This design comes from an exercise in tuning for small area and a short achievable clock period on the open sky130 flow, not from production work. Only simulation tests tie the RTL to the original design; equivalence was not proved. The series may have gaps, and a smaller design here may also do less where the tests do not look. Power is estimated from default activity; no workload was simulated.

**Run 1: cell outlines without signal wires**

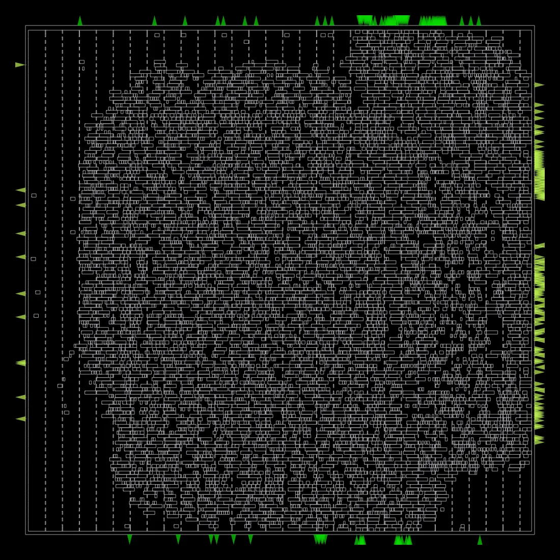
**Run 1: local utilization**

Bar = 100 µm. The die is cut into 21 by 21 equal tiles; dark blue is low, red is high, 0 to 100% covered.
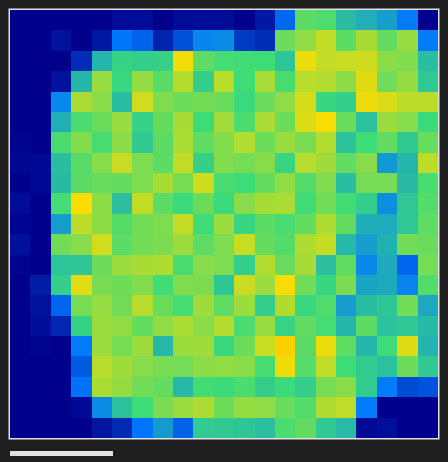
**Run 1: M1 wires**

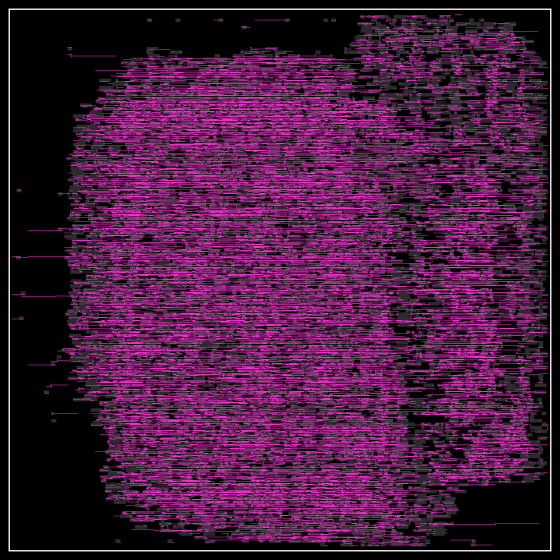
**Run 1: finished layout with every layer on**

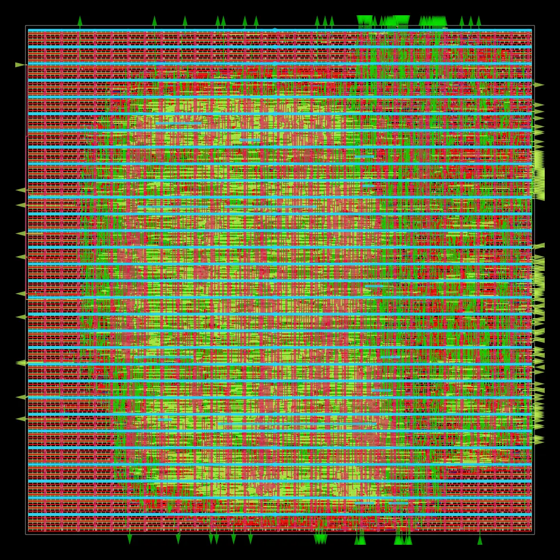
--- run.sh ---
#!/bin/bash
# synth_recipe.tcl (not shown) runs the flow's synth.tcl, then flattens the netlist and writes it again
# the make line also repeats each setting of config.mk as NAME=value (left out here)
make -C /OpenROAD-flow-scripts/flow DESIGN_CONFIG=/design/flow/config.mk WORK_HOME=/design/flow/orfs CLKGATE_MAP_FILE= SYNTH_SCRIPT=/design/flow/synth_recipe.tcl finish
--- config.mk ---
export PLATFORM = sky130hd
export DESIGN_NAME = Top_Level
export DESIGN_NICKNAME = Top_Level
export VERILOG_FILES = /design/flow/design.v
export SDC_FILE = /design/flow/constraint.sdc
export NUM_CORES = 4
export LEC_CHECK = 0
export CAP_MARGIN = 20
export CORE_MARGIN = 2
export CORE_UTILIZATION = 40
export SLEW_MARGIN = 20
--- constraint.sdc ---
create_clock -name core_clock -period 7.0 [get_ports {clk}]
set_input_delay 1.4000 -clock core_clock [delete_from_list [all_inputs] [get_ports {clk}]]
set_output_delay 1.4000 -clock core_clock [all_outputs]
set_load 0.01 [all_outputs]
--- design.v ---
`timescale 1ns / 1ps
module Adder(
  input [31:0] a, 
  input[31:0] b,
  output [31:0] out
);
  assign out = a + b;
endmodule 
`timescale 1ns / 1ps
module mux(
  input [31:0] in1,
  input [31:0] in2,
  input sel,
  output [31:0] out
);
	reg [31:0] ouput;
  always @(in1 or in2 or sel)
  begin
    if (sel)
      ouput <= in2;
    else
      ouput <= in1;
  end
  assign out = ouput;
endmodule 
`timescale 1ns / 1ps
module mux2(
  input [31:0] in1,
  input [31:0] in2, 
  input [31:0]  in3, 
  input [1:0] sel,
  output [31:0] out
);
  wire [31:0] tempResult;
  mux m1 (.in1(in1), .in2(in2), .sel(sel[0]), .out(tempResult));
  mux m2 (.in1(tempResult), .in2(in3), .sel(sel[1]), .out(out));
endmodule 
`timescale 1ns / 1ps
module PC(
  input clk, 
  input reset, 
  input [31:0] PC_In,
  output [31:0] PC_Out
);
	reg [31:0]pc_out;
  always @(posedge reset or posedge clk)
  begin
    if(reset)
      pc_out<= 31'd0;
    else
      pc_out <= PC_In;
  end
  assign PC_Out = pc_out;
endmodule 
`timescale 1ns / 1ps
module IDRegister(
  input [31:0] PC_in,
  input [31:0] ins_in,
  input clk,
  input reset,
  output [31:0] PC_out, 
  output [31:0] ins_out 
);
	reg [31:0] pc,ins;
  always @(posedge reset or posedge clk)
  begin
    if(reset)
      begin
        ins <= 32'b0;
        pc <= 32'b0;
      end
    else
      begin
        pc <= PC_in;
        ins <= ins_in;
      end
  end
  assign PC_out = pc;
  assign ins_out = ins;
endmodule 
`timescale 1ns / 1ps
module Decoder(
  input [31:0] Instruction,
  output [6:0] opcode,
  output [4:0] rd,
  output [2:0] funct3,
  output [4:0] rs1,
  output [4:0] rs2,
  output [6:0] funct7,
  output [11:0] imm
);
  assign opcode = Instruction[6:0];
  assign rd = Instruction[11:7];
  assign funct3 = Instruction[14:12];
  assign rs1 = Instruction[19:15];
  assign rs2 = Instruction[24:20];
  assign funct7 = Instruction[31:25];
  assign imm = Instruction[31:20];
endmodule 
`timescale 1ns / 1ps
module Control_Unit(
  input[6:0] Opcode,
  output Branch, 
  output MemRead, 
  output MemtoReg, 
  output MemWrite, 
  output ALUSrc, 
  output RegWrite, 
  output [1:0] ALUOp 
);
	reg branch, memRead, memtoReg, memWrite, aLUSrc, regWrite;
	reg [1:0] aLUOp;
  always @(Opcode)
  begin
    if(Opcode == 7'b0110011)
    begin
      aLUSrc <= 0;
      memtoReg <= 0;
      regWrite <= 1;
      memRead <= 0;
      memWrite <= 0;
      branch <= 0;
      aLUOp <= 2'b10;
    end
    else if(Opcode == 7'b0000011)
    begin
      aLUSrc <= 1;
      memtoReg <= 1;
      regWrite <= 1;
      memRead <= 1;
      memWrite <= 0;
      branch <= 0;
      aLUOp <= 2'b00;
    end
    else if(Opcode == 7'b0100011)
    begin
      aLUSrc <= 1;
      memtoReg <= 1;
      regWrite <=0;
      memRead <= 0;
      memWrite <= 1;
      branch <= 0;
      aLUOp <= 2'b00;
    end
    else if(Opcode == 7'b1100011)
    begin
      aLUSrc <= 0;
      memtoReg <= 0;
      regWrite <=0;
      memRead <= 0;
      memWrite <= 0;
      branch <= 1;
      aLUOp <= 2'b01;
    end
    else
    begin
      aLUSrc <= 0;
      memtoReg <= 0;
      regWrite <=0;
      memRead <= 0;
      memWrite <= 0;
      branch <= 0;
      aLUOp <= 2'b00;
    end
  end
  assign Branch = branch; 
  assign MemRead=memRead;
  assign MemtoReg= memtoReg;
  assign MemWrite= memWrite;
  assign ALUSrc= aLUSrc;
  assign RegWrite= regWrite;
  assign ALUOp = aLUOp;
endmodule 
`timescale 1ns / 1ps
module RegisterFile(
  input[4:0] rs1, 
  input[4:0] rs2, 
  input[4:0] rd, 
  input[31:0] writeData, 
  input regWrite, 
  input clk, 
  input reset,
  output[31:0] ReadData1,
  output [31:0] ReadData2 
);
  reg [31:0] registerArr [31:0];
  always @(posedge reset or posedge clk)
  begin
    if(reset)
      begin
        registerArr[0] <= 32'd0;
        registerArr[1] <= 32'd0;
        registerArr[2] <= 32'd0;
        registerArr[3] <= 32'd0;
        registerArr[4] <= 32'd0;
        registerArr[5] <= 32'd0;
        registerArr[6] <= 32'd0;
        registerArr[7] <= 32'd0;
        registerArr[8] <= 32'd0;
        registerArr[9] <= 32'd0;
        registerArr[10] <= 32'd15;
        registerArr[11] <= 32'd0;
        registerArr[12] <= 32'd0;
        registerArr[13] <= 32'd0;
        registerArr[14] <= 32'd0;
        registerArr[15] <= 32'd0;
        registerArr[16] <= 32'd0;
        registerArr[17] <= 32'd0;
        registerArr[18] <= 32'd0;
        registerArr[19] <= 32'd0;
        registerArr[20] <= 32'd0;
        registerArr[21] <= 32'd4;
        registerArr[22] <= 32'd0;
        registerArr[23] <= 32'd0;
        registerArr[24] <= 32'd0;
        registerArr[25] <= 32'd0;
        registerArr[26] <= 32'd0;
        registerArr[27] <= 32'd0;
        registerArr[28] <= 32'd0;
        registerArr[29] <= 32'd0;
        registerArr[30] <= 32'd0;
        registerArr[31] <= 32'd0;
      end
    else
    begin
      if(regWrite)
      begin
        registerArr[rd] <= writeData;
      end
    end
  end
  assign ReadData1 = registerArr[rs1];
  assign ReadData2 = registerArr[rs2];
endmodule 
`timescale 1ns / 1ps
module Sign_Entender(
		input[11:0]immediate,
		output[31:0] signExtend
    );
	  assign signExtend = {{20{immediate[11]}}, immediate};
endmodule 
`timescale 1ns / 1ps
module EXRegister(
  input [31:0] PC_in,
  input[31:0] data1_in,
  input[31:0] data2_in,
  input[31:0] immData_in, 
  input[4:0] rs1_in, 
  input[4:0] rs2_in, 
  input[4:0] rd_in,
  input[3:0] Funct_in,
	 input Branch_in, input MemRead_in, 
	 input MemtoReg_in, input MemWrite_in, 
	 input ALUSrc_in, input RegWrite_in, 
	 input[1:0] ALUOp_in, 
	 input clk, input reset,
   output[31:0] PC,
   output[31:0] data1,
   output[31:0] data2,
   output[31:0] immData, 
   output[4:0] rs1, 
   output[4:0] rs2, 
   output[4:0] rd,
   output[3:0] Funct,
          output Branch, output MemRead, 
			 output MemtoReg, output MemWrite, 
			 output ALUSrc, output RegWrite,
          output [1:0] ALUOp 
);
	reg [31:0] PC_out,data1_out,data2_out,immData_out;
         reg [4:0] rs1_out,  rs2_out, rd_out;
         reg [3:0] Funct_out;
         reg Branch_out, MemRead_out, MemtoReg_out, MemWrite_out, ALUSrc_out, RegWrite_out;
         reg [1:0] ALUOp_out ;
  always @(posedge reset or posedge clk)
  begin
    if(reset)
      begin
        PC_out <= 64'b0;
        data1_out <= 64'b0;
        data2_out <= 64'b0;
        immData_out <= 64'b0;
        rs1_out <= 5'b0;
        rs2_out <= 5'b0;
        rd_out <= 5'b0;
        Funct_out <= 4'b0;
        Branch_out <= 1'b0;
        MemRead_out <= 1'b0;
        MemtoReg_out <= 1'b0;
        MemWrite_out <= 1'b0;
        ALUSrc_out <= 1'b0;
        RegWrite_out <= 1'b0;
        ALUOp_out <= 2'b0;
      end
    else
      begin
        PC_out <= PC_in;
        data1_out <= data1_in;
        data2_out <= data2_in;
        immData_out <= immData_in;
        rs1_out <= rs1_in;
        rs2_out <= rs2_in;
        rd_out <= rd_in;
        Funct_out <= Funct_in;
        Branch_out <= Branch_in;
        MemRead_out <= MemRead_in;
        MemtoReg_out <= MemtoReg_in;
        MemWrite_out <= MemWrite_in;
        ALUSrc_out <= ALUSrc_in;
        RegWrite_out <= RegWrite_in;
        ALUOp_out <= ALUOp_in;
      end
  end
   assign PC=PC_out;
   assign data1=data1_out;
   assign data2= data2_out;
   assign immData= immData_out; 
   assign rs1= rs1_out; 
   assign rs2= rs2_out; 
   assign rd=rd_out;
   assign Funct= Funct_out;
   assign Branch= Branch_out; 
	assign MemRead= MemRead_out;
	assign MemtoReg=MemtoReg_out; 
	assign MemWrite= MemWrite_out; 
	assign ALUSrc= ALUSrc_out; 
	assign RegWrite= RegWrite_out;
   assign ALUOp= ALUOp_out; 
endmodule 
`timescale 1ns / 1ps
module ALU_Control(
  input[1:0] ALUOp, 
  input [3:0] Funct,
  output [3:0] Op
);
	reg [3:0] Operation;
  always @(ALUOp or Funct)
  begin
    Operation = 4'b1111;
    if(ALUOp == 2'b00)
      Operation = 4'b0010;
    else if(ALUOp == 2'b01)
      Operation = 4'b0110;
    else if(ALUOp == 2'b10)
    begin
      if(Funct == 4'b0000)
        Operation = 4'b0010;
      else if(Funct == 4'b1000)
        Operation = 4'b0110;
      else if(Funct == 4'b0111)
        Operation = 4'b0000;
      else if(Funct == 4'b0110)
        Operation = 4'b0001;
    end
  end
  assign Op= Operation;
endmodule 
module ForwardingUnit(
  input [4:0] rdMem,
  input regWriteMem, 
  input [4:0] rdWb, 
  input regWriteWb, 
  input [4:0] rs1, 
  input [4:0] rs2,
  output [1:0] For_A, 
  output [1:0] For_B
);
		reg [1:0] ForwardA;
		reg [1:0] ForwardB;
	  always @(rdMem or rdWb or regWriteMem or regWriteWb or rs1 or rs2)
	  begin
		 if (regWriteMem && (rdMem !== 5'b0) && (rdMem === rs2))
			ForwardB = 2'b10;
		 else if (regWriteWb && (rdWb !== 5'b0) && (rdWb === rs2))
			ForwardB <= 2'b01;
		 else
			ForwardB <= 2'b00;
		 if (regWriteMem && (rdMem !== 5'b0) && (rdMem === rs1))
			ForwardA <= 2'b10;
		 else if (regWriteWb && (rdWb !== 5'b0) && (rdWb === rs1))
			ForwardA <= 2'b01;
		 else
			ForwardA <= 2'b00;
	  end
	  assign For_A = ForwardA;
	  assign For_B = ForwardB;
endmodule 
module ALU_32_bit(
  input [31:0] a, 
  input [31:0] b, 
  input [3:0] ALUOp,
  output [31:0] Result, 
  output zero
);
	 reg [31:0] result;
    always @* begin
        case (ALUOp)
            4'b0110: result = a - b;
            4'b0010: result = a + b;
            4'b0110: result = a - b;
            4'b0000: result = a & b;
            4'b0001: result = a | b;
            4'b0111: result = (a < b) ? 32'b1 : 32'b0;
				4'b1111: 
				begin
					result = ALUOp ^ ALUOp;
            end
            default: result = 32'b0;  
        endcase
    end
    assign zero = (result == 32'b0);  
    assign Result = result;  
endmodule
module MEMRegister(
  input [31:0] PC_in,
            input [31:0] aluResult_in,
            input [31:0] data2_in,
             input [4:0] rd_in,
             input Branch_in, input MemRead_in,input MemtoReg_in,input MemWrite_in,input RegWrite_in,input zero_in,
             input clk,input reset,
  output[31:0] PC,
  output[31:0] aluResult,
  output[31:0] data2,
  output[4:0] rd,
  output Branch, output MemRead, output MemtoReg,output MemWrite,output RegWrite,output zero
);
		   reg [31:0] PC_out;
         reg [31:0] aluResult_out;
         reg [31:0] data2_out;
         reg [4:0] rd_out;
         reg Branch_out, MemRead_out, MemtoReg_out, MemWrite_out,RegWrite_out,zero_out;
  always @(posedge reset or posedge clk)
  begin
    if(reset)
      begin
        PC_out <= 64'b0;
        aluResult_out <= 64'b0;
        data2_out <= 64'b0;
        rd_out <= 5'b0;
        Branch_out <= 1'b0;
        MemRead_out <= 1'b0;
        MemtoReg_out <= 1'b0;
        MemWrite_out <= 1'b0;
        RegWrite_out <= 1'b0;
        zero_out <= 1'b0;
      end
    else
      begin
        PC_out <= PC_in;
        aluResult_out <= aluResult_in;
        data2_out <= data2_in;
        rd_out <= rd_in;
        Branch_out <= Branch_in;
        MemRead_out <= MemRead_in;
        MemtoReg_out <= MemtoReg_in;
        MemWrite_out <= MemWrite_in;
        RegWrite_out <= RegWrite_in;
        zero_out <= zero_in;
      end
  end
		assign PC=PC_out;
		assign aluResult= aluResult_out;
		assign data2 = data2_out;
		assign rd= rd_out;
		assign Branch= Branch_out;
		assign MemRead=MemRead_out;
		assign MemtoReg=MemtoReg_out;
		assign  MemWrite=  MemWrite_out;
		assign RegWrite= RegWrite_out;
		assign zero= zero_out;
endmodule 
`timescale 1ns / 1ps
 module Branch_AND(
	input branch,
	input zero,
	output pc_select
	);
	assign pc_select = branch & zero;
	endmodule
module WBRegister(
			input[31:0] aluResult_in,
			input[31:0] memData_in,
			input[4:0] rd_in,
			input MemtoReg_in,
			input RegWrite_in,
			input clk,input reset,
			output [31:0] aluResult,
			output[31:0] memData,
			output[4:0] rd,
			output MemtoReg,output RegWrite
);
			reg [31:0] aluResult_out,memData_out;
         reg [4:0] rd_out;
         reg MemtoReg_out, RegWrite_out;
  always @(posedge reset or posedge clk)
  begin
    if(reset)
      begin
        aluResult_out <= 64'b0;
        memData_out <= 64'b0;
        rd_out <= 5'b0;
        MemtoReg_out <= 1'b0;
        RegWrite_out <= 1'b0;
      end
    else
      begin
        aluResult_out <= aluResult_in;
        memData_out <= memData_in;
        rd_out <= rd_in;
        MemtoReg_out <= MemtoReg_in;
        RegWrite_out <= RegWrite_in;
      end
  end
	assign aluResult=aluResult_out;
	assign memData=memData_out;
	assign rd=rd_out;
	assign MemtoReg=MemtoReg_out;
	assign RegWrite = RegWrite_out;
endmodule 
`timescale 1ns / 1ps
module Top_Level(
	input clk,
	input reset,
	output[31:0] PC,
	input [31:0] Instruction,
	output [31:0] WriteData,
	output [4:0] WriteReg,
	output RegWrite,
	output [31:0] DataAddr,
	output [31:0] DataOut,
	output MemWrite,
	output MemRead,
	input [31:0] DataIn
    );
 wire [31:0] ALU_Results;
 wire [31:0] pc_mux_out;
PC pc(.clk(clk), .reset(reset),
  .PC_In(pc_mux_out),
  .PC_Out(PC)
	);
	wire [31:0] adder_out;
Adder adder(
  .a(PC), 
  .b(1),
  .out(adder_out)
  );
		wire [31:0] BranchPC_In;
		wire [31:0] pcMEM;
		wire pc_sel;
mux pc_select(
  .in1(adder_out),
  .in2(pcMEM),
  .sel(pc_sel),
  .out(pc_mux_out)
);
	wire [31:0]PC_IF, Instruction_IF;
IDRegister if_id(
  .PC_in(PC),
  .ins_in(Instruction),
  .clk(clk),
  .reset(reset),
  .PC_out(PC_IF), 
  .ins_out(Instruction_IF) 
);
	wire [6:0] opcode,funct7; wire [4:0]rd,rs1,rs2; wire [2:0] funct3;
	wire [11:0] imm;
Decoder decoder(
  .Instruction(Instruction_IF),
  .opcode(opcode),
  .rd(rd),.rs1(rs1),.rs2(rs2),
  .funct3(funct3),
  .funct7 (funct7),
  .imm(imm)
);
	wire branch,memRead,memToReg,memWrite,regWrite,aluSrc;
	wire [1:0] aluOp;
Control_Unit control(
  .Opcode(opcode),
  .Branch(branch), 
  .MemRead(memRead), 
  .MemtoReg(memToReg), 
  .MemWrite(memWrite), 
  .ALUSrc(aluSrc), 
  .RegWrite(regWrite), 
  .ALUOp (aluOp)
);
	wire[31:0] ReadData1,ReadData2;
RegisterFile regFile(
  .rs1(rs1), 
  .rs2(rs2), 
  .rd(rdWB), 
  .writeData(WriteData), 
  .regWrite(RegWriteWB), 
  .clk(clk), .reset(reset),
  .ReadData1(ReadData1),
  .ReadData2(ReadData2) 
);
	wire [31:0] imm_extended;
Sign_Entender signExtend(
		.immediate(imm),
		.signExtend(imm_extended)
    );
		wire [31:0] PC_out,data1_out,data2_out,immData_out;
		wire [4:0] rs1_out,  rs2_out, rd_out;
		wire [3:0] Funct_out;
		wire Branch_out, MemRead_out, MemtoReg_out, MemWrite_out, ALUSrc_out, RegWrite_out;
		wire [1:0] ALUOp_out ;
EXRegister	ID_EX(
  .PC_in(PC_IF),
  .data1_in(ReadData1),
  .data2_in(ReadData2),
  .immData_in(imm_extended), 
  .rs1_in(rs1), 
  .rs2_in(rs2), 
  .rd_in(rd),
  .Funct_in({Instruction_IF[31],funct3}),
  .Branch_in(branch), .MemRead_in(memRead), 
  .MemtoReg_in(memToReg), .MemWrite_in(memWrite), 
	.ALUSrc_in(aluSrc),.RegWrite_in(regWrite), 
	 .ALUOp_in(aluOp), 
	 .clk(clk),. reset(reset),
   .PC(PC_out),
   .data1(data1_out),
   .data2(data2_out),
   .immData(immData_out), 
   .rs1(rs1_out), 
   .rs2(rs2_out), 
   .rd(rd_out),
   .Funct(Funct_out),
	.Branch(Branch_out),.MemRead(MemRead_out), 
	.MemtoReg(MemtoReg_out),.MemWrite(MemWrite_out), 
	.ALUSrc(ALUSrc_out),.RegWrite(RegWrite_out),
	.ALUOp(ALUOp_out) 
);
  wire [3:0] Op;
ALU_Control aluCt(
	.ALUOp(ALUOp_out), 
	.Funct(Funct_out), 
	.Op(Op)
);
Adder adder1(
		.a(PC_out), 
		.b(immData_out), 
		.out(BranchPC_In)
  );
  wire [31:0] aluResultMEM,updatedData1 ;
  wire [1:0] ForwardA;
  mux2 data1ForwardingMux (
	  .in1(data1_out), 
	  .in2(WriteData), 
	  .in3(aluResultMEM), 
	  .sel(ForwardA), 
	  .out(updatedData1)
  );
  wire [1:0] ForwardB;
  wire [31:0] updatedData2;
  mux2 data2ForwardingMux (
	  .in1(data2_out), 
	  .in2(WriteData),
	  .in3(aluResultMEM),
	  .sel(ForwardB), 
	  .out(updatedData2)
  );
  wire [4:0] rdMEM,rdWB;
  wire RegWriteMEM,RegWriteWB;
  ForwardingUnit fwd(
	  .rdMem(rdMEM), 
	  .regWriteMem(RegWriteMEM), 
	  .rdWb(rdWB),
	  .regWriteWb(RegWriteWB), 
	  .rs1(rs1_out), .rs2(rs2_out), 
	  .For_A(ForwardA), 
	  .For_B(ForwardB)
  );
  wire [31:0]ReadData3;
  mux aluSrcMux(
	  .in1(updatedData2), 
	  .in2(immData_out), 
	  .out(ReadData3), 
	  .sel(ALUSrc_out)
  );
  wire zero;
 ALU_32_bit main_alu(
  .a(updatedData1), 
  .b(ReadData3), 
  .ALUOp(Op),
  .Result(ALU_Results), 
  .zero(zero)
);
  wire[31:0] data2MEM;
  wire BranchMEM,MemReadMEM, MemtoRegMEM,MemWriteMEM, zeroMEM;
  MEMRegister memReg(
		.clk(clk), 
	  .reset(reset), 
	  .PC_in(BranchPC_In),
	  .aluResult_in(ALU_Results), 
	  .data2_in(updatedData2),
		.rd_in(rd_out), 
		.Branch_in(Branch_out), 
		.MemRead_in(MemRead_out), 
		.MemtoReg_in(MemtoReg_out), 
		.MemWrite_in(MemWrite_out), 
		.RegWrite_in(RegWrite_out), 
		.zero_in(zero),
		 .aluResult(aluResultMEM), 
		 .data2(data2MEM), 
		 .rd(rdMEM),
		 .Branch(BranchMEM), 
		 .MemRead(MemReadMEM),
		 .MemtoReg(MemtoRegMEM), 
		 .MemWrite(MemWriteMEM),
		 .RegWrite(RegWriteMEM),
		 .PC(pcMEM), 
		 .zero(zeroMEM)
	 );
  wire [31:0] MemRead_Data;
  assign DataAddr = aluResultMEM;
  assign DataOut = data2MEM;
  assign MemWrite = MemWriteMEM;
  assign MemRead = MemReadMEM;
  assign MemRead_Data = MemReadMEM ? DataIn : 32'b0;
 Branch_AND b_and(
	.branch(BranchMEM),
	.zero(zeroMEM),
	.pc_select(pc_sel)
	);
	wire [31:0] aluResultWB,MemRead_DataWB;
	wire MemtoRegWB;
  WBRegister wbReg(
  .clk(clk), 
  .reset(reset),
  .aluResult_in(aluResultMEM), 
  .memData_in(MemRead_Data), 
  .rd_in(rdMEM), 
  .MemtoReg_in(MemtoRegMEM), 
  .RegWrite_in(RegWriteMEM),
  .aluResult(aluResultWB), 
  .memData(MemRead_DataWB), 
  .rd(rdWB),
  .MemtoReg(MemtoRegWB), 
  .RegWrite(RegWriteWB));
  assign WriteReg = rdWB;
  assign RegWrite = RegWriteWB;
  mux memRegMux(
	  .in1(aluResultWB), 
	  .in2(MemRead_DataWB), 
	  .out(WriteData), 
	  .sel(MemtoRegWB)
  );
endmodule 
==> results.cfg, run 1 <==
[outcome]
outcome = complete, no violations

[cts]
clk_pin_slew_ns = 0.06
cts.path.max_buffers = 3
postCtsSetupRepairBufs = 0
cts_hold_buffers = 0
h-tree-depth = 4
cts-resized-gates = 0
clock-sinks = 1425

[worst_setup_path]
cp.arrival_ns = 7.29
reg2reg_depth = 21
critPathCaptureType = flip-flop
crit_type = flip-flop to flip-flop
critPathLaunchType = flip-flop
reg2reg_slack_ns = 0.42
worstReg2RegEnd = memReg.zero_out
crit_path_start = memReg.rd_out[2]

[detailed_routing]
ant_nets = 0
dr.pass1.iters = 11
drt_iter0_drc = 12700
drt-wirelength-per-cell_um = 35.0
route.detailed.drc = 0
vias_per_cell = 6.84

[final_layout]
final_common_cell = dfrtp_1
nNetsFinal = 7212
final_cell_mix = dfrtp_1, a21oi_1, nand2_1
final_layout_size_suffix_gt1_frac = 0.0893

[sta]
maxSlewViolCount = 0
worst_pin_slew_ns = 1.35
slew_headroom = 0.0999
clock_skew_ns = 0.0307
period_minus_slack_ns = 6.58
hold_violations = 0
fin_crit_sh = 0.939
setup_viol = 0
rsz0062_at_grt = no
fin_tns_setup_ns = 0

[grt]
grt_remaining_overflow = 0
antenna_found_initial = 26

[min_path]
holdPathEnd = ID_EX.PC_out[11]
hold_class = flip-flop to flip-flop
hp-start = if_id.pc[11]

[synthesis]
yosysSeqAreaShare = 0.529
ys.flop_type = dfrtp_1
synth_nets = 7246
synth_warnings = 12
synth_area_per_cell_um2 = 9.56
postSynthCellCount = 7049
synth_cell_types = 93

[run]
drv_cap = 0

[place]
io_buffers = 201
hpwl_mm = 188

[pwr]
vdd.ir_drop.worst_v = 0.000277
Notes on 'cell outlines without signal wires' above:
filler instances: 15600
fin util: 0.467

Notes on 'local utilization' above:
fullest tile: 76%
mean over tiles: 44%
nearly empty tiles: 13%
tiles over 75% full: 0.20%
Initial Util: 0.403
CORE AREA: 167000 µm²

Notes on 'M1 wires' above:
nets with wire on the layer: 6731
share of all routed wire: 36%
final wirelength: 328 mm
global-route track usage on met1: 0.468
via count: 64000

Notes on 'finished layout with every layer on' above:
DIE HEIGHT: 415 µm
Die Width: 415 µm
Rows: 150
die area: 172000 µm²
I/O pin count: 202

[run 1: power breakdown]
| part | internal (W) | switching, W |
|---|---|---|
| clock network | 0.00497 | 0.00361 |
| logic | 0.000528 | 0.00115 |
| registers | 0.00851 | 0.000274 |
[run 1: per-layer routing]
layer	up-vias	global-route usage	wire length [µm]
li1	25700	-	-
met1	30800	0.468	119000
met3	1801	0.167	50400
met4	28	0.219	25600
met5	-	0.0114	448
met2	5690	0.520	132000
[run 1: area by class of cell]
class,count,area [µm²]
diodes,24,60.1
clock buffers,225,4440
clock inverters,53,776
fillers,15600,89100
inverters,144,544
multi-input cells,4873,29900
flip-flops and latches,1425,35700
well taps,2204,2760
repair buffers,416,3910
[run 1: worst max-delay path, cell delays in order, from the launching register on]
cell	delay [ns]
dfrtp_1	0.43
or4_1	0.51
o21ai_0	0.35
nor4_2	0.14
buf_12	0.19
nand2_1	0.08
o21ai_0	0.08
buf_4	0.15
mux2_2	0.27
ha_1	0.44
a211o_1	0.37
a31oi_2	0.27
o21ai_2	0.16
o22ai_2	0.26
o21ai_0	0.15
nor2b_1	0.16
a311o_1	0.31
nor4_1	0.52
or4bb_1	0.56
or4_1	0.47
or4_1	0.44
nor4_2	0.14
[run 1: state kept, by name, indices dropped and copies added (netlist names), 12 cells and up]
signal                flops
if_id.pc                 32
regFile.registerArr    1024
memReg.data2_out         32
if_id.ins                32
ID_EX.data1_out          32
wbReg.aluResult_out      32
memReg.aluResult_out     32
ID_EX.immData_out        12
ID_EX.data2_out          32
ID_EX.PC_out             32
wbReg.memData_out        32
memReg.PC_out            32
pc.pc_out                32
[run 1: cells in the mapped netlist, types with 34 or more instances]
master | instances | area, µm²
dfrtp_1 | 1420 | 35500
nor2_1 | 771 | 2890
a21oi_1 | 743 | 3720
nand2_1 | 709 | 2660
o21ai_0 | 695 | 3480
clkbuf_1 | 562 | 2110
a221oi_1 | 332 | 2910
a22o_1 | 321 | 2810
a22oi_1 | 320 | 2400
nand4_1 | 144 | 901
inv_1 | 142 | 533
ha_1 | 128 | 1600
nand3_1 | 107 | 536
o32a_1 | 64 | 641
xnor2_1 | 46 | 403
mux2i_1 | 44 | 440
and2_1 | 39 | 244
nor3_1 | 39 | 195
xor2_1 | 34 | 298
[run 1: stage by stage]
stage	instance area, µm²	std cells	worst slack [ns]	total power, W	utilization
floorplan	67400	7049	-14.12	0.00976	-
global placement	72600	9053	0.524	0.0105	0.434
detailed placement	72700	9057	0.549	0.0105	0.435
CTS	77900	9335	0.528	0.0190	0.466
global route	78000	9342	0.0803	0.0195	0.467
finish	78100	9364	0.424	0.0190	0.467
[run 1: how the worst max path moves through the flow]
stage | end | slack [ns] | cells after the start
finish | memReg.zero_out | 0.42 | 21
global route | memReg.zero_out | 0.08 | 23
CTS | memReg.zero_out | 0.53 | 25
detailed placement | memReg.zero_out | 0.55 | 23
global placement | memReg.zero_out | 0.52 | 23
floorplan | ID_EX.ALUOp_out[0] | -14.12 | 1
[run 1: logic make-up after synthesis]
kind of cell	count (synthesis)	synth area share
AO/OA/AOI/OAI	2676	0.261
AND/OR/NAND/NOR	1937	0.124
flip-flops	1425	0.529
buffers and inverters	751	0.0436
adder cells (fa/ha/maj)	131	0.0246
XOR/XNOR	80	0.0104
multiplexers	49	0.00737
==> run 2: a larger rewrite; changed files in full <==
==> design.v <==
module RegisterFile(
  input clk,
  input reset,
  input we,
  input [4:0] wa,
  input [31:0] wd,
  input [4:0] ra1,
  input [4:0] ra2,
  output [31:0] rd1,
  output [31:0] rd2
);
  wire [31:0] wsel;
  wire [1023:0] q;
  reg [31:0] v;
  genvar i;
  generate
    for (i = 0; i < 32; i = i + 1) begin : r
      reg [31:0] data;
      assign wsel[i] = we && (wa == i);
      always @(posedge clk)
        if (wsel[i]) data <= wd;
      assign q[i*32 +: 32] = data;
    end
  endgenerate
  always @(posedge clk or posedge reset)
    if (reset) v <= 32'b0;
    else v <= v | wsel;
  wire [31:0] s1 = (32'b1 << ra1) & v;
  wire [31:0] s2 = (32'b1 << ra2) & v;
  reg [31:0] o1, o2;
  integer k;
  always @* begin
    o1 = 32'b0;
    o2 = 32'b0;
    for (k = 0; k < 32; k = k + 1) begin
      o1 = o1 | ({32{s1[k]}} & q[k*32 +: 32]);
      o2 = o2 | ({32{s2[k]}} & q[k*32 +: 32]);
    end
    if (ra1 == 5'd10 && !v[10]) o1 = o1 | 32'd15;
    if (ra1 == 5'd21 && !v[21]) o1 = o1 | 32'd4;
    if (ra2 == 5'd10 && !v[10]) o2 = o2 | 32'd15;
    if (ra2 == 5'd21 && !v[21]) o2 = o2 | 32'd4;
  end
  assign rd1 = o1;
  assign rd2 = o2;
endmodule
module Top_Level(
	input clk,
	input reset,
	output [31:0] PC,
	input [31:0] Instruction,
	output [31:0] WriteData,
	output [4:0] WriteReg,
	output RegWrite,
	output [31:0] DataAddr,
	output [31:0] DataOut,
	output MemWrite,
	output MemRead,
	input [31:0] DataIn
);
  reg [31:0] pc;
  reg take_m;
  reg [31:0] m2_m;
  always @(posedge clk or posedge reset)
    if (reset) pc <= 32'b0;
    else pc <= take_m ? m2_m : pc + 32'd1;
  assign PC = pc;
  wire [6:0] opc = Instruction[6:0];
  wire isR_f   = opc == 7'b0110011;
  wire isLW_f  = opc == 7'b0000011;
  wire isSW_f  = opc == 7'b0100011;
  wire isBEQ_f = opc == 7'b1100011;
  reg [31:0] pc_d;
  reg [31:7] ins_d;
  reg isR_d, isLW_d, isSW_d, isBEQ_d;
  always @(posedge clk) begin
    pc_d <= pc;
    ins_d <= Instruction[31:7];
  end
  always @(posedge clk or posedge reset)
    if (reset) {isR_d, isLW_d, isSW_d, isBEQ_d} <= 4'b0;
    else {isR_d, isLW_d, isSW_d, isBEQ_d} <= {isR_f, isLW_f, isSW_f, isBEQ_f};
  wire [4:0] rd  = ins_d[11:7];
  wire [4:0] rs1 = ins_d[19:15];
  wire [4:0] rs2 = ins_d[24:20];
  wire [3:0] funct = {ins_d[31], ins_d[14:12]};
  wire [11:0] imm = ins_d[31:20];
  wire regWrite_d = isR_d | isLW_d;
  wire aluSrc_d = isLW_d | isSW_d;
  wire opSub_d = isR_d & (funct == 4'b1000);
  wire opAnd_d = isR_d & (funct == 4'b0111);
  wire opOr_d  = isR_d & (funct == 4'b0110);
  wire opArith_d = ~isR_d | (funct == 4'b0000) | (funct == 4'b1000);
  reg [4:0] rd_e, rd_m;
  reg fw_e, fw_m;             
  reg regWrite_m, memRead_m;
  reg [31:0] res_m;
  wire [31:0] rf1, rf2;
  reg [31:0] wb_data;
  reg [4:0] wb_rd;
  reg wb_we;
  RegisterFile regFile(
    .clk(clk), .reset(reset),
    .we(wb_we), .wa(wb_rd), .wd(wb_data),
    .ra1(rs1), .ra2(rs2), .rd1(rf1), .rd2(rf2));
  wire fwdM1 = fw_e & (rd_e == rs1);
  wire fwdM2 = fw_e & (rd_e == rs2);
  wire fwdW1 = fw_m & (rd_m == rs1);
  wire fwdW2 = fw_m & (rd_m == rs2);
  wire [31:0] wbval = memRead_m ? DataIn : res_m;
  wire [31:0] d1_in = fwdW1 ? wbval : rf1;
  wire [31:0] d2_in = fwdW2 ? wbval : rf2;
  wire [31:0] target = pc_d + {{20{imm[11]}}, imm};
  wire [31:0] x_in = isBEQ_d ? target : {target[31:12], imm};
  reg [31:0] d1_e, d2_e, x_e;
  reg selM1_e, selM2_e, aluSrc_e, opArith_e, opSub_e, opAnd_e, opOr_e;
  reg regWrite_e, memRead_e, memWrite_e, isBEQ_e;
  always @(posedge clk) begin
    d1_e <= d1_in;
    d2_e <= d2_in;
    x_e <= x_in;
    rd_e <= rd;
    selM1_e <= fwdM1;
    selM2_e <= fwdM2;
    aluSrc_e <= aluSrc_d;
    opArith_e <= opArith_d;
    opSub_e <= opSub_d;
    opAnd_e <= opAnd_d;
    opOr_e <= opOr_d;
  end
  always @(posedge clk or posedge reset)
    if (reset) {regWrite_e, memRead_e, memWrite_e, isBEQ_e, fw_e} <= 5'b0;
    else {regWrite_e, memRead_e, memWrite_e, isBEQ_e, fw_e} <=
         {regWrite_d, isLW_d, isSW_d, isBEQ_d, regWrite_d & (rd != 5'd0)};
  wire [31:0] a = selM1_e ? res_m : d1_e;
  wire [31:0] f2 = selM2_e ? res_m : d2_e;
  wire [31:0] b = aluSrc_e ? {{20{x_e[11]}}, x_e[11:0]} : f2;
  wire [31:0] sum = a + (opSub_e ? ~b : b) + {31'b0, opSub_e};
  wire [31:0] res = opArith_e ? sum : opAnd_e ? (a & b) : opOr_e ? (a | b) : 32'b0;
  wire take = isBEQ_e & (a == f2);
  wire [31:0] m2_in = isBEQ_e ? x_e : f2;
  reg memWrite_m;
  always @(posedge clk) begin
    res_m <= res;
    m2_m <= m2_in;
    rd_m <= rd_e;
  end
  always @(posedge clk or posedge reset)
    if (reset) {regWrite_m, memRead_m, memWrite_m, take_m, fw_m} <= 5'b0;
    else {regWrite_m, memRead_m, memWrite_m, take_m, fw_m} <=
         {regWrite_e, memRead_e, memWrite_e, take, fw_e};
  assign DataAddr = res_m;
  assign DataOut = m2_m;
  assign MemWrite = memWrite_m;
  assign MemRead = memRead_m;
  always @(posedge clk) begin
    wb_data <= wbval;
    wb_rd <= rd_m;
  end
  always @(posedge clk or posedge reset)
    if (reset) wb_we <= 1'b0;
    else wb_we <= regWrite_m;
  assign WriteData = wb_data;
  assign WriteReg = wb_rd;
  assign RegWrite = wb_we;
endmodule
==> run 2 against run 1 <==
  * Cell count down 31%
  * Area after synthesis fell by 13%
  * Via count down 25%
==> results.cfg, run 2 <==
[outcome]
outcome = complete, no violations

[grt]
grt_use_met2 = 0.516
busiest_layer = met2
grt_remaining_overflow = 0

[place]
dpl_cell_area_um2 = 62900
io_buffers = 201
dpl_worst_slack_ns = 2.64
hpwl_mm = 151

[synthesis]
synth_warnings = 2
synth_area_per_cell_um2 = 13.6
synth_cell_types = 78
synth_top_area_share = 0.527
synth.cells.most_frequent = edfxtp_1, a22oi_1, dfxtp_1, a221oi_1, clkbuf_1
ys_top_cells_by_area = edfxtp_1, dfxtp_1, a22oi_1

[cts]
cts_hold_buffers = 0
postCtsSetupRepairBufs = 0
cts-resized-gates = 0
clock-sinks = 1374
cts.path.max_buffers = 3
h-tree-depth = 4

[sta]
rsz0062_at_grt = no
worst_slack_ns = 2.45
hold_violations = 0
slew_headroom = 0.202
fin_crit_sh = 0.649
fin_tns_setup_ns = 0
clock_skew_ns = 0.0428
worst_pin_slew_ns = 1.20
maxSlewViolCount = 0

[detailed_routing]
dr.pass1.iters = 12
vias_per_cell = 7.37
drt_iter0_drc = 11600

[final_layout]
seq_area_um2 = 38200
final_cell_mix = edfxtp_1, a22oi_1, dfxtp_1
final_common_cell = edfxtp_1
top_register = regFile.r.data
multi_input_area_um2 = 18900

[min_path]
hp-start = memWrite_e
holdPathEnd = memWrite_m
hold_class = flip-flop to flip-flop

[worst_setup_path]
crit_type = flip-flop to flip-flop

[floorplan]
io_pins = 202
core_um2 = 145000
initial_core_util = 0.402

[run]
drv_cap = 0

[pwr]
vdd.ir_drop.worst_v = 0.000157
## run 2: cells by family (layout without fill, tap and decap cells)
group                      after synthesis  in the layout  synth area share
muxes                                  154            154            0.0282
adders and majority gates               64             64            0.0140
other                                    0             20                 0
and+or+nand+nor                        748            748            0.0685
buffers and inverters                  418            691            0.0295
xor gates and xnor gates               168            168            0.0252
DFF                                   1374           1374             0.654
AOI/OAI and AO/OA                     1355           1355             0.180
## run 2: worst max-delay path by stage
stage | depth (start not counted) | startpoint | slack (ns) | end
detailed placement | 13 | selM2_e | 2.64 | res_m[30]
global placement | 12 | selM2_e | 2.64 | res_m[20]
floorplan | 14 | selM2_e | 3.55 | res_m[30]
global route | 12 | selM2_e | 2.26 | res_m[15]
CTS | 13 | selM2_e | 2.61 | res_m[30]
finish | 12 | selM2_e | 2.45 | res_m[15]
## run 2: through the flow
stage	hold slack [ns]	util	power, W
final	0.351	0.466	0.0175
after global routing	0.365	0.466	0.0179
after global placement	0.335	0.433	0.00988
after detailed placement	0.337	0.433	0.00989
after CTS	0.353	0.466	0.0175
after floorplan	0.323	-	0.00951
## run 2: power breakdown
| group | internal (W) | total, W | switching (W) |
|---|---|---|---|
| Combinational | 0.000306 | 0.000727 | 0.000421 |
| Clock | 0.00445 | 0.00777 | 0.00332 |
| Sequential | 0.00886 | 0.00901 | 0.000151 |
## run 2: layer usage
| metal | up-vias | wire [µm] |
|---|---|---|
| li1 | 17800 | - |
| met5 | - | 264 |
| met3 | 1648 | 46000 |
| met4 | 24 | 23000 |
| met1 | 23000 | 88300 |
| met2 | 5325 | 112000 |
## run 2: area by class of cell
cell class	count	share of cell area
Multi-Input combinational cell	2489	0.280
Tap cell	1917	0.0354
Clock buffer	186	0.0580
Inverter	85	0.00473
Clock inverter	73	0.0111
Timing Repair Buffer	347	0.0461
Antenna cell	20	0.000739
Sequential cell	1374	0.564
## run 2: worst max-delay path, cell delays in order (launching register included)
cell and delay [ns]:
dfxtp_2 0.97, mux2_2 0.45, mux2i_1 0.27, xnor2_1 0.11
ha_1 0.40, and3_1 0.24, a221oi_1 0.55, nor2_1 0.15
a311oi_1 0.50, o211ai_1 0.23, a31oi_1 0.25, xor2_1 0.18
mux2i_1 0.10
**Run 2: cell outlines without signal wires**

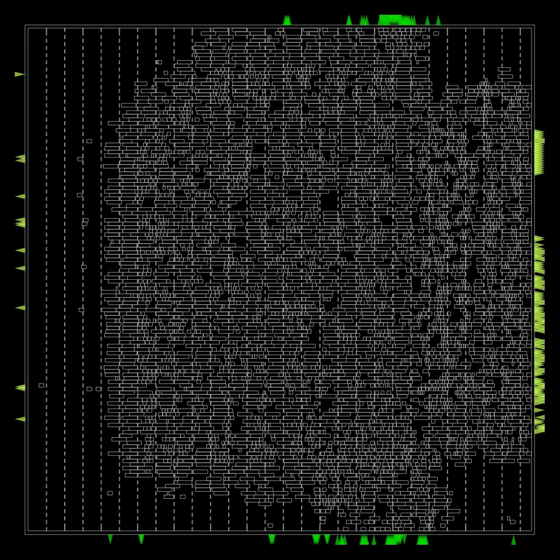
non-filler cells, final: 6491
filler instances: 12700
num tapcells: 1917
fin util: 0.466
register fraction of the total cell area: 0.564

**Run 2: finished layout with every layer on**

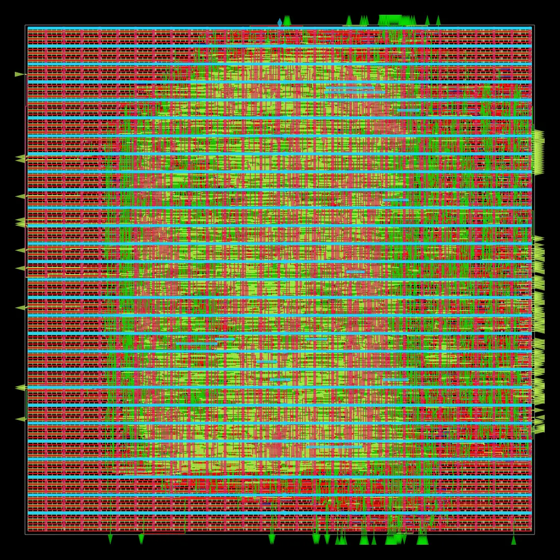
cell area after layout: 67700 µm²
final wirelength: 270 mm
DIE HEIGHT: 386 µm

**Run 2: M1 wires**

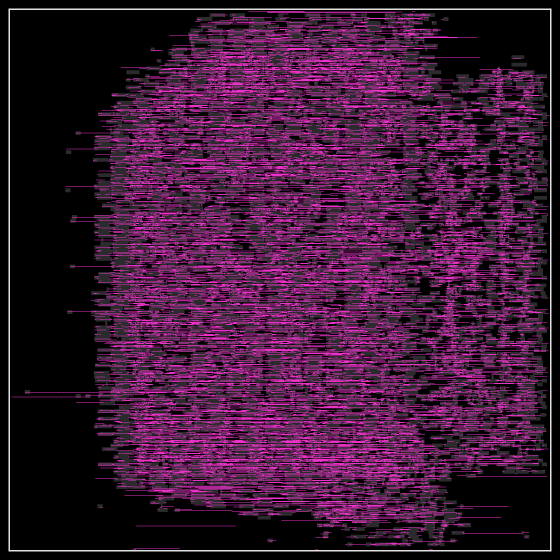
longest straight run: 96.1 µm
share of all routed wire: 33%
main direction: horizontal
nets with wire on the layer: 4305
wire length on this layer: 88.3 mm
global-route track usage on met1: 0.413
via count: 47800

**Run 2: drive-strength map**

Bar = 100 µm.
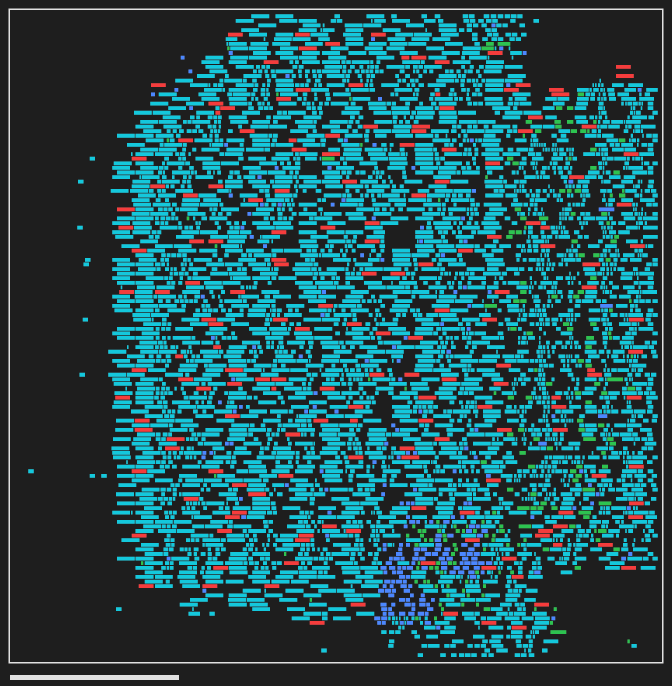

==> run 2 -> run 3 <==
--- a/design.v
+++ b/design.v
@@ -88,5 +88,5 @@
   wire regWrite_d = isR_d | isLW_d;
   wire aluSrc_d = isLW_d | isSW_d;
-  wire opSub_d = isR_d & (funct == 4'b1000);
+  wire sub_d = isR_d & (funct == 4'b1000) | isBEQ_d;
   wire opAnd_d = isR_d & (funct == 4'b0111);
   wire opOr_d  = isR_d & (funct == 4'b0110);
@@ -109,21 +109,25 @@
   wire fwdW2 = fw_m & (rd_m == rs2);
   wire [31:0] wbval = memRead_m ? DataIn : res_m;
-  wire [31:0] d1_in = fwdW1 ? wbval : rf1;
-  wire [31:0] d2_in = fwdW2 ? wbval : rf2;
-  wire [31:0] target = pc_d + {{20{imm[11]}}, imm};
-  wire [31:0] x_in = isBEQ_d ? target : {target[31:12], imm};
-  reg [31:0] d1_e, d2_e, x_e;
-  reg selM1_e, selM2_e, aluSrc_e, opArith_e, opSub_e, opAnd_e, opOr_e;
+  wire [31:0] v1 = fwdW1 ? wbval : rf1;
+  wire [31:0] v2 = fwdW2 ? wbval : rf2;
+  wire [31:0] immx = {{20{imm[11]}}, imm};
+  wire [31:0] target = pc_d + immx;
+  wire [31:0] d1_in = fwdM1 ? 32'b0 : v1;
+  wire [31:0] bx_in = aluSrc_d ? immx : (fwdM2 ? 32'b0 : v2 ^ {32{sub_d}});
+  wire [31:0] sd_in = isBEQ_d ? target : v2;
+  reg [31:0] d1_e, bx_e, sd_e;
+  reg selM1_e, selMp_e, selMn_e, selSD_e, sub_e, opArith_e, opAnd_e, opOr_e;
   reg regWrite_e, memRead_e, memWrite_e, isBEQ_e;
   always @(posedge clk) begin
     d1_e <= d1_in;
-    d2_e <= d2_in;
-    x_e <= x_in;
+    bx_e <= bx_in;
+    sd_e <= sd_in;
     rd_e <= rd;
     selM1_e <= fwdM1;
-    selM2_e <= fwdM2;
-    aluSrc_e <= aluSrc_d;
+    selMp_e <= fwdM2 & ~aluSrc_d & ~sub_d;
+    selMn_e <= fwdM2 & ~aluSrc_d & sub_d;
+    selSD_e <= fwdM2 & ~isBEQ_d;
+    sub_e <= sub_d;
     opArith_e <= opArith_d;
-    opSub_e <= opSub_d;
     opAnd_e <= opAnd_d;
     opOr_e <= opOr_d;
@@ -133,11 +137,12 @@
     else {regWrite_e, memRead_e, memWrite_e, isBEQ_e, fw_e} <=
          {regWrite_d, isLW_d, isSW_d, isBEQ_d, regWrite_d & (rd != 5'd0)};
-  wire [31:0] a = selM1_e ? res_m : d1_e;
-  wire [31:0] f2 = selM2_e ? res_m : d2_e;
-  wire [31:0] b = aluSrc_e ? {{20{x_e[11]}}, x_e[11:0]} : f2;
-  wire [31:0] sum = a + (opSub_e ? ~b : b) + {31'b0, opSub_e};
-  wire [31:0] res = opArith_e ? sum : opAnd_e ? (a & b) : opOr_e ? (a | b) : 32'b0;
-  wire take = isBEQ_e & (a == f2);
-  wire [31:0] m2_in = isBEQ_e ? x_e : f2;
+  wire [31:0] a = ({32{selM1_e}} & res_m) | d1_e;
+  wire [31:0] bb = ({32{selMp_e}} & res_m) | ({32{selMn_e}} & ~res_m) | bx_e;
+  wire [32:0] sum1 = {a, 1'b1} + {bb, sub_e};
+  wire [31:0] sum = sum1[32:1];
+  wire [31:0] res = ({32{opArith_e}} & sum) | ({32{opAnd_e}} & (a & bb)) |
+                    ({32{opOr_e}} & (a | bb));
+  wire take = isBEQ_e & (&(a ^ bb));
+  wire [31:0] m2_in = selSD_e ? res_m : sd_e;
   reg memWrite_m;
   always @(posedge clk) begin
--- a/config.mk
+++ b/config.mk
@@ -8,4 +8,6 @@
 export CAP_MARGIN = 20
 export CORE_MARGIN = 2
-export CORE_UTILIZATION = 40
+export CORE_UTILIZATION = 60
+export SETUP_SLACK_MARGIN = 4.0
 export SLEW_MARGIN = 20
+export TNS_END_PERCENT = 5
**Run 3: drive-strength map**

Bar = 100 µm.
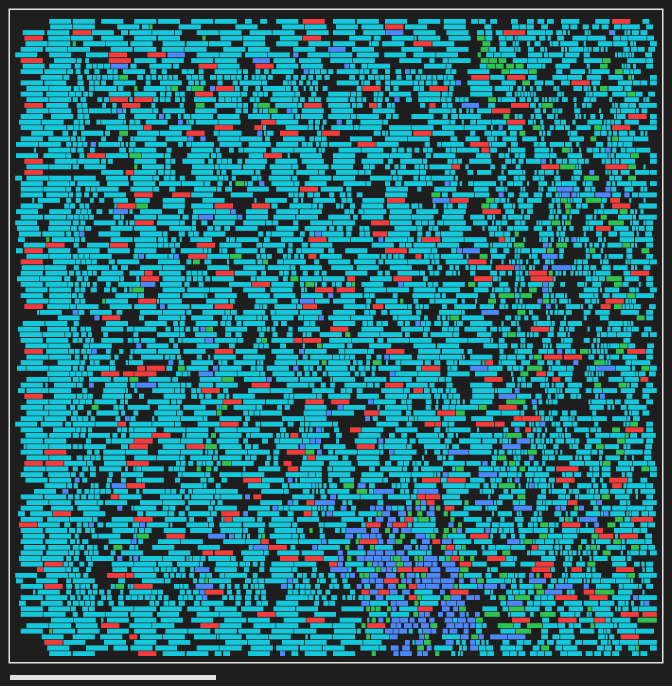
[green] x2 | cells: 247 | most used: mux2_2
[red] x6 and larger | cells: 242 | most used: clkbuf_16
[cyan] x1 and smaller | cells: 3971 | most used: edfxtp_1
[blue] x3 and x4 | cells: 317 | most used: buf_4
setup ws final: 3.54 ns
Buffers excl. clock: 429
layout overhead on the synthesized area: 18.1%
cell area after layout: 69400 µm²

**Run 3: cell outlines without signal wires**

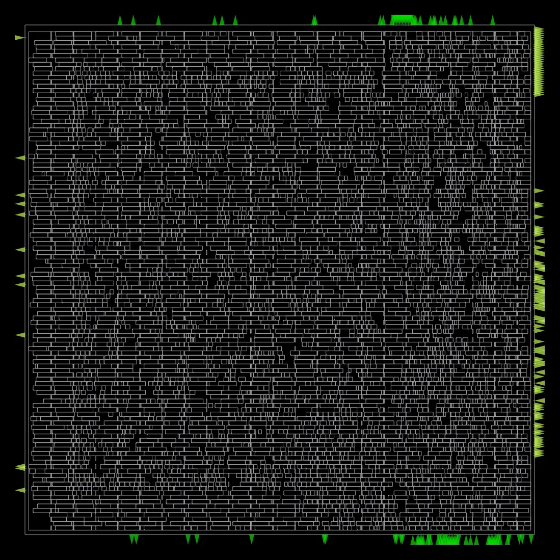
Rows: 114
non-filler cells, final: 6087
num tapcells: 1276

==> run 3 against run 2 <==
  * Largest power group unchanged
  * Setup slack better by 1.1 ns
  * Sequential cell count up 1
  * Still clean
  * Global-route usage increased by 17 points
==> results.cfg, run 3 <==
[outcome]
outcome = complete, no violations

[pwr]
p_switching_w = 0.00371
sw_frac_of_total = 0.216

[detailed_routing]
route.detailed.drc = 0
vias_per_cell = 8.35
routed_wl_mm = 279
ant_nets = 0

[synthesis]
synth.cells.most_frequent = edfxtp_1, a22oi_1, dfxtp_1, clkbuf_1, nand4_1
yosys.area.top_type = edfxtp_1
synth_warnings = 2
synth_cell_types = 78

[final_layout]
seq_area_um2 = 38300
top_register = regFile.r.data
final_common_cell = edfxtp_1

[run]
drv_cap = 0

[cts]
cts_hold_buffers = 0
clock-sinks = 1375

[worst_setup_path]
path_cells = buf_8 > xnor2_1 > nand4_1 > or2_4 > buf_4 > nand3_1 > or3_1 > o22ai_2 > nor3_1 > a221o_1
critPathLaunchType = flip-flop
cp_slowest_cell = o22ai_2
cp.arrival_ns = 4.11
critPathCaptureType = flip-flop

[place]
dpl_worst_slack_ns = 2.66
hpwl_mm = 141

[grt]
antenna_found_initial = 38

[sta]
fin_tns_setup_ns = 0
rsz0062_at_grt = yes
maxSlewViolCount = 0

[floorplan]
initial_core_util = 0.607
io_pins = 202
**Run 3: finished layout with every layer on**

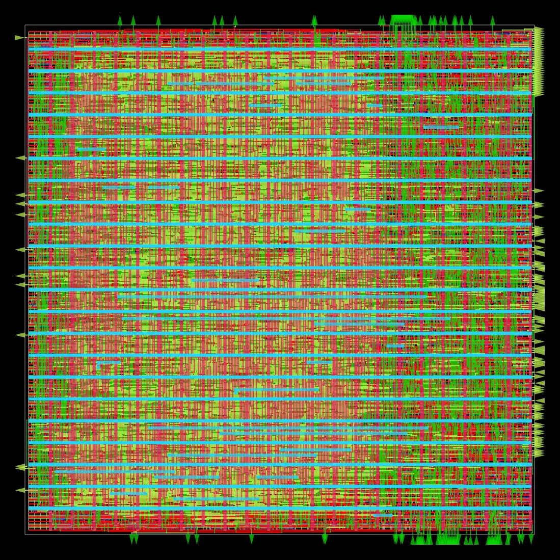
DIE HEIGHT: 317 µm
Die Width: 317 µm
fin util: 0.716

run 3: cell types whose count changed in the layout (fill, tap and decap cells not counted), sizes merged, moves of 35 or more:
cell / previous run / this run
nand2: 112 / 184
mux2i: 74 / 31
a221oi: 232 / 133
a22o: 171 / 125
nor3: 95 / 60
buf: 146 / 225
a21oi: 102 / 56
a22oi: 550 / 683
xnor2: 104 / 39
run 3: per-stage QoR:
step / cell area (µm²) / std cells
after CTS: 68100 / 5985
final: 69400 / 6087
after global placement: 62400 / 5691
after global routing: 69300 / 6063
after floorplan: 58800 / 4407
after detailed placement: 62400 / 5691
run 3: final timing paths:
kind,from,cells after the start,endpoint
setup / recovery,ins_d[23],10,bx_e[4]
hold / removal,memWrite_e,0,memWrite_m
setup reg to reg,ins_d[23],10,bx_e[4]
hold reg to reg,memWrite_e,0,memWrite_m
max in group asynchronous,reset,3,take_m
min in group asynchronous,reset,2,memWrite_m
run 3: power groups by stage:
stage               clock [W]  sequential [W]  combinational [W]
finish                0.00772         0.00893           0.000534
global route          0.00796         0.00893           0.000547
CTS                   0.00766         0.00892           0.000465
detailed placement          0         0.00910           0.000441
global placement            0         0.00910           0.000436
floorplan                   0         0.00908           0.000184
run 3: cells by family (layout without fill, tap and decap cells):
family,after synthesis,count (layout),share of synthesized area
fa+ha+maj,98,98,0.0211
buf+inv,427,783,0.0288
compound gates,1429,1429,0.186
mux,98,98,0.0181
other cells,0,34,0
simple gates,887,901,0.0826
flops,1375,1375,0.650
xor+xnor,93,93,0.0139
run 3: layer usage:
| metal | part of all wire | vias up | track usage |
|---|---|---|---|
| li1 | - | 18400 | - |
| met1 | 0.30 | 23800 | 0.617 |
| met2 | 0.38 | 6289 | 0.709 |
| met3 | 0.20 | 2282 | 0.307 |
| met4 | 0.11 | 61 | 0.389 |
| met5 | 0.0055 | - | 0.0649 |
run 3: worst reg2reg max path: stages (launching register included):
cell	delay, ns
dfxtp_1	0.34
buf_8	0.25
xnor2_1	0.13
nand4_1	0.50
or2_4	0.35
buf_4	0.35
nand3_1	0.17
or3_1	0.35
o22ai_2	0.51
nor3_1	0.14
a221o_1	0.28
run 3: final cells by class:
type,instances,area share
sequential,1375,0.552
multi-input combinational,2619,0.292
timing repair buffer,429,0.0599
clock buffer,189,0.0564
tap,1276,0.0230
clock inverter,68,0.0108
inverter,97,0.00527
antenna,34,0.00123
run 3: timing repair:
item                       4_1_cts  5_1_grt
resized for setup              175      134
cloned                           4       13
pin swaps                       20       38
setup endpoints to repair      274      251
setup buffers                   33       55
--- run 4: outline of the changes from run 3 ---
design.v: 171 -> 625 lines; modules unchanged: 0
  Adder_ka: new, 4 lines
  Adder_kb: new, 4 lines
  Adder_kag: new, 3 lines
  Adder_kbg: new, 3 lines
  Adder_inv: new, 3 lines
  Adder_pg: new, 4 lines
  Adder_sel: new, 3 lines
  Adder: new, 392 lines
  mux: new, 8 lines
  ALU_32_bit: new, 23 lines
  Top_Level: edited, 125 -> 178 lines
  removed: RegisterFile
==> module mux as of run 4 <==
module mux #(parameter W = 32) (
  input [W-1:0] in,
  output [W-1:0] out1,
  output [W-1:0] out2
);
  assign out1 = in;
  assign out2 = in;
endmodule
==> module Adder_kbg as of run 4 <==
module Adder_kbg(input gh, input th, input gl, output gn);
  assign gn = ~(gh | (th & gl));
endmodule
==> module Top_Level as of run 4 <==
module Top_Level(
	input clk,
	input reset,
	output [31:0] PC,
	input [31:0] Instruction,
	output [31:0] WriteData,
	output [4:0] WriteReg,
	output RegWrite,
	output [31:0] DataAddr,
	output [31:0] DataOut,
	output MemWrite,
	output MemRead,
	input [31:0] DataIn
);
  reg [31:0] pc;
  reg take_m;
  reg [31:0] m2_m;
  always @(posedge clk or posedge reset)
    if (reset) pc <= 32'b0;
    else pc <= take_m ? m2_m : pc + 32'd1;
  assign PC = pc;
  wire [6:0] opc = Instruction[6:0];
  wire isR_f   = opc == 7'b0110011;
  wire isLW_f  = opc == 7'b0000011;
  wire isSW_f  = opc == 7'b0100011;
  wire isBEQ_f = opc == 7'b1100011;
  reg [31:0] pc_d;
  reg [31:7] ins_d;
  reg [3:0] rs1lo_d, rs2lo_d;    
  reg [7:0] rs1hi_d, rs2hi_d;    
  reg isR_d, isLW_d, isSW_d, isBEQ_d;
  always @(posedge clk) begin
    pc_d <= pc;
    ins_d <= Instruction[31:7];
    rs1lo_d <= 4'b1 << Instruction[16:15];
    rs1hi_d <= 8'b1 << Instruction[19:17];
    rs2lo_d <= 4'b1 << Instruction[21:20];
    rs2hi_d <= 8'b1 << Instruction[24:22];
  end
  always @(posedge clk or posedge reset)
    if (reset) {isR_d, isLW_d, isSW_d, isBEQ_d} <= 4'b0;
    else {isR_d, isLW_d, isSW_d, isBEQ_d} <= {isR_f, isLW_f, isSW_f, isBEQ_f};
  wire [4:0] rd  = ins_d[11:7];
  wire [4:0] rs1 = ins_d[19:15];
  wire [4:0] rs2 = ins_d[24:20];
  wire [3:0] funct = {ins_d[31], ins_d[14:12]};
  wire [11:0] imm = ins_d[31:20];
  wire regWrite_d = isR_d | isLW_d;
  wire aluSrc_d = isLW_d | isSW_d;
  wire sub_d = isR_d & (funct == 4'b1000) | isBEQ_d;
  wire opAnd_d = isR_d & (funct == 4'b0111);
  wire opOr_d  = isR_d & (funct == 4'b0110);
  wire opArith_d = ~isR_d | (funct == 4'b0000) | (funct == 4'b1000);
  reg [4:0] rd_e, rd_m;
  reg fw_e, fw_m;             
  reg regWrite_m, memRead_m;
  reg [31:0] res_m;
  reg [31:0] wb_data;
  reg [4:0] wb_rd;
  reg wb_we;
  wire [31:0] wsel;
  wire [1023:0] rfq;
  reg [31:0] rfv;
  genvar i;
  generate
    for (i = 0; i < 32; i = i + 1) begin : r
      reg [31:0] data;
      assign wsel[i] = wb_we && (wb_rd == i);
      always @(posedge clk)
        if (wsel[i]) data <= wb_data;
      assign rfq[i*32 +: 32] = data;
    end
  endgenerate
  always @(posedge clk or posedge reset)
    if (reset) rfv <= 32'b0;
    else rfv <= rfv | wsel;
  wire [31:0] s1, s2;
  generate
    for (i = 0; i < 32; i = i + 1) begin : rs
      assign s1[i] = rs1lo_d[i % 4] & rs1hi_d[i / 4] & rfv[i];
      assign s2[i] = rs2lo_d[i % 4] & rs2hi_d[i / 4] & rfv[i];
    end
  endgenerate
  wire init1_10 = rs1lo_d[2] & rs1hi_d[2] & ~rfv[10];
  wire init1_21 = rs1lo_d[1] & rs1hi_d[5] & ~rfv[21];
  wire init2_10 = rs2lo_d[2] & rs2hi_d[2] & ~rfv[10];
  wire init2_21 = rs2lo_d[1] & rs2hi_d[5] & ~rfv[21];
  reg [31:0] rf1, rf2;
  integer k;
  always @* begin
    rf1 = {28'b0, init1_10, init1_10 | init1_21, init1_10, init1_10};
    rf2 = {28'b0, init2_10, init2_10 | init2_21, init2_10, init2_10};
    for (k = 0; k < 32; k = k + 1) begin
      rf1 = rf1 | ({32{s1[k]}} & rfq[k*32 +: 32]);
      rf2 = rf2 | ({32{s2[k]}} & rfq[k*32 +: 32]);
    end
  end
  wire fwdM1 = fw_e & (rd_e == rs1);
  wire fwdM2 = fw_e & (rd_e == rs2);
  wire fwdW1 = fw_m & (rd_m == rs1);
  wire fwdW2 = fw_m & (rd_m == rs2);
  wire [31:0] wbval = memRead_m ? DataIn : res_m;
  wire [31:0] v1 = fwdW1 ? wbval : rf1;
  wire [31:0] v2 = fwdW2 ? wbval : rf2;
  wire [31:0] immx = {{20{imm[11]}}, imm};
  wire [31:0] target = pc_d + immx;
  wire [31:0] d1_in = fwdM1 ? 32'b0 : v1;
  wire [31:0] bx_in = aluSrc_d ? immx : (fwdM2 ? 32'b0 : v2 ^ {32{sub_d}});
  wire [31:0] sd_in = isBEQ_d ? target : v2;
  reg [31:0] d1_e, bx_e, sd_e;
  reg selM1_e, selMp_e, selMn_e, selSD_e, sub_e, opArith_e, opAnd_e, opOr_e;
  reg regWrite_e, memRead_e, memWrite_e, isBEQ_e;
  always @(posedge clk) begin
    d1_e <= d1_in;
    bx_e <= bx_in;
    sd_e <= sd_in;
    rd_e <= rd;
    selM1_e <= fwdM1;
    selMp_e <= fwdM2 & ~aluSrc_d & ~sub_d;
    selMn_e <= fwdM2 & ~aluSrc_d & sub_d;
    selSD_e <= fwdM2 & ~isBEQ_d;
    sub_e <= sub_d;
    opArith_e <= opArith_d;
    opAnd_e <= opAnd_d;
    opOr_e <= opOr_d;
  end
  always @(posedge clk or posedge reset)
    if (reset) {regWrite_e, memRead_e, memWrite_e, isBEQ_e, fw_e} <= 5'b0;
    else {regWrite_e, memRead_e, memWrite_e, isBEQ_e, fw_e} <=
         {regWrite_d, isLW_d, isSW_d, isBEQ_d, regWrite_d & (rd != 5'd0)};
  wire [31:0] res;
  wire eq;
  ALU_32_bit alu(
    .res_m(res_m), .d1(d1_e), .bx(bx_e),
    .selM1(selM1_e), .selMp(selMp_e), .selMn(selMn_e), .sub(sub_e),
    .opArith(opArith_e), .opAnd(opAnd_e), .opOr(opOr_e),
    .res(res), .eq(eq));
  wire take = isBEQ_e & eq;
  wire [31:0] m2_in = selSD_e ? res_m : sd_e;
  wire [31:0] res_a, res_b;
  wire memRead_a, memRead_b;
  mux #(32) dupRes(.in(res), .out1(res_a), .out2(res_b));
  mux #(1) dupMemRead(.in(memRead_e), .out1(memRead_a), .out2(memRead_b));
  reg [31:0] res_o;
  reg memWrite_m, memRead_o;
  always @(posedge clk) begin
    res_m <= res_a;
    res_o <= res_b;
    m2_m <= m2_in;
    rd_m <= rd_e;
  end
  always @(posedge clk or posedge reset)
    if (reset) {regWrite_m, memRead_m, memRead_o, memWrite_m, take_m, fw_m} <= 6'b0;
    else {regWrite_m, memRead_m, memRead_o, memWrite_m, take_m, fw_m} <=
         {regWrite_e, memRead_a, memRead_b, memWrite_e, take, fw_e};
  assign DataAddr = res_o;
  assign DataOut = m2_m;
  assign MemWrite = memWrite_m;
  assign MemRead = memRead_o;
  wire [31:0] wbval_a, wbval_b;
  wire [4:0] rd_a, rd_b;
  mux #(32) dupWb(.in(wbval), .out1(wbval_a), .out2(wbval_b));
  mux #(5) dupRd(.in(rd_m), .out1(rd_a), .out2(rd_b));
  reg [31:0] wb_data_o;
  reg [4:0] wb_rd_o;
  always @(posedge clk) begin
    wb_data <= wbval_a;
    wb_data_o <= wbval_b;
    wb_rd <= rd_a;
    wb_rd_o <= rd_b;
  end
  always @(posedge clk or posedge reset)
    if (reset) wb_we <= 1'b0;
    else wb_we <= regWrite_m;
  assign WriteData = wb_data_o;
  assign WriteReg = wb_rd_o;
  assign RegWrite = wb_we;
endmodule
==> module Adder_pg as of run 4 <==
module Adder_pg(input a, input b, output gn, output tn);
  assign gn = ~(a & b);
  assign tn = ~(a | b);
endmodule
==> module Adder_ka as of run 4 <==
module Adder_ka(input gnh, input tnh, input gnl, input tnl, output g, output t);
  assign g = ~(gnh & (tnh | gnl));
  assign t = ~(tnh | tnl);
endmodule
==> module Adder_kb as of run 4 <==
module Adder_kb(input gh, input th, input gl, input tl, output gn, output tn);
  assign gn = ~(gh | (th & gl));
  assign tn = ~(th & tl);
endmodule
==> module Adder_inv as of run 4 <==
module Adder_inv(input i, output o);
  assign o = ~i;
endmodule
==> module ALU_32_bit as of run 4 <==
module ALU_32_bit(
  input [31:0] res_m,
  input [31:0] d1,
  input [31:0] bx,
  input selM1,
  input selMp,
  input selMn,
  input sub,
  input opArith,
  input opAnd,
  input opOr,
  output [31:0] res,
  output eq
);
  wire [31:0] a = ({32{selM1}} & res_m) | d1;
  wire [31:0] bb = ({32{selMp}} & res_m) | ({32{selMn}} & ~res_m) | bx;
  wire [31:0] x = a ^ bb;
  wire [31:0] lg = ({32{opAnd}} & (a & bb)) | ({32{opOr}} & (a | bb));
  wire [31:0] y0 = ({32{opArith}} & x) | lg;
  wire [31:0] y1 = ({32{opArith}} & ~x) | lg;
  Adder add(.a(a), .b(bb), .cin(sub), .y0(y0), .y1(y1), .r(res));
  assign eq = &x;
endmodule
==> module Adder_kag as of run 4 <==
module Adder_kag(input gnh, input tnh, input gnl, output g);
  assign g = ~(gnh & (tnh | gnl));
endmodule
==> module Adder_sel as of run 4 <==
module Adder_sel(input c, input y0, input y1, output r);
  assign r = c ? y1 : y0;
endmodule
==> flow/run.sh (new file) <==
#!/bin/bash
# The standard layout (standard.sh, all steps, standard synthesis),
# with one change: the buffers that placement puts on the input and output
# ports are buf_4 cells instead of the resizer's default pick.
set -euo pipefail
export BUFFER_PORTS_ARGS="-buffer_cell sky130_fd_sc_hd__buf_4"
bash standard.sh finish > standard.log 2>&1
==> standard.sh (new file) <==
#!/bin/bash
# synth_recipe.tcl (not shown) runs the flow's synth.tcl, then flattens the netlist and writes it again
# the make line also repeats each setting of config.mk as NAME=value (left out here)
make -C /OpenROAD-flow-scripts/flow DESIGN_CONFIG=/design/flow/config.mk WORK_HOME=/design/flow/orfs CLKGATE_MAP_FILE= SYNTH_SCRIPT=/design/flow/synth_recipe.tcl "${@:-finish}"
--- a/config.mk
+++ b/config.mk
@@ -9,5 +9,6 @@
 export CORE_MARGIN = 2
 export CORE_UTILIZATION = 60
-export SETUP_SLACK_MARGIN = 4.0
+export SETUP_SLACK_MARGIN = 4.2
 export SLEW_MARGIN = 20
+export SYNTH_HIERARCHICAL = 1
 export TNS_END_PERCENT = 5
removed: run.sh
**Run 4: local utilization**

Bar = 100 µm. The die is cut into 33 by 33 equal tiles; dark blue is low, red is high, 0 to 100% covered.
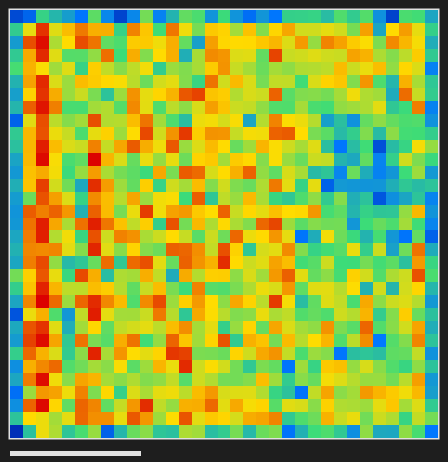
fullest tile: 100%
mean over tiles: 65%
emptiest ninth of the die: right middle
tiles over 75% full: 31%
fin util: 0.685
CORE AREA: 104000 µm²

**Run 4: finished layout with every layer on**

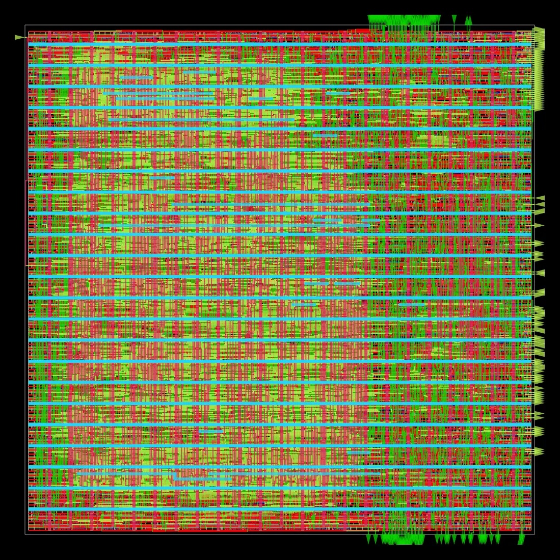
DIE HEIGHT: 328 µm
cell area after layout: 71100 µm²

==> run 4 against run 3 <==
  * Fmax up 7.7%
  * Non-clock buffer count is 69 lower
  * Final area grew 2.5%
  * Critical endpoint is now d1_e[24]
  * Setup slack improved by 0.25 ns
  * Routed wire length is 1.4% lower
  * Still clean on timing, DRC and antenna
  * Sequential cell count up 94
  * Combinational power shrank 19%
  * Critical path type unchanged
  * Sequential power increased by 6.9%
  * Clock-buffer cell count stayed put
  * Clock power is 6.0% higher
==> results.cfg, run 4 <==
[cts]
clk_pin_slew_ns = 0.06
cts_hold_buffers = 0
cts.path.max_buffers = 3
h-tree-depth = 4

[final_layout]
nFillCells = 7362
largest_reg_flops = 1024
final_cell_mix = edfxtp_1, a22oi_1, dfxtp_1
top_register = r.data

[floorplan]
die_x_um = 328
rows = 118
die_area_um2 = 108000

[sta]
slew_headroom = 0.199
fin_crit_sh = 0.459
maxSlewViolCount = 0
period_minus_slack_ns = 3.21
clock_skew_ns = 0.0337

[place]
dp.cells = 6090
io_buffers = 201

[detailed_routing]
ant_nets = 0
routed_wl_mm = 275
route.detailed.drc = 0
drt_iter0_drc = 12600
dr.pass1.iters = 11

[grt]
grt_remaining_overflow = 0
antenna_found_initial = 24

[outcome]
outcome = complete, no violations

[pwr]
vdd.ir_drop.worst_v = 0.000263

[synthesis]
synth_nets = 5001
synth_area_per_cell_um2 = 13.0
yosysSeqAreaShare = 0.636
synth_top_area_share = 0.488
ys_top_cells_by_area = edfxtp_1, dfxtp_1, a22oi_1
yosys.area.top_type = edfxtp_1

[worst_setup_path]
critPathCaptureType = flip-flop
cp.arrival_ns = 3.84
path_cells = and3_2 > buf_4 > a22o_1 > a221oi_1 > nand4_1 > nor3_2 > a211oi_1
**Run 4: cell outlines without signal wires**

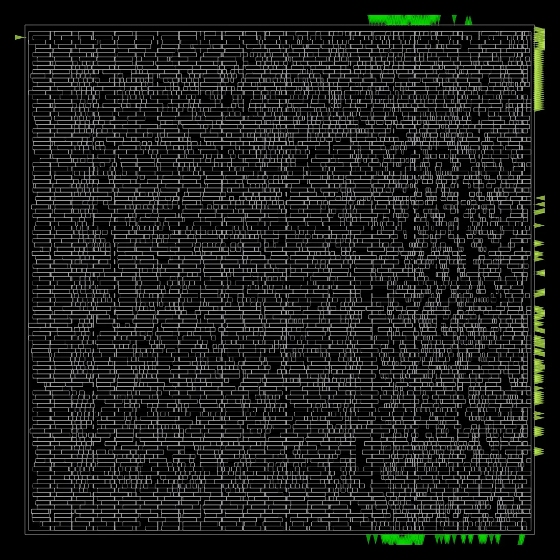
non-filler cells, final: 6386
register fraction of the total cell area: 0.564
sequential cell count: 1469

## run 4: routing by layer
metal  up-vias  GRT usage  wire length (µm)
met5         -     0.0253               961
met4        43      0.334             26000
met3      1922      0.269             51000
met2      5952      0.692            109000
met1     24100      0.598             88700
li1      19100          -                 -
## run 4: layout make-up
| type | count | area [µm²] | area share |
|---|---|---|---|
| tap | 1380 | 1730 | 0.0243 |
| antenna | 11 | 27.5 | 0.000387 |
| timing repair buffer | 360 | 2830 | 0.0398 |
| sequential | 1469 | 40100 | 0.564 |
| clock inverter | 80 | 897 | 0.0126 |
| clock buffer | 189 | 4090 | 0.0576 |
| inverter | 120 | 454 | 0.00639 |
| multi-input combinational | 2777 | 21000 | 0.295 |
## run 4: modules after synthesis, one instance, submodules excluded, excerpt
module,cells,cell area (µm²),times used,flops+latches
Adder,1,3.75,1,0
Adder_inv,1,3.75,8,0
Adder_sel,1,15.0,32,0
Adder_pg,2,7.51,31,0
ALU_32_bit,418,2680,1,0
Top_Level,3950,57100,1,1469
Adder_kb,2,12.5,44,0
Adder_kbg,1,8.76,10,0
Adder_ka,2,12.5,54,0
Adder_kag,1,5.00,21,0
## run 4: cell families (layout without fill, tap and decap cells)
kind of cell / count (synthesis) / count (layout) / share of synthesized area
fa+ha+maj: 97 / 97 / 0.0194
flops: 1469 / 1469 / 0.636
compound gates: 1481 / 1481 / 0.185
buf+inv: 593 / 749 / 0.0446
other cells: 0 / 11 / 0
mux: 137 / 137 / 0.0260
xor+xnor: 75 / 75 / 0.0104
simple gates: 986 / 987 / 0.0779
## run 4: timing repair
action / in CTS / in global routing
setup endpoints to repair: 224 / 271
gates resized for setup: 60 / 83
cloned: 0 / 1
pin swaps: 4 / 18
setup buffers: 0 / 14
## run 4: worst paths after layout
path | startpoint | to | slack (ns) | depth (start not counted)
min | memWrite_e | memWrite_m | 0.35 | 0
min reg2reg | memWrite_e | memWrite_m | 0.35 | 0
min in group asynchronous | reset | regWrite_e | 0.79 | 2
max | rs1hi_d[5] | d1_e[24] | 3.79 | 7
max reg2reg | rs1hi_d[5] | d1_e[24] | 3.79 | 7
max in group asynchronous | reset | take_m | 5.03 | 3
## run 4: stage by stage
stage | hold slack, ns | setup WS [ns]
2_1_floorplan | 0.323 | 4.15
3_3_place_gp | 0.332 | 3.48
3_5_place_dp | 0.335 | 3.45
4_1_cts | 0.349 | 3.98
5_1_grt | 0.360 | 3.93
6_report | 0.348 | 3.79
## run 4: where the power goes
group | switching, W | internal, W | total, W
clock network | 0.00350 | 0.00468 | 0.00818
registers | 0.000171 | 0.00938 | 0.00955
logic | 0.000264 | 0.000169 | 0.000433

-- what the ideal ports hide --
The flow's constraints put no driver on any port. The routed layouts listed below were extracted and timed again, unchanged, in two steps. Step 1 (the two cells are an assumption about what drives the block):
set clk [get_ports {clk}]
set_driving_cell -lib_cell sky130_fd_sc_hd__clkbuf_16 $clk
set_driving_cell -lib_cell sky130_fd_sc_hd__buf_2 [delete_from_list [all_inputs] $clk]
Step 2 also shifts input and output timing later by t, the mid clock arrival at the registers, as if the neighbouring blocks saw the same clock. Slacks: no drivers / after step 1 / after step 2; pairs: no drivers / after step 1.
| run | t (ns) | slack for setup (ns) | latest minus earliest clock arrival (ns) | worst data-port slew with drivers (ns) |
|---|---|---|---|---|
| run 1 | 0.902 | 0.424 / 0.424 / 0.424 | 0.037 / 0.038 | 0.05 |
| run 2 | 0.868 | 2.454 / 2.454 / 2.454 | 0.046 / 0.046 | 0.07 |
| run 3 | 0.835 | 3.542 / 3.542 / 3.542 | 0.033 / 0.033 | 0.07 |
| run 4 | 0.860 | 3.790 / 3.790 / 3.790 | 0.044 / 0.044 | 0.07 |
After both steps setup and hold are still met in every run listed.
